From an optimization exercise on the open Yosys and OpenROAD flow, aimed at small area and a short achievable clock period; shortcuts taken in it are not production practice.
At most, simulation tests tie the RTL to the original design; equivalence was not proved.
Some runs may be left out. An edit can pass the tests and still lose a function that they never use.
Only the layout flow was run in runs 2, 4 and 5; the RTL was not checked for function there.

### flow/config.mk
export PLATFORM = sky130hd
export DESIGN_NAME = fma
export DESIGN_NICKNAME = fma
export VERILOG_FILES = /design/flow/design.v
export SDC_FILE = /design/flow/constraint.sdc
export NUM_CORES = 4
export LEC_CHECK = 0
export CAP_MARGIN = 20
export CORE_MARGIN = 2
export CORE_UTILIZATION = 40
export SLEW_MARGIN = 20
### flow/constraint.sdc
create_clock -name core_clock -period 55.0 [get_ports {clk}]
set_input_delay 11.0000 -clock core_clock [delete_from_list [all_inputs] [get_ports {clk}]]
set_output_delay 11.0000 -clock core_clock [all_outputs]
set_load 0.01 [all_outputs]
### flow/design.v
module fma #(
                parameter int FW = 23,
                parameter int EW = 8
            )(
                input logic clk,
                input logic [2 : 0] rm,
                input logic [3:0] op,
                input logic [EW + FW : 0]  opA,
                input logic [EW + FW : 0]  opB,
                input logic [EW + FW : 0]  opC,
                output logic [EW + FW : 0]  result
            );
    logic [2:0]  rm1;
    logic [3:0]  op1r;
    logic [31:0] a1, b1, c1;
    always_ff @(posedge clk) begin
        rm1  <= rm;
        op1r <= op;
        a1   <= opA;
        b1   <= opB;
        c1   <= opC;
    end
    logic [31:0] x1, x2, x3;
    always_comb begin
        case (op1r[1:0])
            2'b01: begin
                x1 = a1;
                x2 = {b1[31] ^ op1r[2], b1[30:0]};
                x3 = 32'h0;
            end
            2'b10: begin
                x1 = 32'h3f800000;
                x2 = a1;
                x3 = {b1[31] ^ op1r[3], b1[30:0]};
            end
            2'b11: begin
                x1 = a1;
                x2 = {b1[31] ^ op1r[2], b1[30:0]};
                x3 = {c1[31] ^ op1r[3], c1[30:0]};
            end
            default: begin
                x1 = 32'h0;
                x2 = 32'h0;
                x3 = 32'h0;
            end
        endcase
    end
    logic [7:0] e1, e2, e3;
    logic [22:0] f1, f2, f3;
    assign e1 = x1[30:23];
    assign e2 = x2[30:23];
    assign e3 = x3[30:23];
    assign f1 = x1[22:0];
    assign f2 = x2[22:0];
    assign f3 = x3[22:0];
    logic ez1, ez2, ez3, eo1, eo2, eo3, fz1, fz2, fz3;
    assign ez1 = ~|e1;  assign eo1 = &e1;  assign fz1 = ~|f1;
    assign ez2 = ~|e2;  assign eo2 = &e2;  assign fz2 = ~|f2;
    assign ez3 = ~|e3;  assign eo3 = &e3;  assign fz3 = ~|f3;
    logic inf1, inf2, inf3, nan1, nan2, nan3, zero1, zero2, zero3;
    assign inf1 = eo1 & fz1;  assign nan1 = eo1 & ~fz1;  assign zero1 = ez1 & fz1;
    assign inf2 = eo2 & fz2;  assign nan2 = eo2 & ~fz2;  assign zero2 = ez2 & fz2;
    assign inf3 = eo3 & fz3;  assign nan3 = eo3 & ~fz3;  assign zero3 = ez3 & fz3;
    logic nanM, infM, zeroM, sM, s3;
    assign nanM  = nan1 | nan2 | (zero1 & inf2) | (inf1 & zero2);
    assign infM  = (inf1 & ~(zero2 | nan2)) | (inf2 & ~(zero1 | nan1));
    assign zeroM = (zero1 & ~(inf2 | nan2)) | (zero2 & ~(inf1 | nan1));
    assign sM    = x1[31] ^ x2[31];
    assign s3    = x3[31];
    logic [47:0] prod;
    assign prod = {~ez1, f1} * {~ez2, f2};
    logic pm;
    assign pm = prod[47];
    logic [9:0] e12, expM, expC;
    assign e12  = {2'b0, e1} + {2'b0, e2} - 10'd127;
    assign expM = e12 + {9'd0, pm};
    assign expC = {2'b0, e3};
    logic [47:0] sigM, sigC;
    assign sigM = pm ? prod : {prod[46:0], 1'b0};
    assign sigC = {~ez3, f3, 24'd0};
    logic comp;
    logic [9:0] shamt;
    assign comp  = expM > expC;
    assign shamt = comp ? expM - expC : expC - expM;
    logic [47:0] big, sml0, sml;
    assign big    = comp ? sigM : sigC;
    assign sml0 = comp ? sigC : sigM;
    assign sml  = (shamt >= 10'd48) ? 48'd0 : sml0 >> shamt[5:0];
    logic eff, gt, ge, a_ge_b;
    logic [47:0] mag;
    logic [48:0] sum;
    assign eff    = sM ^ s3;
    assign gt     = big > sml;
    assign ge     = big >= sml;
    assign a_ge_b = comp ? ge : ~gt;
    assign mag    = gt ? big - sml : sml - big;
    assign sum    = eff ? {1'b0, mag} : {1'b0, big} + {1'b0, sml};
    logic [9:0] expT;
    assign expT = comp ? expM : expC;
    logic sign2, nan2r, inf2r, zp2;
    assign sign2 = eff ? (a_ge_b ? sM : s3) : sM;
    assign nan2r = nanM | nan3 | (infM & inf3 & eff);
    assign inf2r = infM | inf3;
    assign zp2   = zeroM & zero3;
    logic [48:0] S;
    logic [9:0]  E;
    logic        sgn, nanq, infq, zpq;
    logic [2:0]  rm2;
    always_ff @(posedge clk) begin
        S    <= sum;
        E    <= expT;
        sgn  <= sign2;
        nanq <= nan2r;
        infq <= inf2r;
        zpq  <= zp2;
        rm2  <= rm1;
    end
    logic [48:0] Sx, T;
    assign Sx = {S[48:1], S[0] & ~S[48]};
    logic [47:0] sent;
    assign sent = (E < 10'd48) ? (48'd1 << (6'd47 - E[5:0])) : 48'd0;
    assign T = Sx | {1'b0, sent};
    logic [5:0] lz;
    always_comb begin
        lz = 6'd49;
        for (int i = 0; i < 49; i++)
            if (T[i]) lz = 6'(48 - i);
    end
    logic [48:0] N;
    assign N = Sx << lz;
    logic guard, rnd, sticky, lsb, plus_one;
    assign lsb    = N[25];
    assign guard  = N[24];
    assign rnd    = N[23];
    assign sticky = |N[22:0];
    assign plus_one = (rm2 == 3'b000 && guard && (rnd || sticky || lsb)) ||
                      (rm2 == 3'b010 && sgn && (guard || rnd || sticky)) ||
                      (rm2 == 3'b011 && !sgn && (guard || rnd || sticky)) ||
                      (rm2 == 3'b100 && guard);
    logic [22:0] frac;
    logic [7:0]  expo;
    assign frac = N[47:25] + {22'd0, plus_one};
    assign expo = E[7:0] + 8'd1 - {2'b0, lz};
    logic zero3r;
    assign zero3r = zpq | ~|S;
    logic [31:0] res;
    assign res = nanq   ? {sgn, 31'h7fffffff} :
                 infq   ? {sgn, 8'hff, 23'h0} :
                 zero3r ? {sgn, 31'h0} :
                          {sgn, expo, frac};
    always_ff @(posedge clk) result <= res;
endmodule
### flow/run.sh
#!/bin/bash
# synth_recipe.tcl (not shown) runs the flow's synth.tcl, then flattens the netlist and writes it again
# the make line also repeats each setting of config.mk as NAME=value (left out here)
make -C /OpenROAD-flow-scripts/flow DESIGN_CONFIG=/design/flow/config.mk WORK_HOME=/design/flow/orfs CLKGATE_MAP_FILE= SYNTH_SCRIPT=/design/flow/synth_recipe.tcl finish
Fig. 1: run 1, wires at chosen ports, followed through buffers
Scale: 1.5 px per um.
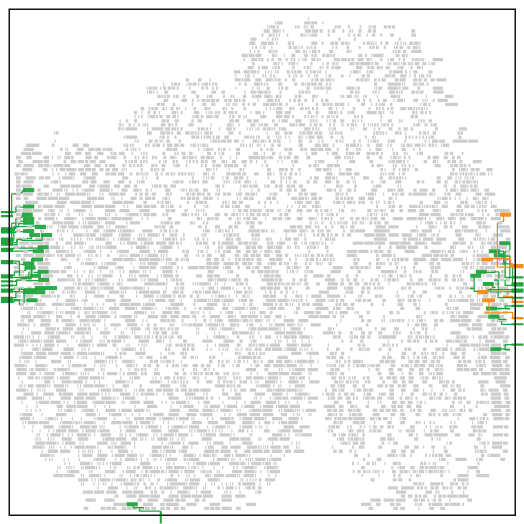
| port | color | bits | direction | end cells | buffers | wire |
|---|---|---|---|---|---|---|
| `op` | orange | 4 | input | 4 | 4 | 140 um |
| `opB` | green | 32 | input | 32 | 32 | 688 um |

Fig. 2: run 1, wires after detailed routing
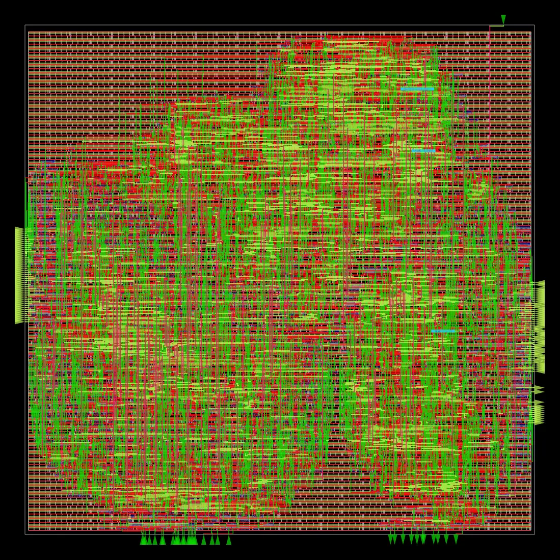
top layer used by detailed routing: met5
Global Route Usage Sum: 0.3185
vias after detailed routing: 43590
sum of routed wire segments on met1: 72730 um

Fig. 3: run 1, PDN straps and rails
Scale: 1.5 px per um. Pins as bars on the die edge.
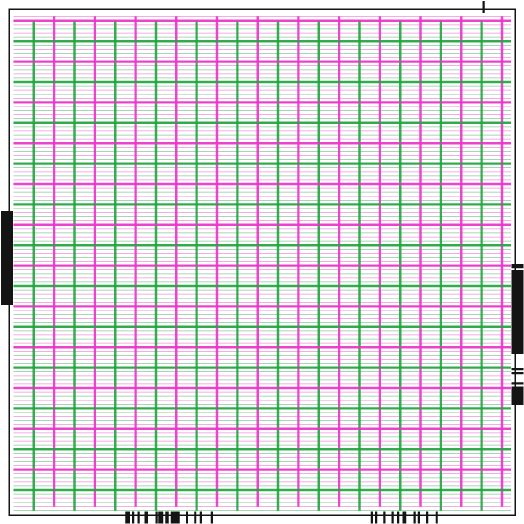
| net | color |
|---|---|
| VDD | magenta |
| VSS | green |
met1 rails: 122
rows: 121
met4 straps: 24
signal pins: 136

==> summary.md, run 1 <==
| Metric | Value |
|---|---|
| Placed wire-length estimate | `147500 um` |
| Maximum number of pins on one net before global-route repair | `79` |
| Total placed cells including tap cells | `7120` |
| Outcome | `finished clean` |
| Total standard cell area after synthesis | `44180 sq um` |
| Area of the multi-input gates | `36290 sq um` |
| Leading cell type in the layout, fill and taps excluded | `sky130_fd_sc_hd__nand2_1` |
| Starting utilization of the core area | `0.4047` |
| TritonCTS clock tree | `built` |
| Core area | `109200 sq um` |
| Die width | `336.3 um` |
| Final weighted congestion in routability-driven placement | `1.043` |
| Async set or reset register ratio after synthesis | `0` |
| Antenna Violating Nets Remaining | `0` |
| H-tree levels | `1` |
| Post-synthesis sequential element count | `201` |
| I/O Pins | `136` |
| Peak clock frequency supported by timing | `41.64 MHz` |
| Met3 track utilization from global routing | `0.06834` |
| Average detailed-routed wire length per instance | `25.49 um` |
| Number of core rows | `121` |
| Residual DRC count | `0` |
| Worst setup slack for register-to-register paths | `30990 ps` |
| Worst-Margin Slew | `1200 ps` |
| Clock Root Buffer | `sky130_fd_sc_hd__clkbuf_16` |
| Crit. Startpoint | `op1r[0]` |
| Terminating pin of the worst hold path | `rm2[2]` |
| Post-placement cell area | `46950 sq um` |
| Fill cell instance count of the final layout | `11130` |
| Max-capacitance violation count | `0` |
| Worst path arrival time | `24510 ps` |
| Fraction of final layout cells sized beyond drive strength 1 | `0.05573` |
| Wire length of the first global-routing pass | `273000 um` |
| Biggest area consumer among synthesized cells | `sky130_fd_sc_hd__fa_1` |
| Final setup fails | `0` |
| Total iterations of the first detailed-routing run | `9` |
| Fin cells | `7166` |
| Classification of the worst-slack hold path | `flip-flop to flip-flop` |
| Final-stage net count | `6628` |
| # clock sinks | `201` |
| Maximum cell stage delay along the critical path | `980 ps` |
| Number of port buffers | `135` |
| Hold path startpoint | `rm1[2]` |
| Leading cell types by total area after synthesis | `sky130_fd_sc_hd__fa_1 22%, sky130_fd_sc_hd__ha_1 10%, sky130_fd_sc_hd__dfxtp_1 9.1%` |
| Launching element type of the critical path | `flip-flop` |
| Sort of element at the end of the critical path | `flip-flop` |
| Period utilization | `0.4366` |
| Total overflow reported by the global router | `0` |
| Worst reg2reg endpoint | `S[45]` |
| Total CTS buffers | `24` |
| Cts-stage hold buffer count | `0` |
| Worst slack, placed | `31600 ps` |
| Number of design-rule violations left by the first detailed-router iteration | `5114` |
| Number of distinct library cells after synthesis | `110` |
| WS Path Type | `flip-flop to flip-flop` |
| Worst setup endpoint | `S[45]` |
| Crit path max fanout | `78` |
| CTS clk-pin slew, worst paths | `80 ps` |
| Area fraction of the dominant cell type after synthesis | `0.2216` |
| Reg-to-Reg Start | `op1r[0]` |
| Number of instances on the worst hold path | `0` |
-- run 1: metrics by stage --
stage | hold slack [ps] | util
6_report | 342.2 | 0.4383
5_1_grt | 347.4 | 0.4383
4_1_cts | 344.1 | 0.4383
3_5_place_dp | 318.7 | 0.4301
3_3_place_gp | 315.6 | 0.4301
2_1_floorplan | 309.6 | -
-- run 1: synth_stat cells, drive strengths merged (22+ instances only) --
cell,count
a2111oi,22
a211oi,54
a21o,86
a21oi,312
a221oi,28
a31oi,54
and2,78
and3,50
buf,65
clkbuf,279
dfxtp,201
fa,489
ha,365
inv,706
mux2,64
mux2i,203
nand2,763
nand2b,44
nand3,104
nand4,57
nor2,534
nor2b,40
nor3,120
nor4,51
o211ai,43
o21a,44
o21ai,235
o21bai,49
o22ai,35
o31ai,32
or2,26
or3,27
xnor2,88
xor2,34
-- run 1: critical path: cells and delay by family (launching register included) --
family	cells	cell delay, ps
AOI/OAI and AO/OA	19	5470
xor gates and xnor gates	3	1220
adders and majority gates	13	5800
buffers and inverters	13	3340
DFF	1	570
muxes	3	950
and+or+nand+nor	15	6340
-- run 1: cell type report --
| class | instances | share of cell area |
|---|---|---|
| Antenna cell | 2 | 0.0001046 |
| Clock buffer | 25 | 0.01263 |
| Clock inverter | 19 | 0.005989 |
| Tap cell | 1476 | 0.03860 |
| Timing Repair Buffer | 235 | 0.04394 |
| Sequential cell | 201 | 0.08421 |
| Multi-Input combinational cell | 4496 | 0.7586 |
| Inverter | 712 | 0.05597 |
-- run 1: logic make-up after synthesis --
| logic type | count (synthesis) | synth area share |
|---|---|---|
| multiplexers | 276 | 0.06707 |
| flip-flops | 201 | 0.09109 |
| buffers and inverters | 1056 | 0.09171 |
| AND/OR/NAND/NOR | 1952 | 0.2013 |
| AO/OA/AOI/OAI | 1292 | 0.1996 |
| XOR/XNOR | 122 | 0.02419 |
| adder cells (fa/ha/maj) | 854 | 0.3250 |
-- run 1: per-layer routing --
metal,share of wire,vias up
met5,0.00026,-
met4,0.055,6
met3,0.10,433
met2,0.45,2486
met1,0.40,21170
li1,-,19500
-- run 1: sequential cells by signal (all words and copies together), names as in the netlist --
signal  flops
b1         32
rm2         3
zpq         1
E          10
op1r        4
rm1         3
sgn         1
result     32
c1         32
nanq        1
S          49
infq        1
a1         32
Fig. 4: run 1, pin placement
Scale: 1.5 px per um. Pins as bars across the die edge, other pins in gray.
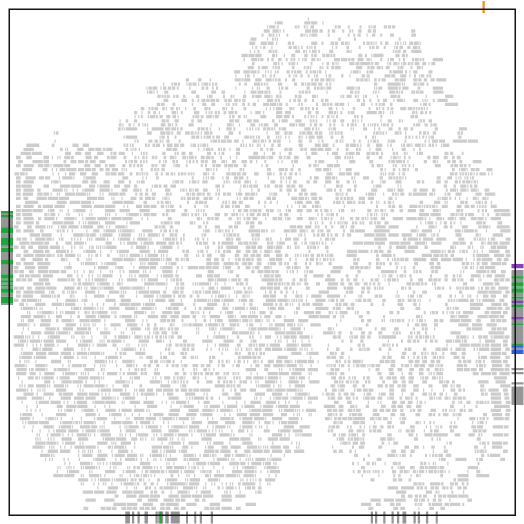

==> run 2: a larger rewrite; changed files in full <==
==> flow/design.v <==
module flop #(
                parameter int DATA_WIDTH = 32
            )(
                input logic clk,
                input logic [DATA_WIDTH - 1 : 0] data_i,
                output logic [DATA_WIDTH - 1 : 0] data_o
            );
            always_ff @(posedge clk) data_o <= data_i;
endmodule
module delay    #(
                    parameter int DATA_WIDTH    = 32,
                    parameter int DELAY         = 1
                )(
                    input logic clk,
                    input logic [DATA_WIDTH - 1 : 0] data_i,
                    output logic [DATA_WIDTH - 1 : 0] data_o
                );
    logic [DELAY : 0][DATA_WIDTH - 1 : 0] data;
    genvar i;
    generate
        assign data_o = data[DELAY];
        assign data[0] = data_i;
        if (DELAY > 0) begin
            for (i = 0; i < DELAY; ++i) begin
                flop #(.DATA_WIDTH(DATA_WIDTH)) flop (.clk(clk), .data_i(data[i]), .data_o(data[i + 1]));
            end
        end else begin
            assign data_o = data_i;
        end
    endgenerate
endmodule
module fpre #(
                parameter int FW = 23,
                parameter int EW = 8
            )(
                input logic clk,
                input logic [EW + FW : 0]  opA,
                input logic [EW + FW : 0]  opB,
                input logic [EW + FW : 0]  opC,
                input logic [3:0] op,
                output logic sign1,
                output logic sign2,
                output logic sign3,
                output logic [EW - 1 : 0] exponent1,
                output logic [EW - 1 : 0] exponent2,
                output logic [EW - 1 : 0] exponent3,
                output logic [FW : 0] significant1,
                output logic [FW : 0] significant2,
                output logic [FW : 0] significant3,
                output logic inf1,
                output logic inf2,
                output logic inf3,
                output logic nan1,
                output logic nan2,
                output logic nan3,
                output logic zero1,
                output logic zero2,
                output logic zero3
            );
    localparam BIAS = 2**(EW - 1) - 1;
    logic [EW + FW : 0] op1;  
    logic [EW + FW : 0] op2;  
    logic [EW + FW : 0] op3;  
    always_comb begin
        case (op[1:0])
            2'b01: begin
                op1 = opA;
                op2 = op[2] ? {~opB[EW + FW], opB[EW + FW - 1:0]} : opB;
                op3 = 0;
            end
            2'b10: begin
                op1 = {1'b0, 1'b0, {(EW - 1){1'b1}}, {FW{1'b0}}};
                op2 = opA;
                op3 = op[3] ? {~opB[EW + FW], opB[EW + FW - 1:0]} : opB;
            end
            2'b11: begin
                op1 = opA;
                op2 = op[2] ? {~opB[EW + FW], opB[EW + FW - 1:0]} : opB;
                op3 = op[3] ? {~opC[EW + FW], opC[EW + FW - 1:0]} : opC;
            end
            default: begin
                op1 = 0;
                op2 = 0;
                op3 = 0;
            end
        endcase
    end
    logic sign1_temp;
    logic sign2_temp;
    logic sign3_temp;
    logic [EW - 1 : 0] exponent1_temp;
    logic [EW - 1 : 0] exponent2_temp;
    logic [EW - 1 : 0] exponent3_temp;
    logic [FW - 1 : 0] fraction1;
    logic [FW - 1 : 0] fraction2;
    logic [FW - 1 : 0] fraction3;
    assign {sign1_temp, exponent1_temp, fraction1} = op1;
    assign {sign2_temp, exponent2_temp, fraction2} = op2;
    assign {sign3_temp, exponent3_temp, fraction3} = op3;
    always_comb begin
        sign1 = sign1_temp;
        sign2 = sign2_temp;
        sign3 = sign3_temp;
        exponent1 = exponent1_temp;
        exponent2 = exponent2_temp;
        exponent3 = exponent3_temp;
        significant1 = {|exponent1_temp, fraction1};
        significant2 = {|exponent2_temp, fraction2};
        significant3 = {|exponent3_temp, fraction3};
        inf1 = &exponent1_temp & ~|fraction1;
        inf2 = &exponent2_temp & ~|fraction2;
        inf3 = &exponent3_temp & ~|fraction3;
        nan1 = &exponent1_temp & |fraction1;
        nan2 = &exponent2_temp & |fraction2;
        nan3 = &exponent3_temp & |fraction3;
        zero1 = ~|exponent1_temp & ~|fraction1;
        zero2 = ~|exponent2_temp & ~|fraction2;
        zero3 = ~|exponent3_temp & ~|fraction3;
    end
endmodule
module fmul #(
                parameter int FW = 23,
                parameter int EW = 8
            )(
                input logic clk,
                input logic [EW - 1 : 0]    exponentA,
                input logic [FW : 0]        significantA,
                input logic signA,
                input logic infA,
                input logic nanA,
                input logic zeroA,
                input logic [EW - 1 : 0]    exponentB,
                input logic [FW : 0]        significantB,
                input logic signB,
                input logic infB,
                input logic nanB,
                input logic zeroB,
                output logic [EW + 1 : 0]    exponentR,
                output logic [2*FW + 1 : 0]  significantR,
                output logic signR,
                output logic infR,
                output logic nanR,
                output logic zeroR
            );
    localparam BIAS = 2**(EW - 1) - 1;
    logic [EW + 1 : 0]    exponent_temp;
    logic [2*FW + 1 : 0]  significant_temp;
    assign exponent_temp = {2'b0, exponentA} + {2'b0, exponentB} - {2'b0, (EW)'(BIAS)};
    assign significant_temp = significantA*significantB;
    always_ff @( posedge clk ) begin
        nanR <= nanA | nanB | (zeroA & infB) | (infA & zeroB);
        infR <= (infA & ~(zeroB | nanB)) | (infB & ~(zeroA | nanA));
        zeroR <= (zeroA & ~(infB | nanB)) | (zeroB & ~(infA | nanA));
        signR <= signA ^ signB;
        exponentR <= exponent_temp + significant_temp[2*FW + 1];
        significantR <= significant_temp[2*FW + 1] ? significant_temp : {significant_temp[2*FW : 0], 1'b0};
    end
endmodule
module fexp #(
                parameter int FW1   = 23,
                parameter int FW2   = 40,
                parameter int EW1    = 8,
                parameter int EW2    = 10
            )(
                input logic clk,
                input logic [EW1 - 1 : 0]   exponentA,
                input logic [FW1 : 0]       significantA,
                input logic signA,
                input logic infA,
                input logic nanA,
                input logic zeroA,
                output logic [EW2 - 1 : 0]   exponentR,
                output logic [FW2 : 0]       significantR,
                output logic signR,
                output logic infR,
                output logic nanR,
                output logic zeroR
            );
    always_ff @( posedge clk ) begin
        significantR    <= {significantA, {FW2 - FW1{1'b0}}};
        exponentR       <= {{EW2 - EW1{1'b0}}, exponentA};
        signR           <= signA;
        infR            <= infA;
        nanR            <= nanA;
        zeroR           <= zeroA;
    end
endmodule
module fadd #(
                parameter int FW = 23,
                parameter int EW = 8
            )(
                input logic clk,
                input logic [EW - 1 : 0]    exponentA,
                input logic [FW : 0]        significantA,
                input logic signA,
                input logic infA,
                input logic nanA,
                input logic zeroA,
                input logic [EW - 1 : 0]    exponentB,
                input logic [FW : 0]        significantB,
                input logic signB,
                input logic infB,
                input logic nanB,
                input logic zeroB,
                output logic [EW - 1 : 0]   exponentR,
                output logic [FW  : 0]      significantR,
                output logic signR,
                output logic infR,
                output logic nanR,
                output logic zeroR
            );
    logic comp;
    assign comp = exponentA > exponentB;
    logic [EW : 0] shamt;
    assign shamt = comp ? exponentA - exponentB : exponentB - exponentA;
    logic [FW : 0] shifted_signigicantA;
    logic [FW : 0] shifted_signigicantB;
    assign shifted_signigicantA = comp ? significantA : significantA >> shamt;
    assign shifted_signigicantB = comp ? significantB >> shamt : significantB;
    logic [FW + 1 : 0] add_signigicant;
    logic [FW + 1 : 0] sub_signigicant;
    assign add_signigicant = shifted_signigicantA + shifted_signigicantB;
    logic a_ge_b;
    assign a_ge_b = shifted_signigicantA >= shifted_signigicantB;
    assign sub_signigicant = a_ge_b ? shifted_signigicantA - shifted_signigicantB : shifted_signigicantB - shifted_signigicantA;
    logic [FW + 1: 0] significant_temp;
    logic [EW - 1 : 0] exponent_temp;
    assign significant_temp = signA ^ signB ? sub_signigicant : add_signigicant;
    assign exponent_temp = comp ? exponentA : exponentB;
    always_ff @( posedge clk ) begin
        nanR            <= nanA | nanB | (infA & infB & (signA ^ signB));
        infR            <= (infA | infB) & ~(nanA | nanB | (infA & infB & (signA ^ signB)));
        zeroR           <= (zeroA & zeroB) | (~|significant_temp & ~(nanA | nanB));
        signR           <= (signA ^ signB) ? (a_ge_b ? signA : signB) : signA;
        exponentR <= exponent_temp + significant_temp[FW + 1];
        significantR <= significant_temp[FW + 1] ? significant_temp[FW + 1:1] : significant_temp[FW:0];
    end
endmodule
module fnorm #(
                parameter int FW1   = 26,
                parameter int FW2   = 23,
                parameter int EW1   = 10,
                parameter int EW2   = 8
            )(
                input logic clk,
                input logic [2 : 0] rm,
                input logic [EW1 - 1 : 0]   exponentA,
                input logic [FW1 : 0]       significantA,
                input logic signA,
                input logic infA,
                input logic nanA,
                input logic zeroA,
                output logic [EW2 - 1 : 0]   exponentR,
                output logic [FW2 : 0]       significantR,
                output logic signR,
                output logic infR,
                output logic nanR,
                output logic zeroR
            );
    logic [FW1 : 0] norm_significant;
    logic [EW1 : 0] exponent_temp;
    always_comb begin : arbiter
        exponent_temp       = exponentA;
        norm_significant    = significantA;
        for (int i = 0; i < FW1 + 1; i++) begin
            if (!norm_significant[FW1] && exponent_temp != 0) begin
                exponent_temp       -= 1;
                norm_significant    <<= 1;
            end
        end
    end
    logic [FW1 - FW2 - 3 : 0] sticky_temp;
    logic [FW2 : 0] significant_temp;
    logic guard;
    logic round;
    logic sticky;
    assign {significant_temp, guard, round, sticky_temp} = norm_significant;
    assign sticky = |sticky_temp;
    logic plus_one;
    assign plus_one =   (rm == 3'b000 && guard && (round  || sticky || significant_temp[0])) ||
                        (rm == 3'b010 && signA && (guard  || round  || sticky)) ||
                        (rm == 3'b011 && !signA && (guard || round  || sticky)) ||
                        (rm == 3'b100 && guard);
    always_ff @( posedge clk ) begin
        significantR    <= significant_temp + plus_one;
        exponentR       <= exponent_temp[EW2 - 1:0];
        signR           <= signA;
        infR            <= infA;
        nanR            <= nanA;
        zeroR           <= zeroA;
    end
endmodule
module fpost #(
                parameter int FW   = 23,
                parameter int EW   = 8
            )(
                input logic [EW - 1 : 0]   exponentA,
                input logic [FW : 0]       significantA,
                input logic signA,
                input logic infA,
                input logic nanA,
                input logic zeroA,
                output logic [EW + FW : 0]  result
            );
    assign result = nanA    ? {signA, {EW + FW{1'b1}}} :
                    infA    ? {signA, {EW{1'b1}}, {FW{1'b0}}} :
                    zeroA   ? {signA, {EW + FW{1'b0}}} :
                    {signA,  exponentA, significantA[FW - 1 : 0]};
endmodule
module fma #(
                parameter int FW = 23,
                parameter int EW = 8
            )(
                input logic clk,
                input logic [2 : 0] rm,
                input logic [3:0] op,
                input logic [EW + FW : 0]  opA,
                input logic [EW + FW : 0]  opB,
                input logic [EW + FW : 0]  opC,
                output logic [EW + FW : 0]  result
            );
    logic sign1_pre;
    logic sign2_pre;
    logic sign3_pre;
    logic [EW - 1 : 0] exponent1_pre;
    logic [EW - 1 : 0] exponent2_pre;
    logic [EW - 1 : 0] exponent3_pre;
    logic [FW : 0] significant1_pre;
    logic [FW : 0] significant2_pre;
    logic [FW : 0] significant3_pre;
    logic inf1_pre;
    logic inf2_pre;
    logic inf3_pre;
    logic nan1_pre;
    logic nan2_pre;
    logic nan3_pre;
    logic zero1_pre;
    logic zero2_pre;
    logic zero3_pre;
    logic [2 : 0] rm_o;
    delay #(.DATA_WIDTH(3), .DELAY(2)) delay (.clk(clk), .data_i(rm), .data_o(rm_o));
    fpre #(.FW(FW),.EW(EW)) fpre    (
                                        .clk            (clk),
                                        .opA            (opA),
                                        .opB            (opB),
                                        .opC            (opC),
                                        .op             (op),
                                        .sign1          (sign1_pre),
                                        .sign2          (sign2_pre),
                                        .sign3          (sign3_pre),
                                        .exponent1      (exponent1_pre),
                                        .exponent2      (exponent2_pre),
                                        .exponent3      (exponent3_pre),
                                        .significant1   (significant1_pre),
                                        .significant2   (significant2_pre),
                                        .significant3   (significant3_pre),
                                        .inf1           (inf1_pre),
                                        .inf2           (inf2_pre),
                                        .inf3           (inf3_pre),
                                        .nan1           (nan1_pre),
                                        .nan2           (nan2_pre),
                                        .nan3           (nan3_pre),
                                        .zero1          (zero1_pre),
                                        .zero2          (zero2_pre),
                                        .zero3          (zero3_pre)
                                    );
    logic [EW + 1 : 0]    exponent_mul;
    logic [2*FW + 1 : 0]  significant_mul;
    logic sign_mul;
    logic inf_mul;
    logic nan_mul;
    logic zero_mul;
    fmul #(.FW(FW),.EW(EW)) fmul    (
                                        .clk            (clk),
                                        .exponentA      (exponent1_pre),
                                        .significantA   (significant1_pre),
                                        .signA          (sign1_pre),
                                        .infA           (inf1_pre),
                                        .nanA           (nan1_pre),
                                        .zeroA          (zero1_pre),
                                        .exponentB      (exponent2_pre),
                                        .significantB   (significant2_pre),
                                        .signB          (sign2_pre),
                                        .infB           (inf2_pre),
                                        .nanB           (nan2_pre),
                                        .zeroB          (zero2_pre),
                                        .exponentR      (exponent_mul),
                                        .significantR   (significant_mul),
                                        .signR          (sign_mul),
                                        .infR           (inf_mul),
                                        .nanR           (nan_mul),
                                        .zeroR          (zero_mul)
                                    );
    logic [EW + 1 : 0]    exponent_exp;
    logic [2*FW + 1 : 0]  significant_exp;
    logic sign_exp;
    logic inf_exp;
    logic nan_exp;
    logic zero_exp;
    fexp #(.FW1(FW),.FW2(2*FW + 1),.EW1(EW),.EW2(EW + 2)) fexp  (
                                                                    .clk            (clk),
                                                                    .exponentA      (exponent3_pre),
                                                                    .significantA   (significant3_pre),
                                                                    .signA          (sign3_pre),
                                                                    .infA           (inf3_pre),
                                                                    .nanA           (nan3_pre),
                                                                    .zeroA          (zero3_pre),
                                                                    .exponentR      (exponent_exp),
                                                                    .significantR   (significant_exp),
                                                                    .signR          (sign_exp),
                                                                    .infR           (inf_exp),
                                                                    .nanR           (nan_exp),
                                                                    .zeroR          (zero_exp)
                                                                );
    logic [EW + 1 : 0]      exponent_add;
    logic [2*FW + 1: 0]     significant_add;
    logic sign_add;
    logic inf_add;
    logic nan_add;
    logic zero_add;
    fadd #(.FW(2*FW + 1),.EW(EW + 2)) fadd  (
                                                .clk            (clk),
                                                .exponentA      (exponent_mul),
                                                .significantA   (significant_mul),
                                                .signA          (sign_mul),
                                                .infA           (inf_mul),
                                                .nanA           (nan_mul),
                                                .zeroA          (zero_mul),
                                                .exponentB      (exponent_exp),
                                                .significantB   (significant_exp),
                                                .signB          (sign_exp),
                                                .infB           (inf_exp),
                                                .nanB           (nan_exp),
                                                .zeroB          (zero_exp),
                                                .exponentR      (exponent_add),
                                                .significantR   (significant_add),
                                                .signR          (sign_add),
                                                .infR           (inf_add),
                                                .nanR           (nan_add),
                                                .zeroR          (zero_add)
                                            );
    logic sign_norm;
    logic [EW - 1 : 0] exponent_norm;
    logic [FW : 0] significant_norm;
    logic inf_norm;
    logic nan_norm;
    logic zero_norm;
    fnorm #(.FW1(2*FW + 1),.FW2(FW),.EW1(EW + 2),.EW2(EW)) fnorm    (
                                                                                .clk            (clk),
                                                                                .rm             (rm_o),
                                                                                .exponentA      (exponent_add),
                                                                                .significantA   (significant_add),
                                                                                .signA          (sign_add),
                                                                                .infA           (inf_add),
                                                                                .nanA           (nan_add),
                                                                                .zeroA          (zero_add),
                                                                                .exponentR      (exponent_norm),
                                                                                .significantR   (significant_norm),
                                                                                .signR          (sign_norm),
                                                                                .infR           (inf_norm),
                                                                                .nanR           (nan_norm),
                                                                                .zeroR          (zero_norm)
                                                                            );
fpost #(.FW(FW),.EW(EW)) fpost  (
                                    .exponentA      (exponent_norm),
                                    .significantA   (significant_norm),
                                    .signA          (sign_norm),
                                    .infA           (inf_norm),
                                    .nanA           (nan_norm),
                                    .zeroA          (zero_norm),
                                    .result         (result)
                                );
endmodule
Fig. 5: run 2, pin placement
Scale: 1 px per um. Pins as bars across the die edge, other pins in gray.
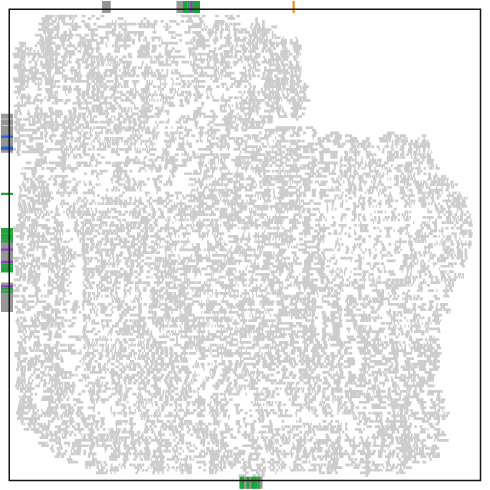
| port | color | pins | direction | edge |
|---|---|---|---|---|
| `clk` | orange | 1 | input | top |
| `op` | purple | 4 | input | 3 left, 1 top |
| `rm` | blue | 3 | input | left |
| `opB` | green | 32 | input | 16 left, 8 top, 8 bottom |

Fig. 6: run 2, wires at chosen ports, followed through buffers
Scale: 1 px per um.
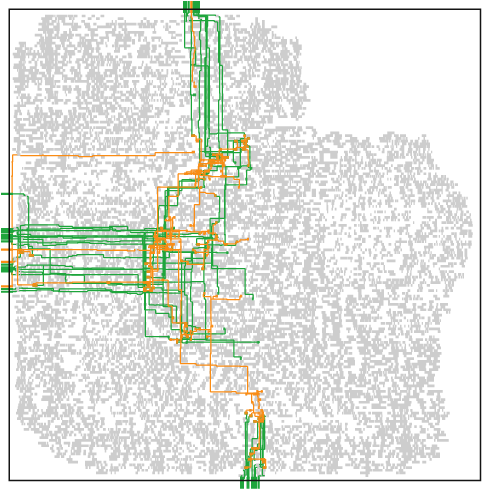
| port | color | bits | direction | end cells | buffers | wire |
|---|---|---|---|---|---|---|
| `opB` | green | 32 | input | 119 | 37 | 7720 um |
| `op` | orange | 4 | input | 203 | 7 | 2890 um |
I/O Pins: 136
number of port buffers: 135

Fig. 7: run 2, hierarchy map of the flops
Scale: 1 px per um. Other sequential cells in the stronger gray, the rest of the logic in the fainter gray.
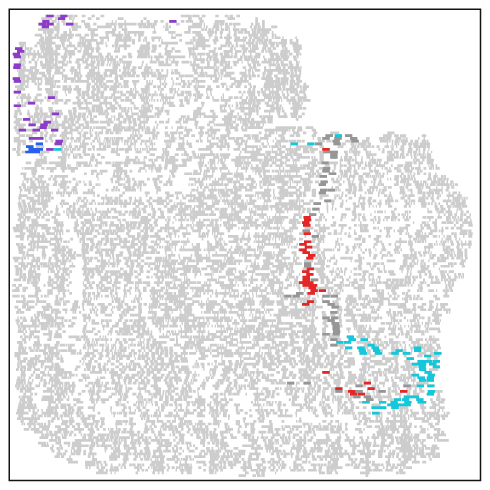
| scope | color | flops |
|---|---|---|
| `fadd` | cyan | 62 |
| `fexp` | red | 36 |
| `delay` | blue | 6 |
| `fnorm` | purple | 35 |
not colored: 62

==> run 2 against run 1 <==
Synthesized cell count is 100% higher; count of clock-buffer cells in the layout is 8 higher; cell count is 100% higher; still clean; register-to-register slack worse by 29000 ps; via count is 100% higher.
==> summary.md, run 2 <==
| Metric | Value |
|---|---|
| Leading post-synthesis cells by instance count | `1562 x sky130_fd_sc_hd__nand2_1, 1489 x sky130_fd_sc_hd__mux2i_1, 1281 x sky130_fd_sc_hd__nor2_1, 799 x sky130_fd_sc_hd__inv_1, 756 x sky130_fd_sc_hd__a21oi_1 (was 763 x sky130_fd_sc_hd__nand2_1, 704 x sky130_fd_sc_hd__inv_1, 532 x sky130_fd_sc_hd__nor2_1, 489 x sky130_fd_sc_hd__fa_1, 365 x sky130_fd_sc_hd__ha_1)` |
| WS Path Type | `flip-flop to flip-flop (unchanged)` |
| Number of core rows | `170 (was 121)` |
| Global Route Usage Sum | `0.2831 (was 0.3185)` |
| Max-capacitance violation count | `0 (unchanged)` |
| Final-stage net count | `12630 (was 6628)` |
| Final setup fails | `0 (unchanged)` |
| Total CTS buffers | `26 (was 24)` |
| Min cycle time layout | `53300 ps (was 24010 ps)` |
| Routed Wire Length | `329100 um (was 182700 um)` |
| Classification of the worst-slack hold path | `flip-flop to flip-flop (unchanged)` |
| Crit. Startpoint | `fadd.exponentR[7] (was op1r[0])` |
| Number of global-route vias before repair | `83710 (was 42600)` |
| Residual DRC count | `0 (unchanged)` |
| Post-Syn Area per Cell | `7.509 sq um (was 7.679 sq um)` |
| Area added between synthesis and finish | `11.08% (was 8.302%)` |
| Core area | `215000 sq um (was 109200 sq um)` |
| Share of synthesized area occupied by flip-flops and latches | `0.04637 (was 0.09109)` |
| Number of distinct library cells after synthesis | `218 (was 110)` |
| Antenna violations before repair | `30 (was 5)` |
| Terminating pin of the worst hold path | `delay.genblk1.genblk1[1].flop.data_o[2] (was rm2[2])` |
| Main flop type after synthesis | `sky130_fd_sc_hd__dfxtp_1 (unchanged)` |
| TritonCTS clock tree | `built (unchanged)` |
| Top library cells by usage in the layout, fill and taps aside | `1554 x sky130_fd_sc_hd__nand2_1, 1479 x sky130_fd_sc_hd__mux2i_1, 1267 x sky130_fd_sc_hd__nor2_1, 782 x sky130_fd_sc_hd__inv_1, 733 x sky130_fd_sc_hd__a21oi_1 (was 763 x sky130_fd_sc_hd__nand2_1, 704 x sky130_fd_sc_hd__inv_1, 531 x sky130_fd_sc_hd__nor2_1, 489 x sky130_fd_sc_hd__fa_1, 364 x sky130_fd_sc_hd__ha_1)` |
| Final std cell area, no fill | `96380 sq um (was 47840 sq um)` |
| Worst setup slack for register-to-register paths | `1700 ps (was 30990 ps)` |
| Floorplan die area | `220700 sq um (was 113100 sq um)` |
| Async set or reset register ratio after synthesis | `0 (unchanged)` |
| Relative slew slack | `0.2460 (was 0.1983)` |
| Leading cell types by total area after synthesis | `sky130_fd_sc_hd__mux2i_1 17%, sky130_fd_sc_hd__fa_1 11%, sky130_fd_sc_hd__nand2_1 6.8% (was sky130_fd_sc_hd__fa_1 22%, sky130_fd_sc_hd__ha_1 10%, sky130_fd_sc_hd__dfxtp_1 9.1%)` |
| # clock sinks | `201 (unchanged)` |
| CP required | `55490 ps (was 55500 ps)` |
| Number of instances on the worst hold path | `0 (unchanged)` |
| Crit path max fanout | `32 (was 78)` |
| Launching element type of the critical path | `flip-flop (unchanged)` |
| CTS clk-pin slew, worst paths | `60 ps (was 80 ps)` |
| Starting utilization of the core area | `0.4035 (was 0.4047)` |
| Post-placement cell area | `92960 sq um (was 46950 sq um)` |
| Maximum cell stage delay along the critical path | `600 ps (was 980 ps)` |
| Worst-Margin Slew | `1121 ps (was 1200 ps)` |
| Total iterations of the first detailed-routing run | `10 (was 9)` |
| Fraction of the core area covered by cells at the end of the flow | `0.4482 (was 0.4383)` |
| Total standard cell area after synthesis | `86770 sq um (was 44180 sq um)` |
| Fraction of final layout cells sized beyond drive strength 1 | `0.1738 (was 0.05573)` |
| Placed wire-length estimate | `265900 um (was 147500 um)` |
| Biggest registers after layout | `fadd.significantR (48), fmul.significantR (48), fexp.significantR (24)` |
| Outcome | `finished clean (unchanged)` |
| Dominant delay contributor by cell family on the critical path | `simple AND/OR/NAND/NOR gates (unchanged)` |
| Vias after detailed routing | `87430 (was 43590)` |
| Number of buffers on the longest clock path | `3 (unchanged)` |
| Worst slack, placed | `-1804 ps (was 31600 ps)` |
| Reg-to-Reg Start | `fadd.exponentR[7] (was op1r[0])` |
| Latest clock arrival within the worst-skew pair | `630 ps (was 590 ps)` |
| Sort of element at the end of the critical path | `flip-flop (unchanged)` |
| Number of flops mapped to enable cells by yosys | `0 (unchanged)` |
| Post-synthesis sequential element count | `201 (unchanged)` |
| Final number of hold-violating endpoints | `0 (unchanged)` |
| Antenna Violating Nets Remaining | `0 (unchanged)` |
| Area of the multi-input gates | `78540 sq um (was 36290 sq um)` |
| Clock Root Buffer | `sky130_fd_sc_hd__clkbuf_16 (unchanged)` |
| Worst reg2reg endpoint | `fnorm.significantR[22] (was S[45])` |
| Sequential cell area | `4033 sq um (was 4029 sq um)` |
| Peak clock frequency supported by timing | `18.76 MHz (was 41.64 MHz)` |
| Wire length of the first global-routing pass | `502400 um (was 273000 um)` |
| Via-to-Cell Ratio | `6.016 (was 6.083)` |
| Gate Count Post-Synth | `11560 (was 5753)` |
| Number of design-rule violations left by the first detailed-router iteration | `8501 (was 5114)` |
| Cell with the most instances after synthesis | `sky130_fd_sc_hd__nand2_1 (unchanged)` |
| Hold path startpoint | `delay.genblk1.genblk1[0].flop.data_o[2] (was rm1[2])` |
| Period utilization | `0.9691 (was 0.4366)` |
| Cts-stage hold buffer count | `0 (unchanged)` |
| Die width | `469.8 um (was 336.3 um)` |
| Average detailed-routed wire length per instance | `22.65 um (was 25.49 um)` |
| H-tree levels | `1 (unchanged)` |
| Total overflow reported by the global router | `0 (unchanged)` |
| Maximum number of pins on one net before global-route repair | `93 (was 79)` |
| Worst path arrival time | `53790 ps (was 24510 ps)` |
| Number of warnings issued by yosys | `6 (was 1)` |
| Clk_skew | `51.16 ps (was 21.28 ps)` |
| Fill cell instance count of the final layout | `21730 (was 11130)` |
| Leading cell type in the layout, fill and taps excluded | `sky130_fd_sc_hd__nand2_1 (unchanged)` |
| Area fraction of the dominant cell type after synthesis | `0.1718 (was 0.2216)` |
| Summed negative setup slack over all endpoints | `0 ps (unchanged)` |
| Final weighted congestion in routability-driven placement | `1.002 (was 1.043)` |
| Biggest area consumer among synthesized cells | `sky130_fd_sc_hd__mux2i_1 (was sky130_fd_sc_hd__fa_1)` |
| Critical path buffers and inverters | `29 (was 13)` |
[run 2: changes by cell type after synthesis, sizes merged, moves of 99 or more]
cell and change:
mux2i +1299, nand2 +823, nor2 +777, a21oi +494, o21ai +319, clkbuf +185, xnor2 +167, buf +160
mux2 +142, nand3 +127, inv +99
[run 2: logic make-up (layout without fill, tap and decap cells)]
group	count (synthesis)	in the layout	synth area share
muxes	1711	1711	0.2022
other	0	11	0
buffers and inverters	1509	1630	0.07922
and+or+nand+nor	4177	4180	0.2341
AOI/OAI and AO/OA	2729	2733	0.2314
DFF	201	201	0.04637
xor gates and xnor gates	365	365	0.04010
adders and majority gates	863	863	0.1666
[run 2: worst max-delay path by stage]
stage | cells past startpoint | endpoint | slack [ps]
after floorplan | 275 | fnorm.significantR[22] | 5
after global placement | 247 | fnorm.significantR[22] | -790
after detailed placement | 242 | fnorm.significantR[22] | -1800
after CTS | 249 | fnorm.significantR[15] | 30
after global routing | 254 | fnorm.significantR[22] | -350
final | 254 | fnorm.significantR[22] | 1700
[run 2: area by class of cell]
class / instances / area share
antenna: 11 / 0.0002856
clock buffer: 33 / 0.007542
clock inverter: 14 / 0.001999
inverter: 810 / 0.03195
multi-input combinational: 9852 / 0.8149
sequential: 201 / 0.04184
tap: 2838 / 0.03684
timing repair buffer: 773 / 0.06464
[run 2: repair_timing]
action	in CTS	in global routing
setup buffers	5	157
cloned	5	3
pin swaps	9	149
gates resized for setup	23	181
endpoints found under the hold margin	0	0
setup endpoints to repair	23	31
[run 2: metal layers]
layer  vias up  routed length [um]  global-route usage
met5         -                 188                   0
met4        28               11960             0.08950
met3       495               26980             0.04742
met2      3349              140700              0.4348
met1     42290              149300              0.4007
li1      41270                   -                   -
[run 2: worst reg2reg max path, delay by kind of cell (launching register included)]
| family | cells | cell delay (ps) |
|---|---|---|
| AO/OA/AOI/OAI | 93 | 19250 |
| XOR/XNOR | 13 | 2580 |
| adder cells (fa/ha/maj) | 24 | 4690 |
| buffers and inverters | 29 | 3730 |
| flip-flops | 1 | 370 |
| multiplexers | 7 | 1810 |
| AND/OR/NAND/NOR | 88 | 20830 |
[run 2: metrics by stage]
stage | hold WS (ps) | cells
5_1_grt | 346.1 | 14530
6_report | 337.8 | 14530
2_1_floorplan | 309.6 | 11560
3_3_place_gp | 315.9 | 14300
4_1_cts | 340.1 | 14360
3_5_place_dp | 319.0 | 14300
Fig. 8: run 2, met1 routing
Scale: 1 px per um.
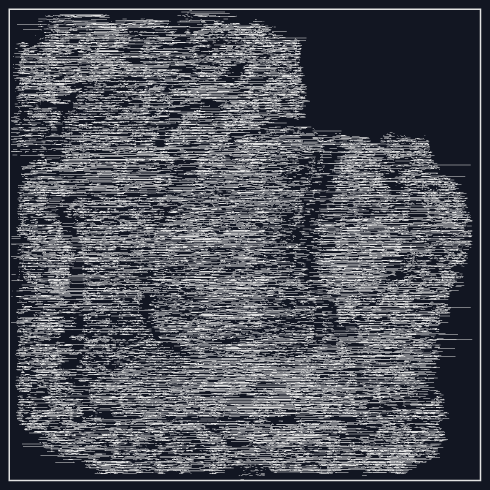

## Run 3: large edit since run 2, in outline
flow/design.v: 473 -> 1058 lines; modules unchanged: 0
  mul24: new, 830 lines
  fa3: new, 4 lines
  ha2: new, 4 lines
  fma: edited, 164 -> 220 lines
  removed: flop, delay, fpre, fmul, fexp, fadd, fnorm, fpost
==> module fma as of run 3 <==
module fma #(
                parameter int FW = 23,
                parameter int EW = 8
            )(
                input logic clk,
                input logic [2 : 0] rm,
                input logic [3:0] op,
                input logic [EW + FW : 0]  opA,
                input logic [EW + FW : 0]  opB,
                input logic [EW + FW : 0]  opC,
                output logic [EW + FW : 0]  result
            );
    logic [2:0]  rm1;
    logic [3:0]  op1r;
    logic [31:0] a1, b1, c1;
    always_ff @(posedge clk) begin
        rm1  <= rm;
        op1r <= op;
        a1   <= opA;
        b1   <= opB;
        c1   <= opC;
    end
    logic [31:0] x1, x2, x3;
    always_comb begin
        case (op1r[1:0])
            2'b01: begin
                x1 = a1;
                x2 = {b1[31] ^ op1r[2], b1[30:0]};
                x3 = 32'h0;
            end
            2'b10: begin
                x1 = 32'h3f800000;
                x2 = a1;
                x3 = {b1[31] ^ op1r[3], b1[30:0]};
            end
            2'b11: begin
                x1 = a1;
                x2 = {b1[31] ^ op1r[2], b1[30:0]};
                x3 = {c1[31] ^ op1r[3], c1[30:0]};
            end
            default: begin
                x1 = 32'h0;
                x2 = 32'h0;
                x3 = 32'h0;
            end
        endcase
    end
    logic [7:0] e1, e2, e3;
    logic [22:0] f1, f2, f3;
    assign e1 = x1[30:23];
    assign e2 = x2[30:23];
    assign e3 = x3[30:23];
    assign f1 = x1[22:0];
    assign f2 = x2[22:0];
    assign f3 = x3[22:0];
    logic ez1, ez2, ez3, eo1, eo2, eo3, fz1, fz2, fz3;
    assign ez1 = ~|e1;  assign eo1 = &e1;  assign fz1 = ~|f1;
    assign ez2 = ~|e2;  assign eo2 = &e2;  assign fz2 = ~|f2;
    assign ez3 = ~|e3;  assign eo3 = &e3;  assign fz3 = ~|f3;
    logic inf1, inf2, inf3, nan1, nan2, nan3, zero1, zero2, zero3;
    assign inf1 = eo1 & fz1;  assign nan1 = eo1 & ~fz1;  assign zero1 = ez1 & fz1;
    assign inf2 = eo2 & fz2;  assign nan2 = eo2 & ~fz2;  assign zero2 = ez2 & fz2;
    assign inf3 = eo3 & fz3;  assign nan3 = eo3 & ~fz3;  assign zero3 = ez3 & fz3;
    logic nanM, infM, zeroM, sM, s3;
    assign nanM  = nan1 | nan2 | (zero1 & inf2) | (inf1 & zero2);
    assign infM  = (inf1 & ~(zero2 | nan2)) | (inf2 & ~(zero1 | nan1));
    assign zeroM = (zero1 & ~(inf2 | nan2)) | (zero2 & ~(inf1 | nan1));
    assign sM    = x1[31] ^ x2[31];
    assign s3    = x3[31];
    logic [47:0] prod;
    mul24 u_mul (.a({~ez1, f1}), .b({~ez2, f2}), .p(prod));
    logic pm;
    assign pm = prod[47];
    logic [9:0] e12, e12p, expC;
    assign e12  = {2'b0, e1} + {2'b0, e2} - 10'd127;
    assign e12p = e12 + 10'd1;
    assign expC = {2'b0, e3};
    logic comp0, comp1;
    logic [9:0] d0, d1;
    assign comp0 = e12 > expC;
    assign comp1 = e12p > expC;
    assign d0 = comp0 ? e12 - expC : expC - e12;
    assign d1 = comp1 ? e12p - expC : expC - e12p;
    logic comp;
    logic [9:0] shamt, expM;
    assign comp  = pm ? comp1 : comp0;
    assign shamt = pm ? d1 : d0;
    assign expM  = pm ? e12p : e12;
    logic [47:0] sigM;
    assign sigM = pm ? prod : {prod[46:0], 1'b0};
    logic [47:0] M2;
    logic [23:0] C2;
    logic [5:0]  sh2;
    logic        shz2, comp2, sM2, s32, nan2q, inf2q, zp2;
    logic [9:0]  E2;
    logic [2:0]  rm2;
    always_ff @(posedge clk) begin
        M2    <= sigM;
        C2    <= {~ez3, f3};
        sh2   <= shamt[5:0];
        shz2  <= shamt >= 10'd48;
        comp2 <= comp;
        E2    <= comp ? expM : expC;
        sM2   <= sM;
        s32   <= s3;
        nan2q <= nanM | nan3 | (infM & inf3 & (sM ^ s3));
        inf2q <= infM | inf3;
        zp2   <= zeroM & zero3;
        rm2   <= rm1;
    end
    logic eff;
    assign eff = sM2 ^ s32;
    logic [47:0] big, sml0;
    assign big  = comp2 ? M2 : {C2, 24'd0};
    assign sml0 = comp2 ? {C2, 24'd0} : M2;
    logic [47:0] rs [0:6];
    assign rs[0] = sml0;
    genvar k;
    generate
        for (k = 0; k < 6; k++) begin : g_rs
            assign rs[k + 1] = sh2[k] ? (rs[k] >> (1 << k)) : rs[k];
        end
    endgenerate
    logic [47:0] y, g, p, G, P;
    assign y = (rs[6] & {48{~shz2}}) ^ {48{eff}};
    assign g = big & y;
    assign p = big ^ y;
    always_comb begin
        G = g;
        P = p;
        for (int l = 0; l < 6; l++)
            for (int i = 0; i < 48; i++)
                if (((i + 1) % (2 << l)) == 0) begin
                    G[i] = G[i] | (P[i] & G[i - (1 << l)]);
                    P[i] = P[i] & P[i - (1 << l)];
                end
        for (int l = 4; l >= 0; l--)
            for (int i = 0; i < 48; i++)
                if (((i + 1) % (2 << l)) == (1 << l) && i >= (2 << l)) begin
                    G[i] = G[i] | (P[i] & G[i - (1 << l)]);
                    P[i] = P[i] & P[i - (1 << l)];
                end
    end
    logic gt, ge, a_ge_b;
    assign gt = G[47];
    assign ge = G[47] | P[47];
    assign a_ge_b = comp2 ? ge : ~gt;
    logic [47:0] cy0, cy1, cs;
    assign cy0 = {G[46:0], 1'b0};
    assign cy1 = {G[46:0] | P[46:0], 1'b1};
    assign cs = eff ? (gt ? cy1 : ~cy0) : cy0;
    logic [48:0] S;
    assign S = {~eff & G[47], p ^ cs};
    logic sgn;
    assign sgn = eff ? (a_ge_b ? sM2 : s32) : sM2;
    logic [48:0] Sx, T;
    assign Sx = {S[48:1], S[0] & ~S[48]};
    logic [47:0] sent;
    assign sent = (E2 < 10'd48) ? (48'd1 << (6'd47 - E2[5:0])) : 48'd0;
    assign T = Sx | {1'b0, sent};
    logic [63:0] t64;
    assign t64 = {T, 1'b1, 14'd0};
    logic [6:0] lzt [0:31];
    always_comb begin
        for (int i = 0; i < 32; i++)
            lzt[i] = t64[63 - 2 * i] ? 7'd0 : (t64[62 - 2 * i] ? 7'd1 : 7'd2);
        for (int l = 1; l < 6; l++)
            for (int i = 0; i < (32 >> l); i++)
                lzt[i] = ~lzt[2 * i][l] ? lzt[2 * i] :
                       lzt[2 * i + 1][l] ? 7'(2 << l) : 7'((1 << l) | lzt[2 * i + 1]);
    end
    logic [5:0] lz;
    assign lz = lzt[0][5:0];
    logic [48:0] ls [0:6];
    assign ls[6] = Sx;
    generate
        for (k = 5; k >= 0; k--) begin : g_ls
            assign ls[k] = lz[k] ? (ls[k + 1] << (1 << k)) : ls[k + 1];
        end
    endgenerate
    logic [22:0] po;
    always_comb begin
        po = Sx[22:0];
        for (int l = 0; l < 5; l++)
            for (int i = 0; i < 23; i++)
                if ((i >> l) & 1)
                    po[i] = po[i] | po[((i >> l) << l) - 1];
    end
    logic sticky;
    assign sticky = (lz <= 6'd22) ? po[5'd22 - lz[4:0]] : 1'b0;
    logic guard, rnd, lsb, plus_one;
    assign lsb    = ls[0][25];
    assign guard  = ls[0][24];
    assign rnd    = ls[0][23];
    assign plus_one = (rm2 == 3'b000 && guard && (rnd || sticky || lsb)) ||
                      (rm2 == 3'b010 && sgn && (guard || rnd || sticky)) ||
                      (rm2 == 3'b011 && !sgn && (guard || rnd || sticky)) ||
                      (rm2 == 3'b100 && guard);
    logic [22:0] fr, ap;
    assign fr = ls[0][47:25];
    always_comb begin
        ap = {fr[21:0], 1'b1};
        for (int l = 0; l < 5; l++)
            for (int i = 0; i < 23; i++)
                if ((i >> l) & 1)
                    ap[i] = ap[i] & ap[((i >> l) << l) - 1];
    end
    logic [22:0] frac;
    assign frac = fr ^ (ap & {23{plus_one}});
    logic [7:0] expo;
    assign expo = E2[7:0] + 8'd1 - {2'b0, lz};
    logic zero3r;
    assign zero3r = zp2 | ~|S;
    logic [31:0] res;
    assign res = nan2q  ? {sgn, 31'h7fffffff} :
                 inf2q  ? {sgn, 8'hff, 23'h0} :
                 zero3r ? {sgn, 31'h0} :
                          {sgn, expo, frac};
    always_ff @(posedge clk) result <= res;
endmodule
==> module ha2 as of run 3 <==
module ha2 (input logic a, b, output logic s, co);
    assign s  = a ^ b;
    assign co = a & b;
endmodule
==> module fa3 as of run 3 <==
module fa3 (input logic a, b, c, output logic s, co);
    assign s  = a ^ b ^ c;
    assign co = (a & b) | (a & c) | (b & c);
endmodule
--- a/flow/config.mk
+++ b/flow/config.mk
@@ -6,6 +6,9 @@
 export NUM_CORES = 4
 export LEC_CHECK = 0
+export ABC_AREA = 1
 export CAP_MARGIN = 20
 export CORE_MARGIN = 2
 export CORE_UTILIZATION = 40
 export SLEW_MARGIN = 20
+export SYNTH_HIERARCHICAL = 1
+export SYNTH_MINIMUM_KEEP_SIZE = 0
Fig. 9: run 3, met1 routing
Scale: 1 px per um.
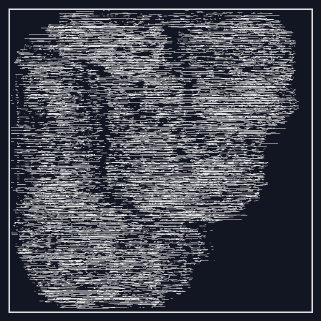
nets with wire on the layer: 5401
wire length on this layer: 54.1 mm

Fig. 10: run 3, PDN straps and rails
Scale: 1.5 px per um. Pins as bars on the die edge.
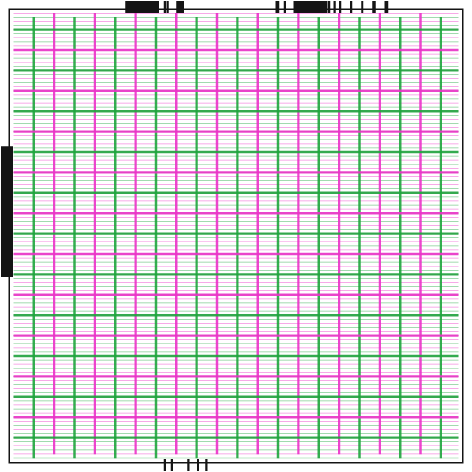
| net | color |
|---|---|
| VSS | green |
| VDD | magenta |
signal pins: 136
met4 straps: 21
rows: 109
met1 rails: 110
core area: 87970 sq um
overall die height: 301.4 um

Fig. 11: run 3, pin placement
Scale: 1.5 px per um. Pins as bars across the die edge, other pins in gray.
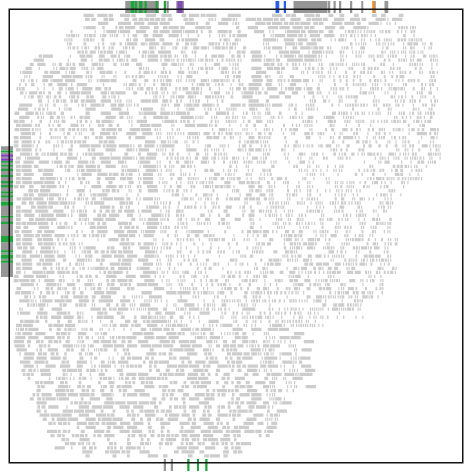
| port | color | pins | direction | edge |
|---|---|---|---|---|
| `opB` | green | 32 | input | 20 left, 9 top, 3 bottom |
| `rm` | blue | 3 | input | top |
| `op` | purple | 4 | input | 2 left, 2 top |
| `clk` | orange | 1 | input | top |
all pins by edge: 67 top, 64 left, 5 bottom

==> run 3 against run 2 <==
First-iteration DRC count decreased by 58%; count of clock-buffer cells in the layout decreased by 2; worst hold slack lost 4.1 ps; critical path type is now flip-flop to primary output; critical endpoint is now result[22]; highest routed layer is now met4.
==> summary.md, run 3 <==
| Metric | Value |
|---|---|
| Outcome | `finished clean (unchanged)` |
| Total iterations of the first detailed-routing run | `6 (was 10)` |
| Summed negative setup slack over all endpoints | `0 ps (unchanged)` |
| Maximum cell stage delay along the critical path | `540 ps (was 600 ps)` |
| Leading post-synthesis cells by instance count | `1411 x sky130_fd_sc_hd__nand2_1, 555 x sky130_fd_sc_hd__inv_1, 365 x sky130_fd_sc_hd__xor2_1, 349 x sky130_fd_sc_hd__nand3_1, 324 x sky130_fd_sc_hd__o21ai_0 (was 1562 x sky130_fd_sc_hd__nand2_1, 1489 x sky130_fd_sc_hd__mux2i_1, 1281 x sky130_fd_sc_hd__nor2_1, 799 x sky130_fd_sc_hd__inv_1, 756 x sky130_fd_sc_hd__a21oi_1)` |
| CP required | `44000 ps (was 55490 ps)` |
| Starting utilization of the core area | `0.4022 (was 0.4035)` |
| Area added between synthesis and finish | `8.570% (was 11.08%)` |
| Total placed cells including tap cells | `6280 (was 14300)` |
| Number of instances on the worst hold path | `0 (unchanged)` |
| Dominant delay contributor by cell family on the critical path | `buffers and inverters (was simple AND/OR/NAND/NOR gates)` |
| Total overflow reported by the global router | `0 (unchanged)` |
| Fill cell instance count of the final layout | `9284 (was 21730)` |
| Period utilization | `0.2266 (was 0.9691)` |
| Placed wire-length estimate | `96030 um (was 265900 um)` |
| WS Path Type | `flip-flop to primary output (was flip-flop to flip-flop)` |
| Reg-to-Reg Start | `comp2 (was fadd.exponentR[7])` |
| Number of global-route vias before repair | `34010 (was 83710)` |
| H-tree levels | `1 (unchanged)` |
| # diodes | `0 (was 11)` |
| Max-capacitance violation count | `0 (unchanged)` |
| Area fraction of the dominant cell type after synthesis | `0.1658 (was 0.1718)` |
| Worst-Margin Slew | `1117 ps (was 1121 ps)` |
| Average detailed-routed wire length per instance | `19.69 um (was 22.65 um)` |
| Critical path buffers and inverters | `1 (was 29)` |
| Number of flops mapped to enable cells by yosys | `0 (unchanged)` |
| Clk_skew | `31.57 ps (was 51.16 ps)` |
| Classification of the worst-slack hold path | `flip-flop to flip-flop (unchanged)` |
| Hold path startpoint | `rm1[1] (was delay.genblk1.genblk1[0].flop.data_o[2])` |
| Peak clock frequency supported by timing | `80.25 MHz (was 18.76 MHz)` |
| Final number of hold-violating endpoints | `0 (unchanged)` |
| Total CTS buffers | `28 (was 26)` |
| Worst reg2reg endpoint | `result[1] (was fnorm.significantR[22])` |
| Cell with the most instances after synthesis | `sky130_fd_sc_hd__nand2_1 (unchanged)` |
| TritonCTS clock tree | `built (unchanged)` |
| Sort of element at the end of the critical path | `primary output (was flip-flop)` |
| Post-synthesis sequential element count | `233 (was 201)` |
| Maximum number of pins on one net before global-route repair | `74 (was 93)` |
| Min cycle time layout | `12460 ps (was 53300 ps)` |
| Fraction of final layout cells sized beyond drive strength 1 | `0.06038 (was 0.1738)` |
| Vias after detailed routing | `34870 (was 87430)` |
| Setup Fix Bufs, Post-CTS | `0 (was 5)` |
| Number of design-rule violations left by the first detailed-router iteration | `3538 (was 8501)` |
| Die width | `301.4 um (was 469.8 um)` |
| Number of port buffers | `135 (unchanged)` |
run 3: cell count changes in the layout (fill, tap and decap cells not counted), sizes merged, moves of 179 or more:
cell / change
mux2i: -1479
nor2: -1008
a21oi: -651
buf: -575
o22ai: +266
xor2: +257
xnor2: -234
inv: -218
o21ai: -213
mux2: -206
fa: -195
ha: -179
run 3: final cells by class:
cell class / instances / area (sq um) / area share
Clock buffer: 31 / 711.9 / 0.01854
Clock inverter: 19 / 227.7 / 0.005929
Inverter: 592 / 2235 / 0.05818
Multi-Input combinational cell: 4094 / 27260 / 0.7097
Sequential cell: 233 / 4667 / 0.1215
Tap cell: 1165 / 1458 / 0.03795
Timing Repair Buffer: 198 / 1852 / 0.04821
run 3: worst max path at each step:
stage / cells past startpoint / to / slack, ps / from
2_1_floorplan: 0 / result[0] / 43670 / result[0]
3_3_place_gp: 1 / result[22] / 43160 / result[22]
3_5_place_dp: 1 / result[30] / 43160 / result[30]
4_1_cts: 1 / result[19] / 42490 / result[19]
5_1_grt: 56 / result[1] / 42410 / comp2
6_report: 1 / result[22] / 42540 / result[22]
run 3: layer usage:
metal | part of all wire | track usage | vias up | wire, um
li1 | - | - | 16780 | -
met1 | 0.43 | 0.3623 | 16320 | 54110
met2 | 0.45 | 0.4406 | 1435 | 55840
met3 | 0.073 | 0.04049 | 333 | 9100
met4 | 0.045 | 0.1158 | 0 | 5616
met5 | 0 | 0 | - | 0
run 3: per-stage QoR:
stage                       util  setup slack, ps  cell area, sq um
after detailed placement  0.4254            43160             37420
after floorplan                -            43670             35420
final                     0.4366            42540             38410
after global routing      0.4366            42410             38410
after CTS                 0.4361            42490             38360
after global placement    0.4254            43160             37420
run 3: kinds of logic after synthesis:
| kind of cell | Yosys count | synth area share |
|---|---|---|
| AOI/OAI and AO/OA | 894 | 0.1466 |
| xor gates and xnor gates | 386 | 0.09557 |
| adders and majority gates | 487 | 0.2344 |
| buffers and inverters | 888 | 0.1038 |
| DFF | 233 | 0.1319 |
| muxes | 23 | 0.006508 |
| other | 1 | 0.0001060 |
| and+or+nand+nor | 2292 | 0.2811 |
Fig. 12: run 3, wires at chosen ports, followed through buffers
Scale: 1.5 px per um.
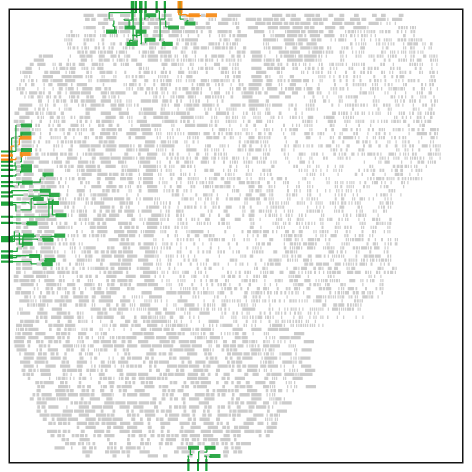

==> run 4: changes to the inputs <==
--- a/flow/design.v
+++ b/flow/design.v
@@ -836,6 +836,149 @@
     assign s  = a ^ b;
     assign co = a & b;
 endmodule
+module falign (
+    input  logic [47:0] M,       
+    input  logic [23:0] C,       
+    input  logic        comp,    
+    input  logic [5:0]  sh,
+    input  logic        shz,     
+    output logic [47:0] big,
+    output logic [47:0] sml
+);
+    logic [47:0] s0;
+    assign big = comp ? M : {C, 24'd0};
+    assign s0  = comp ? {C, 24'd0} : M;
+    logic [47:0] rs [0:6];
+    assign rs[0] = s0;
+    genvar k;
+    generate
+        for (k = 0; k < 6; k++) begin : g_rs
+            assign rs[k + 1] = sh[k] ? (rs[k] >> (1 << k)) : rs[k];
+        end
+    endgenerate
+    assign sml = rs[6] & {48{~shz}};
+endmodule
+module faddsub (
+    input  logic [47:0] big,
+    input  logic [47:0] sml,
+    input  logic        sub,
+    output logic [48:0] S,
+    output logic        gt,      
+    output logic        ge       
+);
+    logic [47:0] y, g, p, G, P;
+    assign y = sml ^ {48{sub}};
+    assign g = big & y;
+    assign p = big ^ y;
+    always_comb begin
+        G = g;
+        P = p;
+        for (int l = 0; l < 6; l++)
+            for (int i = 0; i < 48; i++)
+                if (((i + 1) % (2 << l)) == 0) begin
+                    G[i] = G[i] | (P[i] & G[i - (1 << l)]);
+                    P[i] = P[i] & P[i - (1 << l)];
+                end
+        for (int l = 4; l >= 0; l--)
+            for (int i = 0; i < 48; i++)
+                if (((i + 1) % (2 << l)) == (1 << l) && i >= (2 << l)) begin
+                    G[i] = G[i] | (P[i] & G[i - (1 << l)]);
+                    P[i] = P[i] & P[i - (1 << l)];
+                end
+    end
+    assign gt = G[47];
+    assign ge = G[47] | P[47];
+    logic [47:0] cy0, cy1, cs;
+    assign cy0 = {G[46:0], 1'b0};
+    assign cy1 = {G[46:0] | P[46:0], 1'b1};
+    assign cs  = sub ? (gt ? cy1 : ~cy0) : cy0;
+    assign S   = {~sub & G[47], p ^ cs};
+endmodule
+module fnorm (
+    input  logic [48:0] Sx,
+    input  logic [9:0]  E,       
+    output logic [5:0]  lz,
+    output logic [22:0] fr,      
+    output logic        lsb,
+    output logic        guard,
+    output logic        rnd,
+    output logic        sticky
+);
+    logic [47:0] sent;
+    logic [48:0] T;
+    assign sent = (E < 10'd48) ? (48'd1 << (6'd47 - E[5:0])) : 48'd0;
+    assign T = Sx | {1'b0, sent};
+    logic [63:0] t64;
+    assign t64 = {T, 1'b1, 14'd0};
+    logic [6:0] lzt [0:31];
+    always_comb begin
+        for (int i = 0; i < 32; i++)
+            lzt[i] = t64[63 - 2 * i] ? 7'd0 : (t64[62 - 2 * i] ? 7'd1 : 7'd2);
+        for (int l = 1; l < 6; l++)
+            for (int i = 0; i < (32 >> l); i++)
+                lzt[i] = ~lzt[2 * i][l] ? lzt[2 * i] :
+                         lzt[2 * i + 1][l] ? 7'(2 << l) : 7'((1 << l) | lzt[2 * i + 1]);
+    end
+    assign lz = lzt[0][5:0];
+    logic [48:0] ls [0:6];
+    assign ls[6] = Sx;
+    genvar k;
+    generate
+        for (k = 5; k >= 0; k--) begin : g_ls
+            assign ls[k] = lz[k] ? (ls[k + 1] << (1 << k)) : ls[k + 1];
+        end
+    endgenerate
+    logic [22:0] po;
+    always_comb begin
+        po = Sx[22:0];
+        for (int l = 0; l < 5; l++)
+            for (int i = 0; i < 23; i++)
+                if ((i >> l) & 1)
+                    po[i] = po[i] | po[((i >> l) << l) - 1];
+    end
+    assign sticky = (lz <= 6'd22) ? po[5'd22 - lz[4:0]] : 1'b0;
+    assign fr    = ls[0][47:25];
+    assign lsb   = ls[0][25];
+    assign guard = ls[0][24];
+    assign rnd   = ls[0][23];
+endmodule
+module fpost (
+    input  logic [22:0] fr,
+    input  logic        lsb,
+    input  logic        guard,
+    input  logic        rnd,
+    input  logic        sticky,
+    input  logic [2:0]  rm,
+    input  logic        sgn,
+    input  logic [7:0]  E,
+    input  logic [5:0]  lz,
+    input  logic        nan,
+    input  logic        inf,
+    input  logic        zero,
+    output logic [31:0] res
+);
+    logic plus_one;
+    assign plus_one = (rm == 3'b000 && guard && (rnd || sticky || lsb)) ||
+                      (rm == 3'b010 && sgn && (guard || rnd || sticky)) ||
+                      (rm == 3'b011 && !sgn && (guard || rnd || sticky)) ||
+                      (rm == 3'b100 && guard);
+    logic [22:0] ap;
+    always_comb begin
+        ap = {fr[21:0], 1'b1};
+        for (int l = 0; l < 5; l++)
+            for (int i = 0; i < 23; i++)
+                if ((i >> l) & 1)
+                    ap[i] = ap[i] & ap[((i >> l) << l) - 1];
+    end
+    logic [22:0] frac;
+    assign frac = fr ^ (ap & {23{plus_one}});
+    logic [7:0] expo;
+    assign expo = E + 8'd1 - {2'b0, lz};
+    assign res = nan  ? {sgn, 31'h7fffffff} :
+                 inf  ? {sgn, 8'hff, 23'h0} :
+                 zero ? {sgn, 31'h0} :
+                        {sgn, expo, frac};
+endmodule
 module fma #(
                 parameter int FW = 23,
                 parameter int EW = 8
@@ -848,33 +991,23 @@
                 input logic [EW + FW : 0]  opC,
                 output logic [EW + FW : 0]  result
             );
-    logic [2:0]  rm1;
-    logic [3:0]  op1r;
-    logic [31:0] a1, b1, c1;
-    always_ff @(posedge clk) begin
-        rm1  <= rm;
-        op1r <= op;
-        a1   <= opA;
-        b1   <= opB;
-        c1   <= opC;
-    end
     logic [31:0] x1, x2, x3;
     always_comb begin
-        case (op1r[1:0])
+        case (op[1:0])
             2'b01: begin
-                x1 = a1;
-                x2 = {b1[31] ^ op1r[2], b1[30:0]};
+                x1 = opA;
+                x2 = {opB[31] ^ op[2], opB[30:0]};
                 x3 = 32'h0;
             end
             2'b10: begin
                 x1 = 32'h3f800000;
-                x2 = a1;
-                x3 = {b1[31] ^ op1r[3], b1[30:0]};
+                x2 = opA;
+                x3 = {opB[31] ^ op[3], opB[30:0]};
             end
             2'b11: begin
-                x1 = a1;
-                x2 = {b1[31] ^ op1r[2], b1[30:0]};
-                x3 = {c1[31] ^ op1r[3], c1[30:0]};
+                x1 = opA;
+                x2 = {opB[31] ^ op[2], opB[30:0]};
+                x3 = {opC[31] ^ op[3], opC[30:0]};
             end
             default: begin
                 x1 = 32'h0;
@@ -883,14 +1016,25 @@
             end
         endcase
     end
+    logic [2:0]  rm1;
+    logic        sM1;
+    logic [30:0] a1, b1;
+    logic [31:0] c1;
+    always_ff @(posedge clk) begin
+        rm1 <= rm;
+        sM1 <= x1[31] ^ x2[31];
+        a1  <= x1[30:0];
+        b1  <= x2[30:0];
+        c1  <= x3;
+    end
     logic [7:0] e1, e2, e3;
     logic [22:0] f1, f2, f3;
-    assign e1 = x1[30:23];
-    assign e2 = x2[30:23];
-    assign e3 = x3[30:23];
-    assign f1 = x1[22:0];
-    assign f2 = x2[22:0];
-    assign f3 = x3[22:0];
+    assign e1 = a1[30:23];
+    assign e2 = b1[30:23];
+    assign e3 = c1[30:23];
+    assign f1 = a1[22:0];
+    assign f2 = b1[22:0];
+    assign f3 = c1[22:0];
     logic ez1, ez2, ez3, eo1, eo2, eo3, fz1, fz2, fz3;
     assign ez1 = ~|e1;  assign eo1 = &e1;  assign fz1 = ~|f1;
     assign ez2 = ~|e2;  assign eo2 = &e2;  assign fz2 = ~|f2;
@@ -899,30 +1043,31 @@
     assign inf1 = eo1 & fz1;  assign nan1 = eo1 & ~fz1;  assign zero1 = ez1 & fz1;
     assign inf2 = eo2 & fz2;  assign nan2 = eo2 & ~fz2;  assign zero2 = ez2 & fz2;
     assign inf3 = eo3 & fz3;  assign nan3 = eo3 & ~fz3;  assign zero3 = ez3 & fz3;
-    logic nanM, infM, zeroM, sM, s3;
+    logic nanM, infM, zeroM, s3;
     assign nanM  = nan1 | nan2 | (zero1 & inf2) | (inf1 & zero2);
     assign infM  = (inf1 & ~(zero2 | nan2)) | (inf2 & ~(zero1 | nan1));
     assign zeroM = (zero1 & ~(inf2 | nan2)) | (zero2 & ~(inf1 | nan1));
-    assign sM    = x1[31] ^ x2[31];
-    assign s3    = x3[31];
+    assign s3    = c1[31];
     logic [47:0] prod;
     mul24 u_mul (.a({~ez1, f1}), .b({~ez2, f2}), .p(prod));
     logic pm;
     assign pm = prod[47];
-    logic [9:0] e12, e12p, expC;
-    assign e12  = {2'b0, e1} + {2'b0, e2} - 10'd127;
+    logic [9:0] e12, e12p;
+    assign e12  = {2'b0, e1} + {2'b0, e2} + 10'd897;
     assign e12p = e12 + 10'd1;
-    assign expC = {2'b0, e3};
-    logic comp0, comp1;
-    logic [9:0] d0, d1;
-    assign comp0 = e12 > expC;
-    assign comp1 = e12p > expC;
-    assign d0 = comp0 ? e12 - expC : expC - e12;
-    assign d1 = comp1 ? e12p - expC : expC - e12p;
+    logic [10:0] d;                  
+    assign d = {1'b0, e12} - {3'b0, e3};
+    logic dneg, dz, wrap;
+    assign dneg = d[10];
+    assign dz   = ~|d;
+    assign wrap = &e12;              
+    logic [9:0] u, u1;
+    assign u  = d[9:0] ^ {10{dneg}};
+    assign u1 = u + 10'd1;
     logic comp;
     logic [9:0] shamt, expM;
-    assign comp  = pm ? comp1 : comp0;
-    assign shamt = pm ? d1 : d0;
+    assign comp  = pm ? (~dneg & ~wrap) : (~dneg & ~dz);
+    assign shamt = (pm & wrap) ? {2'b0, e3} : ((pm ^ dneg) ? u1 : u);
     assign expM  = pm ? e12p : e12;
     logic [47:0] sigM;
     assign sigM = pm ? prod : {prod[46:0], 1'b0};
@@ -938,121 +1083,32 @@
         sh2   <= shamt[5:0];
         shz2  <= shamt >= 10'd48;
         comp2 <= comp;
-        E2    <= comp ? expM : expC;
-        sM2   <= sM;
+        E2    <= comp ? expM : {2'b0, e3};
+        sM2   <= sM1;
         s32   <= s3;
-        nan2q <= nanM | nan3 | (infM & inf3 & (sM ^ s3));
+        nan2q <= nanM | nan3 | (infM & inf3 & (sM1 ^ s3));
         inf2q <= infM | inf3;
         zp2   <= zeroM & zero3;
         rm2   <= rm1;
     end
     logic eff;
     assign eff = sM2 ^ s32;
-    logic [47:0] big, sml0;
-    assign big  = comp2 ? M2 : {C2, 24'd0};
-    assign sml0 = comp2 ? {C2, 24'd0} : M2;
-    logic [47:0] rs [0:6];
-    assign rs[0] = sml0;
-    genvar k;
-    generate
-        for (k = 0; k < 6; k++) begin : g_rs
-            assign rs[k + 1] = sh2[k] ? (rs[k] >> (1 << k)) : rs[k];
-        end
-    endgenerate
-    logic [47:0] y, g, p, G, P;
-    assign y = (rs[6] & {48{~shz2}}) ^ {48{eff}};
-    assign g = big & y;
-    assign p = big ^ y;
-    always_comb begin
-        G = g;
-        P = p;
-        for (int l = 0; l < 6; l++)
-            for (int i = 0; i < 48; i++)
-                if (((i + 1) % (2 << l)) == 0) begin
-                    G[i] = G[i] | (P[i] & G[i - (1 << l)]);
-                    P[i] = P[i] & P[i - (1 << l)];
-                end
-        for (int l = 4; l >= 0; l--)
-            for (int i = 0; i < 48; i++)
-                if (((i + 1) % (2 << l)) == (1 << l) && i >= (2 << l)) begin
-                    G[i] = G[i] | (P[i] & G[i - (1 << l)]);
-                    P[i] = P[i] & P[i - (1 << l)];
-                end
-    end
-    logic gt, ge, a_ge_b;
-    assign gt = G[47];
-    assign ge = G[47] | P[47];
-    assign a_ge_b = comp2 ? ge : ~gt;
-    logic [47:0] cy0, cy1, cs;
-    assign cy0 = {G[46:0], 1'b0};
-    assign cy1 = {G[46:0] | P[46:0], 1'b1};
-    assign cs = eff ? (gt ? cy1 : ~cy0) : cy0;
+    logic [47:0] big, sml;
+    falign u_align (.M(M2), .C(C2), .comp(comp2), .sh(sh2), .shz(shz2), .big(big), .sml(sml));
     logic [48:0] S;
-    assign S = {~eff & G[47], p ^ cs};
-    logic sgn;
+    logic gt, ge;
+    faddsub u_add (.big(big), .sml(sml), .sub(eff), .S(S), .gt(gt), .ge(ge));
+    logic a_ge_b, sgn;
+    assign a_ge_b = comp2 ? ge : ~gt;
     assign sgn = eff ? (a_ge_b ? sM2 : s32) : sM2;
-    logic [48:0] Sx, T;
+    logic [48:0] Sx;
     assign Sx = {S[48:1], S[0] & ~S[48]};
-    logic [47:0] sent;
-    assign sent = (E2 < 10'd48) ? (48'd1 << (6'd47 - E2[5:0])) : 48'd0;
-    assign T = Sx | {1'b0, sent};
-    logic [63:0] t64;
-    assign t64 = {T, 1'b1, 14'd0};
-    logic [6:0] lzt [0:31];
-    always_comb begin
-        for (int i = 0; i < 32; i++)
-            lzt[i] = t64[63 - 2 * i] ? 7'd0 : (t64[62 - 2 * i] ? 7'd1 : 7'd2);
-        for (int l = 1; l < 6; l++)
-            for (int i = 0; i < (32 >> l); i++)
-                lzt[i] = ~lzt[2 * i][l] ? lzt[2 * i] :
-                       lzt[2 * i + 1][l] ? 7'(2 << l) : 7'((1 << l) | lzt[2 * i + 1]);
-    end
     logic [5:0] lz;
-    assign lz = lzt[0][5:0];
-    logic [48:0] ls [0:6];
-    assign ls[6] = Sx;
-    generate
-        for (k = 5; k >= 0; k--) begin : g_ls
-            assign ls[k] = lz[k] ? (ls[k + 1] << (1 << k)) : ls[k + 1];
-        end
-    endgenerate
-    logic [22:0] po;
-    always_comb begin
-        po = Sx[22:0];
-        for (int l = 0; l < 5; l++)
-            for (int i = 0; i < 23; i++)
-                if ((i >> l) & 1)
-                    po[i] = po[i] | po[((i >> l) << l) - 1];
-    end
-    logic sticky;
-    assign sticky = (lz <= 6'd22) ? po[5'd22 - lz[4:0]] : 1'b0;
-    logic guard, rnd, lsb, plus_one;
-    assign lsb    = ls[0][25];
-    assign guard  = ls[0][24];
-    assign rnd    = ls[0][23];
-    assign plus_one = (rm2 == 3'b000 && guard && (rnd || sticky || lsb)) ||
-                      (rm2 == 3'b010 && sgn && (guard || rnd || sticky)) ||
-                      (rm2 == 3'b011 && !sgn && (guard || rnd || sticky)) ||
-                      (rm2 == 3'b100 && guard);
-    logic [22:0] fr, ap;
-    assign fr = ls[0][47:25];
-    always_comb begin
-        ap = {fr[21:0], 1'b1};
-        for (int l = 0; l < 5; l++)
-            for (int i = 0; i < 23; i++)
-                if ((i >> l) & 1)
-                    ap[i] = ap[i] & ap[((i >> l) << l) - 1];
-    end
-    logic [22:0] frac;
-    assign frac = fr ^ (ap & {23{plus_one}});
-    logic [7:0] expo;
-    assign expo = E2[7:0] + 8'd1 - {2'b0, lz};
-    logic zero3r;
-    assign zero3r = zp2 | ~|S;
+    logic [22:0] fr;
+    logic lsb, guard, rnd, sticky;
+    fnorm u_norm (.Sx(Sx), .E(E2), .lz(lz), .fr(fr), .lsb(lsb), .guard(guard), .rnd(rnd), .sticky(sticky));
     logic [31:0] res;
-    assign res = nan2q  ? {sgn, 31'h7fffffff} :
-                 inf2q  ? {sgn, 8'hff, 23'h0} :
-                 zero3r ? {sgn, 31'h0} :
-                          {sgn, expo, frac};
+    fpost u_post (.fr(fr), .lsb(lsb), .guard(guard), .rnd(rnd), .sticky(sticky), .rm(rm2), .sgn(sgn),
+                  .E(E2[7:0]), .lz(lz), .nan(nan2q), .inf(inf2q), .zero(zp2 | ~|S), .res(res));
     always_ff @(posedge clk) result <= res;
 endmodule
==> flow/flow/run.sh (new file) <==
#!/bin/bash
# The standard layout (bash standard.sh), with plain buffers on the ports
# instead of the delay buffers buffer_ports picks by default.
set -euo pipefail
export BUFFER_PORTS_ARGS="-buffer_cell sky130_fd_sc_hd__buf_1"
bash standard.sh > standard.log 2>&1
==> flow/standard.sh (new file) <==
#!/bin/bash
# synth_recipe.tcl (not shown) runs the flow's synth.tcl, then flattens the netlist and writes it again
# the make line also repeats each setting of config.mk as NAME=value (left out here)
make -C /OpenROAD-flow-scripts/flow DESIGN_CONFIG=/design/flow/config.mk WORK_HOME=/design/flow/orfs CLKGATE_MAP_FILE= SYNTH_SCRIPT=/design/flow/synth_recipe.tcl "${@:-finish}"
removed: flow/run.sh
Fig. 13: run 4, wires at chosen ports, followed through buffers
Scale: 1.5 px per um.
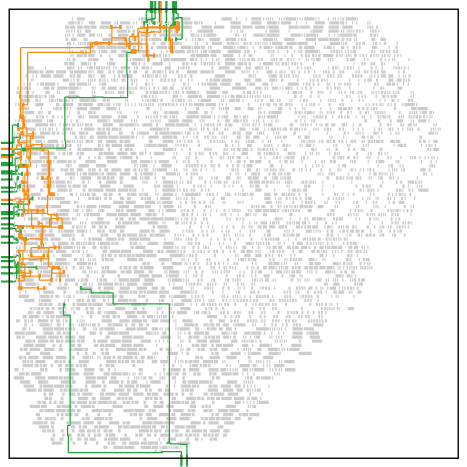
| port | color | bits | direction | end cells | buffers | wire |
|---|---|---|---|---|---|---|
| `opB` | green | 32 | input | 34 | 32 | 894 um |
| `op` | orange | 4 | input | 94 | 6 | 1280 um |

Fig. 14: run 4, met1 routing
Scale: 1 px per um.
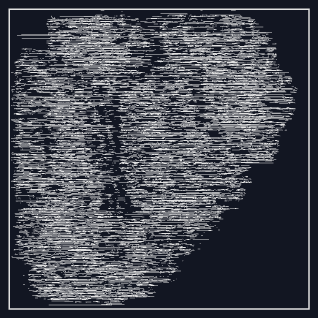
longest straight run: 76.4 um
nets with wire on the layer: 5142
main direction: horizontal
share of all routed wire: 44%
wire length on this layer: 53.1 mm
Routed Wire Length: 120700 um
GR met1 Demand/Resource: 0.3654

==> run 4 against run 3 <==
Still clean on timing, DRC and antenna; maximum frequency grew 0.98%; utilization shrank 1.1 points; first-iteration DRC count grew 1.4%; register-to-register slack gained 320 ps; flip-flop and latch count shrank 5; wire length shrank 3.2%; clock skew shrank 11 ps; critical path depth grew 5.
==> summary.md, run 4 <==
| Metric | Value |
|---|---|
| Fraction of the core area covered by cells at the end of the flow | `0.4260 (was 0.4366)` |
| Met3 track utilization from global routing | `0.04025 (was 0.04049)` |
| Cell-by-cell listing of the critical path | `clkbuf_2 > buf_4 > inv_1 > nand2_1 > buf_4 > o21ai_0 (was clkdlybuf4s50_1)` |
| I/O Pins | `136 (unchanged)` |
| Biggest area consumer among synthesized cells | `sky130_fd_sc_hd__fa_1 (unchanged)` |
| Via-to-Cell Ratio | `5.620 (was 5.507)` |
| Largest register by flop count | `M2 (unchanged)` |
| RSZ-0062 raised after global routing | `false (unchanged)` |
| Clk_skew | `20.44 ps (was 31.57 ps)` |
| Biggest registers after layout | `M2 (48), c1 (32), result (32)` |
| Crit path max fanout | `65 (was 1)` |
| Residual DRC count | `0 (unchanged)` |
| GRT busiest layer | `met2 (unchanged)` |
| Overall die height | `298.3 um (was 301.4 um)` |
| Antenna violations before repair | `1 (was 0)` |
| Clock Root Buffer | `sky130_fd_sc_hd__clkbuf_16 (unchanged)` |
| Total overflow reported by the global router | `0 (unchanged)` |
| Number of design-rule violations left by the first detailed-router iteration | `3586 (was 3538)` |
| Wire length of the first global-routing pass | `188800 um (was 194900 um)` |
| Total iterations of the first detailed-routing run | `9 (was 6)` |
| Total standard cell area after synthesis | `34650 sq um (was 35380 sq um)` |
| Gate Count Post-Synth | `4984 (was 5204)` |
| Relative slew slack | `0.2077 (was 0.2361)` |
| Fraction of final layout cells sized beyond drive strength 1 | `0.06813 (was 0.06038)` |
| Number of buffers on the longest clock path | `3 (unchanged)` |
| Number of distinct library cells after synthesis | `70 (unchanged)` |
| CP required | `55410 ps (was 44000 ps)` |
| Worst path arrival time | `12750 ps (was 1460 ps)` |
| Max-capacitance violation count | `0 (unchanged)` |
| Final setup fails | `0 (unchanged)` |
| Maximum cell stage delay along the critical path | `550 ps (was 540 ps)` |
| Classification of the worst-slack hold path | `flip-flop to flip-flop (unchanged)` |
| Launching element type of the critical path | `input port (was flip-flop)` |
| H-tree levels | `1 (unchanged)` |
| Number of global-route vias before repair | `32910 (was 34010)` |
| Final number of hold-violating endpoints | `0 (unchanged)` |
| WS Path Type | `input port to flip-flop (was flip-flop to primary output)` |
| Total CTS buffers | `25 (was 28)` |
| Peak clock frequency supported by timing | `81.04 MHz (was 80.25 MHz)` |
| Area added between synthesis and finish | `5.175% (was 8.570%)` |
| Number of core rows | `107 (was 109)` |
| Final weighted congestion in routability-driven placement | `0.9804 (was 1.009)` |
| Min cycle time layout | `12340 ps (was 12460 ps)` |
| Placed wire-length estimate | `92410 um (was 96030 um)` |
| Number of warnings issued by yosys | `15 (was 11)` |
| Antenna Violating Nets Remaining | `0 (unchanged)` |
| Period utilization | `0.2244 (was 0.2266)` |
| Sort of element at the end of the critical path | `flip-flop (was primary output)` |
| Latest clock arrival within the worst-skew pair | `560 ps (was 610 ps)` |
| Final-report max-slew violation count | `0 (unchanged)` |
| Summed negative setup slack over all endpoints | `0 ps (unchanged)` |
| Leading cell types by total area after synthesis | `sky130_fd_sc_hd__fa_1 17%, sky130_fd_sc_hd__dfxtp_1 13%, sky130_fd_sc_hd__nand2_1 12% (was sky130_fd_sc_hd__fa_1 17%, sky130_fd_sc_hd__nand2_1 15%, sky130_fd_sc_hd__dfxtp_1 13%)` |
| Number of flip-flops under the largest register name | `48 (unchanged)` |
| Outcome | `finished clean (unchanged)` |
| Post-synthesis sequential element count | `228 (was 233)` |
| Main flop type after synthesis | `sky130_fd_sc_hd__dfxtp_1 (unchanged)` |
| Cell with the most instances after synthesis | `sky130_fd_sc_hd__nand2_1 (unchanged)` |
| Async set or reset register ratio after synthesis | `0 (unchanged)` |
| Starting utilization of the core area | `0.4050 (was 0.4022)` |
| Leading cell type in the layout, fill and taps excluded | `sky130_fd_sc_hd__nand2_1 (unchanged)` |
| Floorplan die area | `88990 sq um (was 90840 sq um)` |
| # clock sinks | `228 (was 233)` |
| Number of port buffers | `135 (unchanged)` |
| Worst-Margin Slew | `1187 ps (was 1117 ps)` |
| Area fraction of the dominant cell type after synthesis | `0.1676 (was 0.1658)` |
| Core area | `85550 sq um (was 87970 sq um)` |
| Master of the slowest instance on the critical path | `sky130_fd_sc_hd__buf_4 (was sky130_fd_sc_hd__clkdlybuf4s50_1)` |
| Cells resized by post-CTS repair | `0 (unchanged)` |
| Cell with the most instances on the worst path | `sky130_fd_sc_hd__buf_4` |
| Share of synthesized area occupied by flip-flops and latches | `0.1317 (was 0.1319)` |
| Average detailed-routed wire length per instance | `19.86 um (was 19.69 um)` |
| Met2 Resource Use GR | `0.4171 (was 0.4406)` |
| Post-Syn Area per Cell | `6.952 sq um (was 6.798 sq um)` |
| TritonCTS clock tree | `built (unchanged)` |
| Maximum number of pins on one net before global-route repair | `94 (was 74)` |
| Die width | `298.3 um (was 301.4 um)` |
| Final-stage net count | `5479 (was 5738)` |
| Setup Fix Bufs, Post-CTS | `0 (unchanged)` |
| CTS clk-pin slew, worst paths | `60 ps (was 70 ps)` |
| Leading post-synthesis cells by instance count | `1119 x sky130_fd_sc_hd__nand2_1, 621 x sky130_fd_sc_hd__nand3_1, 495 x sky130_fd_sc_hd__inv_1, 398 x sky130_fd_sc_hd__xor2_1, 301 x sky130_fd_sc_hd__o22ai_1 (was 1411 x sky130_fd_sc_hd__nand2_1, 555 x sky130_fd_sc_hd__inv_1, 365 x sky130_fd_sc_hd__xor2_1, 349 x sky130_fd_sc_hd__nand3_1, 324 x sky130_fd_sc_hd__o21ai_0)` |
| Cts-stage hold buffer count | `0 (unchanged)` |
| Top library cells by usage in the layout, fill and taps aside | `1119 x sky130_fd_sc_hd__nand2_1, 620 x sky130_fd_sc_hd__nand3_1, 492 x sky130_fd_sc_hd__inv_1, 397 x sky130_fd_sc_hd__xor2_1, 301 x sky130_fd_sc_hd__o22ai_1 (was 1409 x sky130_fd_sc_hd__nand2_1, 551 x sky130_fd_sc_hd__inv_1, 365 x sky130_fd_sc_hd__xor2_1, 349 x sky130_fd_sc_hd__nand3_1, 313 x sky130_fd_sc_hd__o21ai_0)` |
| Number of flops mapped to enable cells by yosys | `0 (unchanged)` |
Fig. 15: run 4, wires after detailed routing
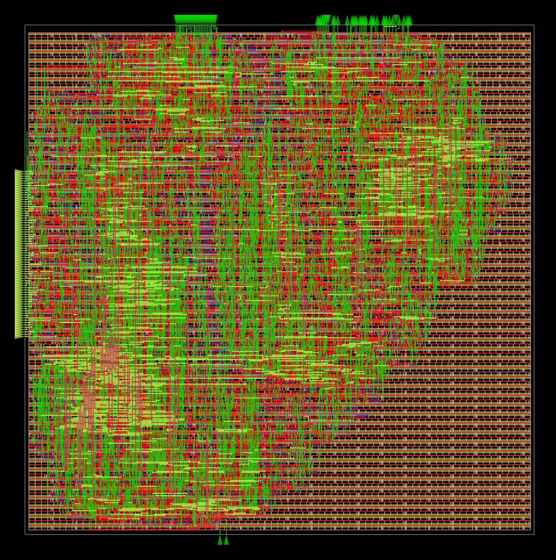
Global Route Usage Sum: 0.2643
vias after detailed routing: 34150
Met3 Routed Length: 10020 um

## run 4: cell types whose count changed in the layout (fill, tap and decap cells not counted), moves of 59 or more
cell / change
sky130_fd_sc_hd__clkdlybuf4s50_1: -135
sky130_fd_sc_hd__nand3_1: +271
sky130_fd_sc_hd__buf_1: +133
sky130_fd_sc_hd__nand2_1: -290
sky130_fd_sc_hd__o21ai_0: -131
sky130_fd_sc_hd__inv_1: -59
## run 4: cell type report
cell class                 instances  area [sq um]
antenna                            1         2.502
clock buffer                      32         681.9
multi-input combinational       3927         26610
inverter                         533          2003
sequential                       228          4578
tap                             1144          1431
clock inverter                    11         126.4
fill                            9016         49110
timing repair buffer             201          1008
## run 4: worst max-delay path, delay by kind of cell
family | cells | cell delay [ps]
buffers and inverters | 4 | 1110
AO/OA/AOI/OAI | 1 | 160
AND/OR/NAND/NOR | 1 | 440
## run 4: per-stage QoR
step	setup slack [ps]	std cells	cell area (sq um)	hold WS [ps]
3_3_place_gp	42180	6032	35620	309.7
5_1_grt	42510	6076	36440	333.4
6_report	42660	6077	36440	326.7
4_1_cts	42710	6075	36430	327.8
3_5_place_dp	42130	6032	35620	312.8
2_1_floorplan	43170	4995	34690	309.6
## run 4: worst paths after layout
path	from	endpoint	slack (ps)	cells after the start
setup reg to reg	comp2	result[1]	43840	57
setup / recovery	op[0]	c1[17]	42660	6
hold reg to reg	rm1[2]	rm2[2]	330	0
hold / removal	rm1[2]	rm2[2]	330	0
## run 4: cells by family (layout without fill, tap and decap cells)
logic type,Yosys count,in the layout,synth area share
AOI/OAI and AO/OA,754,754,0.1284
xor gates and xnor gates,426,426,0.1083
adders and majority gates,459,459,0.2286
buffers and inverters,840,777,0.1030
DFF,228,228,0.1317
muxes,11,11,0.003214
other,1,13,0.0001082
and+or+nand+nor,2265,2265,0.2966
## run 4: per-layer routing
layer / routed length (um) / share of wire / vias up
met5: 0 / 0 / -
met4: 4505 / 0.037 / 0
met3: 10020 / 0.083 / 283
met2: 53080 / 0.44 / 1577
met1: 53060 / 0.44 / 16080
li1: - / - / 16220
Fig. 16: run 4, PDN straps and rails
Scale: 1.5 px per um. Pins as bars on the die edge.
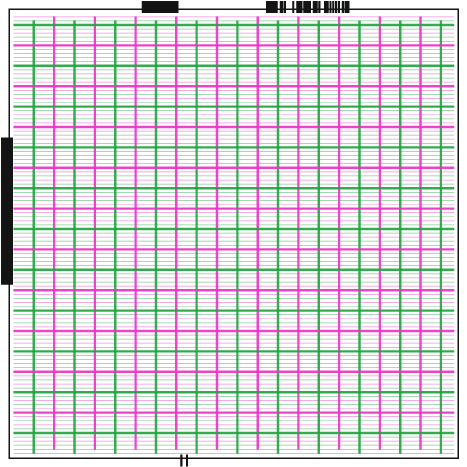

==> run 5: changes to the inputs <==
--- a/flow/config.mk
+++ b/flow/config.mk
@@ -8,7 +8,8 @@
 export ABC_AREA = 1
 export CAP_MARGIN = 20
 export CORE_MARGIN = 2
-export CORE_UTILIZATION = 40
+export CORE_UTILIZATION = 70
+export PLACE_DENSITY = 0.8
 export SLEW_MARGIN = 20
 export SYNTH_HIERARCHICAL = 1
 export SYNTH_MINIMUM_KEEP_SIZE = 0
Fig. 17: run 5, PDN straps and rails
Scale: 2 px per um. Pins as bars on the die edge.
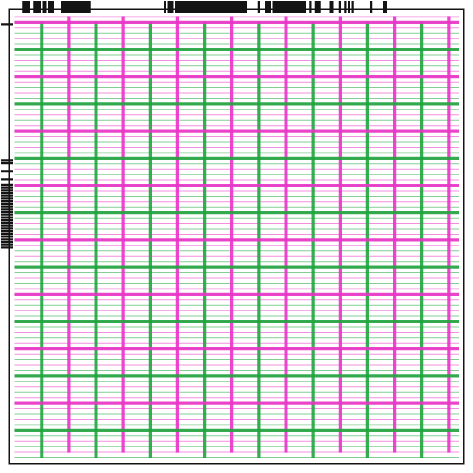
| net | color |
|---|---|
| VDD | magenta |
| VSS | green |
met5 straps: 16
rows: 81
met4 straps: 16

Fig. 18: run 5, wires at chosen ports, followed through buffers
Scale: 2 px per um.
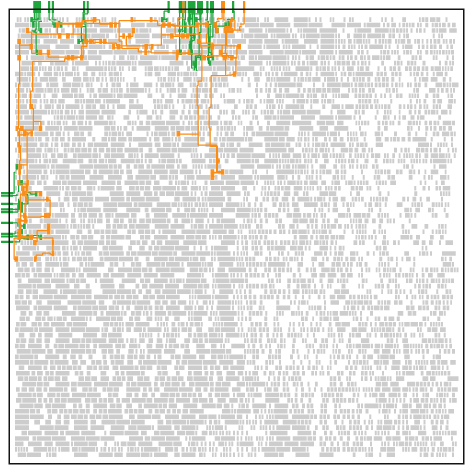
| port | color | bits | direction | end cells | buffers | wire |
|---|---|---|---|---|---|---|
| `opB` | green | 32 | input | 34 | 32 | 527 um |
| `op` | orange | 4 | input | 94 | 6 | 1190 um |

==> run 5 against run 4 <==
First-iteration DRC count increased by 36%; cell count decreased by 8.0%; maximum frequency increased by 1.5%; global-route usage increased by 18 points; still clean; worst hold slack improved by 3.9 ps.
==> summary.md, run 5 <==
| Metric | Value |
|---|---|
| Maximum number of pins on one net before global-route repair | `94 (unchanged)` |
| Final setup fails | `0 (unchanged)` |
| H-tree levels | `1 (unchanged)` |
| Setup Fix Bufs, Post-CTS | `0 (unchanged)` |
| Clk_skew | `34.03 ps (was 20.44 ps)` |
| Final std cell area, no fill | `35770 sq um (was 36440 sq um)` |
| Final-stage net count | `5472 (was 5479)` |
| Hold path startpoint | `rm1[0] (was rm1[2])` |
| Worst setup slack for register-to-register paths | `43590 ps (was 43840 ps)` |
| Leading cell type in the layout, fill and taps excluded | `sky130_fd_sc_hd__nand2_1 (unchanged)` |
| Sort of element at the end of the critical path | `flip-flop (unchanged)` |
| Floorplan die area | `51290 sq um (was 88990 sq um)` |
| Worst path arrival time | `12600 ps (was 12750 ps)` |
| Min cycle time layout | `12160 ps (was 12340 ps)` |
| Area of the multi-input gates | `26600 sq um (was 26610 sq um)` |
| Cell with the most instances after synthesis | `sky130_fd_sc_hd__nand2_1 (unchanged)` |
| Max-capacitance violation count | `0 (unchanged)` |
| Number of core rows | `81 (was 107)` |
| Number of warnings issued by yosys | `15 (unchanged)` |
| Final weighted congestion in routability-driven placement | `1.068 (was 0.9804)` |
| Latest clock arrival within the worst-skew pair | `560 ps (about the same)` |
| RSZ-0062 raised after global routing | `false (unchanged)` |
| Summed negative setup slack over all endpoints | `0 ps (unchanged)` |
| Cells resized by post-CTS repair | `0 (unchanged)` |
| Classification of the worst-slack hold path | `flip-flop to flip-flop (unchanged)` |
| CTS clk-pin slew, worst paths | `70 ps (was 60 ps)` |
| Vias after detailed routing | `35430 (was 34150)` |
| Crit path max fanout | `65 (unchanged)` |
| Die width | `226.5 um (was 298.3 um)` |
| Number of design-rule violations left by the first detailed-router iteration | `4869 (was 3586)` |
| # clock sinks | `228 (unchanged)` |
| Total CTS buffers | `24 (was 25)` |
| Final number of hold-violating endpoints | `0 (unchanged)` |
| Fill cell instance count of the final layout | `4239 (was 9016)` |
| Global Route Usage Sum | `0.4466 (was 0.2643)` |
| Fin cells | `5592 (was 6077)` |
| Clock Root Buffer | `sky130_fd_sc_hd__clkbuf_16 (unchanged)` |
| Post-Syn Area per Cell | `6.952 sq um (unchanged)` |
| Via-to-Cell Ratio | `6.336 (was 5.620)` |
| Worst-Margin Slew | `1184 ps (was 1187 ps)` |
| Cts-stage hold buffer count | `0 (unchanged)` |
| Share of synthesized area occupied by flip-flops and latches | `0.1317 (unchanged)` |
| Outcome | `finished clean (unchanged)` |
| Top library cells by usage in the layout, fill and taps aside | `1119 x sky130_fd_sc_hd__nand2_1, 620 x sky130_fd_sc_hd__nand3_1, 495 x sky130_fd_sc_hd__inv_1, 396 x sky130_fd_sc_hd__xor2_1, 301 x sky130_fd_sc_hd__o22ai_1 (was 1119 x sky130_fd_sc_hd__nand2_1, 620 x sky130_fd_sc_hd__nand3_1, 492 x sky130_fd_sc_hd__inv_1, 397 x sky130_fd_sc_hd__xor2_1, 301 x sky130_fd_sc_hd__o22ai_1)` |
| Number of flops mapped to enable cells by yosys | `0 (unchanged)` |
| Total standard cell area after synthesis | `34650 sq um (unchanged)` |
| Number of distinct library cells after synthesis | `70 (unchanged)` |
| Number of flip-flops under the largest register name | `48 (unchanged)` |
| Sequential cell area | `4577 sq um (was 4578 sq um)` |
| Fraction of the core area covered by cells at the end of the flow | `0.7307 (was 0.4260)` |
| Relative slew slack | `0.2110 (was 0.2077)` |
| Worst reg2reg endpoint | `result[2] (was result[1])` |
| CP required | `55450 ps (was 55410 ps)` |
| Average detailed-routed wire length per instance | `20.89 um (was 19.86 um)` |
| Maximum cell stage delay along the critical path | `560 ps (was 550 ps)` |
| Gate Count Post-Synth | `4984 (unchanged)` |
| Final-report max-slew violation count | `0 (unchanged)` |
| Post-synthesis sequential element count | `228 (unchanged)` |
| Cell-by-cell listing of the critical path | `clkbuf_2 > buf_4 > inv_1 > buf_4 > a21oi_1 > o21ai_0 > nand3b_1 > o21ai_0 (was clkbuf_2 > buf_4 > inv_1 > nand2_1 > buf_4 > o21ai_0)` |
| Hold Worst Slack | `330.6 ps (was 326.7 ps)` |
| Number of instances on the worst hold path | `0 (unchanged)` |
| Residual DRC count | `0 (unchanged)` |
| Reg-to-Reg Start | `comp2 (unchanged)` |
| Async set or reset register ratio after synthesis | `0 (unchanged)` |
| Fraction of final layout cells sized beyond drive strength 1 | `0.06719 (was 0.06813)` |
| Core area | `48950 sq um (was 85550 sq um)` |
Fig. 19: run 5, pin placement
Scale: 2 px per um. Pins as bars across the die edge, other pins in gray.
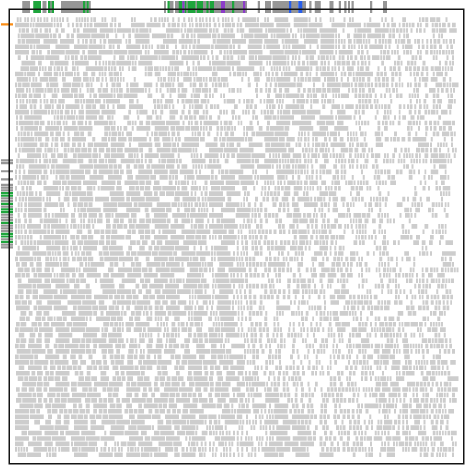
| port | color | pins | direction | edge |
|---|---|---|---|---|
| `rm` | blue | 3 | input | top |
| `op` | purple | 4 | input | top |
| `clk` | orange | 1 | input | left |
| `opB` | green | 32 | input | 23 top, 9 left |

==> run 5: cell counts after synthesis <==
No cell type changed its count.
==> run 5: layout make-up <==
class | instances | area share
tap | 664 | 0.02323
clock inverter | 12 | 0.003533
timing repair buffer | 195 | 0.02683
antenna | 2 | 0.0001399
sequential | 228 | 0.1280
multi-input combinational | 3927 | 0.7437
clock buffer | 31 | 0.01864
inverter | 533 | 0.05600
==> run 5: critical path, delay by kind of cell <==
family          cells  cell delay (ps)
compound gates      3              360
simple gates        1               90
buf+inv             4             1090
==> run 5: per-module statistics from Yosys, one instance, submodules excluded <==
| module | cell area (sq um) | times used |
|---|---|---|
| ha2 | 12.51 | 34 |
| fnorm | 3867 | 1 |
| fa3 | 20.02 | 264 |
| falign | 3835 | 1 |
| fpost | 1259 | 1 |
| fma | 8628 | 1 |
| mul24 | 7834 | 1 |
| faddsub | 3515 | 1 |
==> run 5: how the worst max path moves through the flow <==
stage | start | to | slack (ps) | depth (start not counted)
finish | op[0] | sM1 | 42840 | 8
global route | op[0] | sM1 | 42630 | 8
CTS | op[0] | sM1 | 42910 | 8
detailed placement | op[0] | sM1 | 42330 | 8
global placement | op[0] | sM1 | 42320 | 8
floorplan | op[0] | b1[23] | 43170 | 4
==> run 5: cell families after synthesis <==
family,synth area share
mux,0.003214
fa+ha+maj,0.2286
simple gates,0.2966
flops,0.1317
buf+inv,0.1030
xor+xnor,0.1083
other cells,0.0001082
compound gates,0.1284
==> run 5: through the flow <==
stage	setup slack, ps
final	42840
after floorplan	43170
after CTS	42910
after global placement	42320
after global routing	42630
after detailed placement	42330
==> run 5: routing by layer <==
metal / global-route usage / part of all wire
met4: 0.2712 / 0.071
met2: 0.6972 / 0.44
met1: 0.5606 / 0.37
met5: 0 / 0.00044
met3: 0.1074 / 0.12
Fig. 20: run 5, wires after detailed routing
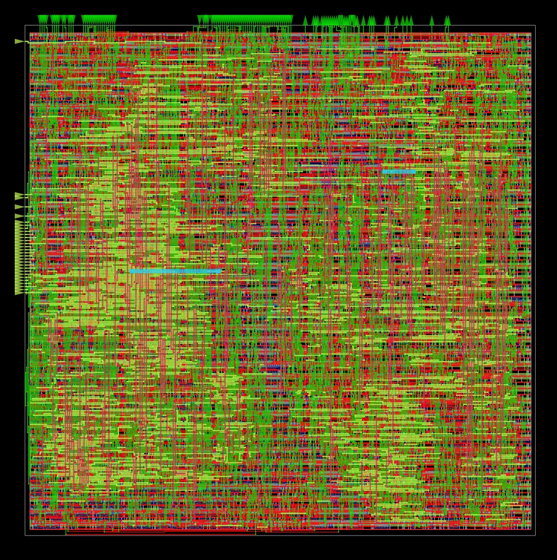

==> run 6: changes to the inputs <==
--- a/flow/design.v
+++ b/flow/design.v
@@ -896,7 +896,8 @@
 endmodule
 module fnorm (
     input  logic [48:0] Sx,
-    input  logic [9:0]  E,       
+    input  logic [5:0]  E,       
+    input  logic        Elt48,   
     output logic [5:0]  lz,
     output logic [22:0] fr,      
     output logic        lsb,
@@ -906,7 +907,7 @@
 );
     logic [47:0] sent;
     logic [48:0] T;
-    assign sent = (E < 10'd48) ? (48'd1 << (6'd47 - E[5:0])) : 48'd0;
+    assign sent = Elt48 ? (48'd1 << (6'd47 - E)) : 48'd0;
     assign T = Sx | {1'b0, sent};
     logic [63:0] t64;
     assign t64 = {T, 1'b1, 14'd0};
@@ -991,23 +992,33 @@
                 input logic [EW + FW : 0]  opC,
                 output logic [EW + FW : 0]  result
             );
+    logic [2:0]  rm1;
+    logic [3:0]  op1;
+    logic [31:0] a1r, b1r, c1r;
+    always_ff @(posedge clk) begin
+        rm1 <= rm;
+        op1 <= op;
+        a1r <= opA;
+        b1r <= opB;
+        c1r <= opC;
+    end
     logic [31:0] x1, x2, x3;
     always_comb begin
-        case (op[1:0])
+        case (op1[1:0])
             2'b01: begin
-                x1 = opA;
-                x2 = {opB[31] ^ op[2], opB[30:0]};
+                x1 = a1r;
+                x2 = {b1r[31] ^ op1[2], b1r[30:0]};
                 x3 = 32'h0;
             end
             2'b10: begin
                 x1 = 32'h3f800000;
-                x2 = opA;
-                x3 = {opB[31] ^ op[3], opB[30:0]};
+                x2 = a1r;
+                x3 = {b1r[31] ^ op1[3], b1r[30:0]};
             end
             2'b11: begin
-                x1 = opA;
-                x2 = {opB[31] ^ op[2], opB[30:0]};
-                x3 = {opC[31] ^ op[3], opC[30:0]};
+                x1 = a1r;
+                x2 = {b1r[31] ^ op1[2], b1r[30:0]};
+                x3 = {c1r[31] ^ op1[3], c1r[30:0]};
             end
             default: begin
                 x1 = 32'h0;
@@ -1016,17 +1027,13 @@
             end
         endcase
     end
-    logic [2:0]  rm1;
     logic        sM1;
     logic [30:0] a1, b1;
     logic [31:0] c1;
-    always_ff @(posedge clk) begin
-        rm1 <= rm;
-        sM1 <= x1[31] ^ x2[31];
-        a1  <= x1[30:0];
-        b1  <= x2[30:0];
-        c1  <= x3;
-    end
+    assign sM1 = x1[31] ^ x2[31];
+    assign a1  = x1[30:0];
+    assign b1  = x2[30:0];
+    assign c1  = x3;
     logic [7:0] e1, e2, e3;
     logic [22:0] f1, f2, f3;
     assign e1 = a1[30:23];
@@ -1075,7 +1082,8 @@
     logic [23:0] C2;
     logic [5:0]  sh2;
     logic        shz2, comp2, sM2, s32, nan2q, inf2q, zp2;
-    logic [9:0]  E2;
+    logic [7:0]  E2;
+    logic        El2;
     logic [2:0]  rm2;
     always_ff @(posedge clk) begin
         M2    <= sigM;
@@ -1083,7 +1091,8 @@
         sh2   <= shamt[5:0];
         shz2  <= shamt >= 10'd48;
         comp2 <= comp;
-        E2    <= comp ? expM : {2'b0, e3};
+        E2    <= comp ? expM[7:0] : e3;
+        El2   <= comp ? (expM < 10'd48) : (e3 < 8'd48);
         sM2   <= sM1;
         s32   <= s3;
         nan2q <= nanM | nan3 | (infM & inf3 & (sM1 ^ s3));
@@ -1106,9 +1115,9 @@
     logic [5:0] lz;
     logic [22:0] fr;
     logic lsb, guard, rnd, sticky;
-    fnorm u_norm (.Sx(Sx), .E(E2), .lz(lz), .fr(fr), .lsb(lsb), .guard(guard), .rnd(rnd), .sticky(sticky));
+    fnorm u_norm (.Sx(Sx), .E(E2[5:0]), .Elt48(El2), .lz(lz), .fr(fr), .lsb(lsb), .guard(guard), .rnd(rnd), .sticky(sticky));
     logic [31:0] res;
     fpost u_post (.fr(fr), .lsb(lsb), .guard(guard), .rnd(rnd), .sticky(sticky), .rm(rm2), .sgn(sgn),
-                  .E(E2[7:0]), .lz(lz), .nan(nan2q), .inf(inf2q), .zero(zp2 | ~|S), .res(res));
+                  .E(E2), .lz(lz), .nan(nan2q), .inf(inf2q), .zero(zp2 | ~|S), .res(res));
     always_ff @(posedge clk) result <= res;
 endmodule
--- a/flow/config.mk
+++ b/flow/config.mk
@@ -8,8 +8,8 @@
 export ABC_AREA = 1
 export CAP_MARGIN = 20
 export CORE_MARGIN = 2
-export CORE_UTILIZATION = 70
-export PLACE_DENSITY = 0.8
+export CORE_UTILIZATION = 40
+export CTS_BUF_LIST = sky130_fd_sc_hd__clkbuf_8
 export SLEW_MARGIN = 20
 export SYNTH_HIERARCHICAL = 1
 export SYNTH_MINIMUM_KEEP_SIZE = 0
Fig. 21: run 6, wires after detailed routing
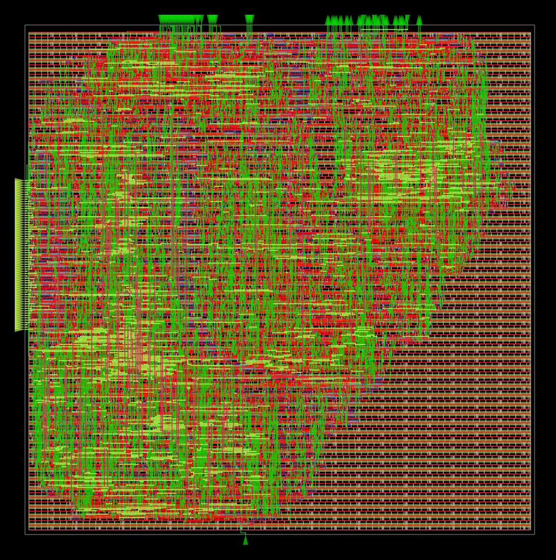
Global Route Usage Sum: 0.2669
Met3 Routed Length: 9765 um
met2 routed WL: 53540 um
Routed Wire Length: 121200 um

Fig. 22: run 6, met1 routing
Scale: 1 px per um.
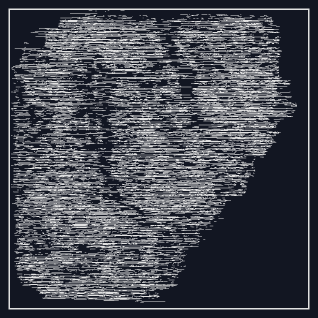
share of all routed wire: 44%
main direction: horizontal
nets with wire on the layer: 5137
longest straight run: 70.2 um

Fig. 23: run 6, pin placement
Scale: 1.5 px per um. Pins as bars across the die edge, other pins in gray.
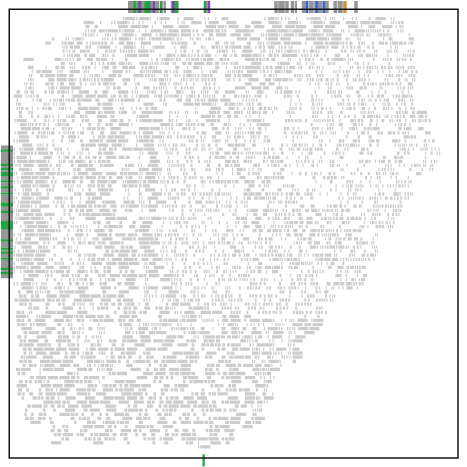
| port | color | pins | direction | edge |
|---|---|---|---|---|
| `rm` | blue | 3 | input | top |
| `clk` | orange | 1 | input | top |
| `opB` | green | 32 | input | 21 left, 10 top, 1 bottom |
| `op` | purple | 4 | input | top |

==> run 6 against run 5 <==
Sequential share of layout area shrank 0.10 points; synthesized cell count shrank 0.10%; clock skew shrank 0.83 ps; flip-flop and latch count grew 4; via count shrank 3.8%; critical path depth shrank 7; still clean.
==> summary.md, run 6 <==
| Metric | Value |
|---|---|
| Total CTS buffers | `41 (was 24)` |
| Worst path arrival time | `1070 ps (was 12600 ps)` |
| Total iterations of the first detailed-routing run | `8 (was 9)` |
| Launching element type of the critical path | `flip-flop (was input port)` |
| Master of the slowest instance on the critical path | `sky130_fd_sc_hd__dfxtp_1 (was sky130_fd_sc_hd__buf_4)` |
| Main flop type after synthesis | `sky130_fd_sc_hd__dfxtp_1 (unchanged)` |
| WS Path Type | `flip-flop to primary output (was input port to flip-flop)` |
| Post-synthesis sequential element count | `232 (was 228)` |
| Outcome | `finished clean (unchanged)` |
| Relative slew slack | `0.2138 (was 0.2110)` |
| Antenna violations before repair | `1 (was 4)` |
| Critical path buffers and inverters | `1 (was 4)` |
| Number of flops mapped to enable cells by yosys | `0 (unchanged)` |
| Peak clock frequency supported by timing | `82.83 MHz (was 82.26 MHz)` |
| Clock Root Buffer | `sky130_fd_sc_hd__clkbuf_8 (was sky130_fd_sc_hd__clkbuf_16)` |
| I/O Pins | `136 (unchanged)` |
| Share of synthesized area occupied by flip-flops and latches | `0.1342 (was 0.1317)` |
| Maximum cell stage delay along the critical path | `310 ps (was 560 ps)` |
| Antenna Violating Nets Remaining | `0 (unchanged)` |
| Number of design-rule violations left by the first detailed-router iteration | `3297 (was 4869)` |
| Number of warnings issued by yosys | `15 (unchanged)` |
| Fill cell instance count of the final layout | `9094 (was 4239)` |
| Core area | `85410 sq um (was 48950 sq um)` |
| Final setup fails | `0 (unchanged)` |
| H-tree levels | `2 (was 1)` |
| Number of core rows | `107 (was 81)` |
| Gate Count Post-Synth | `4979 (was 4984)` |
| Dominant delay contributor by cell family on the critical path | `flip-flops (was buffers and inverters)` |
| Max-capacitance violation count | `0 (unchanged)` |
| Starting utilization of the core area | `0.4051 (was 0.7078)` |
| Residual DRC count | `0 (unchanged)` |
| Vias after detailed routing | `34080 (was 35430)` |
| Cells resized by post-CTS repair | `0 (unchanged)` |
| Biggest area consumer among synthesized cells | `sky130_fd_sc_hd__fa_1 (unchanged)` |
| Final-report max-slew violation count | `0 (unchanged)` |
| Classification of the worst-slack hold path | `flip-flop to flip-flop (unchanged)` |
| Area added between synthesis and finish | `5.837% (was 3.239%)` |
| Worst reg2reg endpoint | `E2[1] (was result[2])` |
| Leading cell type in the layout, fill and taps excluded | `sky130_fd_sc_hd__nand2_1 (unchanged)` |
| CP required | `44000 ps (was 55450 ps)` |
| Largest register by flop count | `M2 (unchanged)` |
| Area fraction of the dominant cell type after synthesis | `0.1678 (was 0.1676)` |
| Final weighted congestion in routability-driven placement | `1.009 (was 1.068)` |
| Maximum number of pins on one net before global-route repair | `94 (unchanged)` |
| Fraction of final layout cells sized beyond drive strength 1 | `0.07095 (was 0.06719)` |
| Number of buffers on the longest clock path | `3 (unchanged)` |
| Cts-stage hold buffer count | `0 (unchanged)` |
| # clock sinks | `232 (was 228)` |
| Period utilization | `0.2195 (was 0.2210)` |
| Number of global-route vias before repair | `32950 (was 32620)` |
| Wire length of the first global-routing pass | `189200 um (was 178600 um)` |
| Total overflow reported by the global router | `0 (unchanged)` |
| Via-to-Cell Ratio | `5.581 (was 6.336)` |
| Worst setup endpoint | `result[27] (was sM1)` |
| Number of distinct library cells after synthesis | `68 (was 70)` |
| Cell-by-cell listing of the critical path | `buf_1 (was clkbuf_2 > buf_4 > inv_1 > buf_4 > a21oi_1 > o21ai_0 > nand3b_1 > o21ai_0)` |
| Worst-Margin Slew | `1169 ps (was 1184 ps)` |
| Floorplan die area | `88860 sq um (was 51290 sq um)` |
| CTS clk-pin slew, worst paths | `70 ps (about the same)` |
[run 6: changes by cell type after synthesis, moves of 5 or more]
cell	delta
sky130_fd_sc_hd__nor2_1	-5
sky130_fd_sc_hd__o21ai_1	+13
sky130_fd_sc_hd__nand4_1	-5
sky130_fd_sc_hd__buf_1	-8
sky130_fd_sc_hd__mux2i_1	-7
sky130_fd_sc_hd__nand3_1	-21
sky130_fd_sc_hd__clkbuf_1	-10
sky130_fd_sc_hd__o21ai_0	-8
sky130_fd_sc_hd__o22ai_1	+7
sky130_fd_sc_hd__buf_2	+12
sky130_fd_sc_hd__nand2_1	+14
sky130_fd_sc_hd__o211ai_1	+15
sky130_fd_sc_hd__inv_1	+9
[run 6: worst min path at each step]
| stage | from | endpoint | slack, ps | depth (start not counted) |
|---|---|---|---|---|
| floorplan | rm1[0] | rm2[0] | 310 | 0 |
| global placement | rm1[2] | rm2[2] | 310 | 0 |
| detailed placement | rm1[2] | rm2[2] | 310 | 0 |
| CTS | rm1[2] | rm2[2] | 330 | 0 |
| global route | rm1[2] | rm2[2] | 360 | 0 |
| finish | rm1[2] | rm2[2] | 330 | 0 |
[run 6: through the flow]
step	worst slack, ps	hold WS (ps)	util	instances	area, sq um
after detailed placement	43540	312.1	0.4180	6032	35700
after global routing	42740	358.4	0.4287	6106	36620
after floorplan	43670	309.6	-	4990	34640
after CTS	42880	325.6	0.4287	6105	36620
after global placement	43550	311.8	0.4180	6032	35700
final	42930	326.2	0.4287	6106	36620
[run 6: final cells by class]
class	instances	area share
flip-flops and latches	232	0.1269
clock buffers	47	0.01767
diodes	1	0.00006834
multi-input cells	3908	0.7252
inverters	545	0.05597
repair buffers	203	0.02778
clock inverters	26	0.007278
well taps	1144	0.03909
[run 6: kinds of logic (layout without fill, tap and decap cells)]
family | after synthesis | after routing | share of synthesized area
compound gates | 780 | 780 | 0.1340
fa+ha+maj | 455 | 455 | 0.2275
simple gates | 2232 | 2232 | 0.2901
xor+xnor | 425 | 425 | 0.1076
other cells | 1 | 13 | 0.0001084
flops | 232 | 232 | 0.1342
mux | 4 | 4 | 0.001193
buf+inv | 850 | 821 | 0.1053
[run 6: layer usage]
layer	vias to the layer above	share of wire	global-route usage
li1	16250	-	-
met1	15930	0.44	0.3635
met2	1575	0.44	0.4243
met3	323	0.081	0.04033
met4	0	0.041	0.1034
met5	-	0	0

## separate check: timing with driven ports
The flow's constraints put no driver on any port. The routed layouts listed below were extracted and timed again, unchanged, in two steps.
Step 1 (the two cells are an assumption about what drives the block):
set clk [get_ports {clk}]
set_driving_cell -lib_cell sky130_fd_sc_hd__clkbuf_16 $clk
set_driving_cell -lib_cell sky130_fd_sc_hd__buf_2 [delete_from_list [all_inputs] $clk]
Step 2 moves the port delays by t, midway between the first and last clock arrival at a register: inputs arrive t later, outputs are due t later. That takes back most of the time a late clock gives input paths.
a / b / c = ideal / step 1 / step 2; a / b = the first two.
run | t (ns) | setup WS [ns] | worst slew at a driven data input, ns | pins driven straight from the clock port
run 1 | 0.661 | 30.987 / 30.987 / 30.987 | 0.07 | 1
run 2 | 0.674 | 1.698 / 1.698 / 1.698 | 0.18 | 1
run 3 | 0.660 | 42.539 / 42.471 / 43.131 | 0.05 | 1
run 4 | 0.613 | 42.660 / 42.702 / 42.089 | 0.05 | 1
run 5 | 0.597 | 42.844 / 42.872 / 42.276 | 0.11 | 1
run 6 | 0.665 | 42.926 / 42.865 / 43.530 | 0.05 | 1
After both steps setup and hold are still met in every run listed. The setup slack of run 4, which loses most, moves by +0.042 ns with the drivers and by -0.571 ns with both steps.
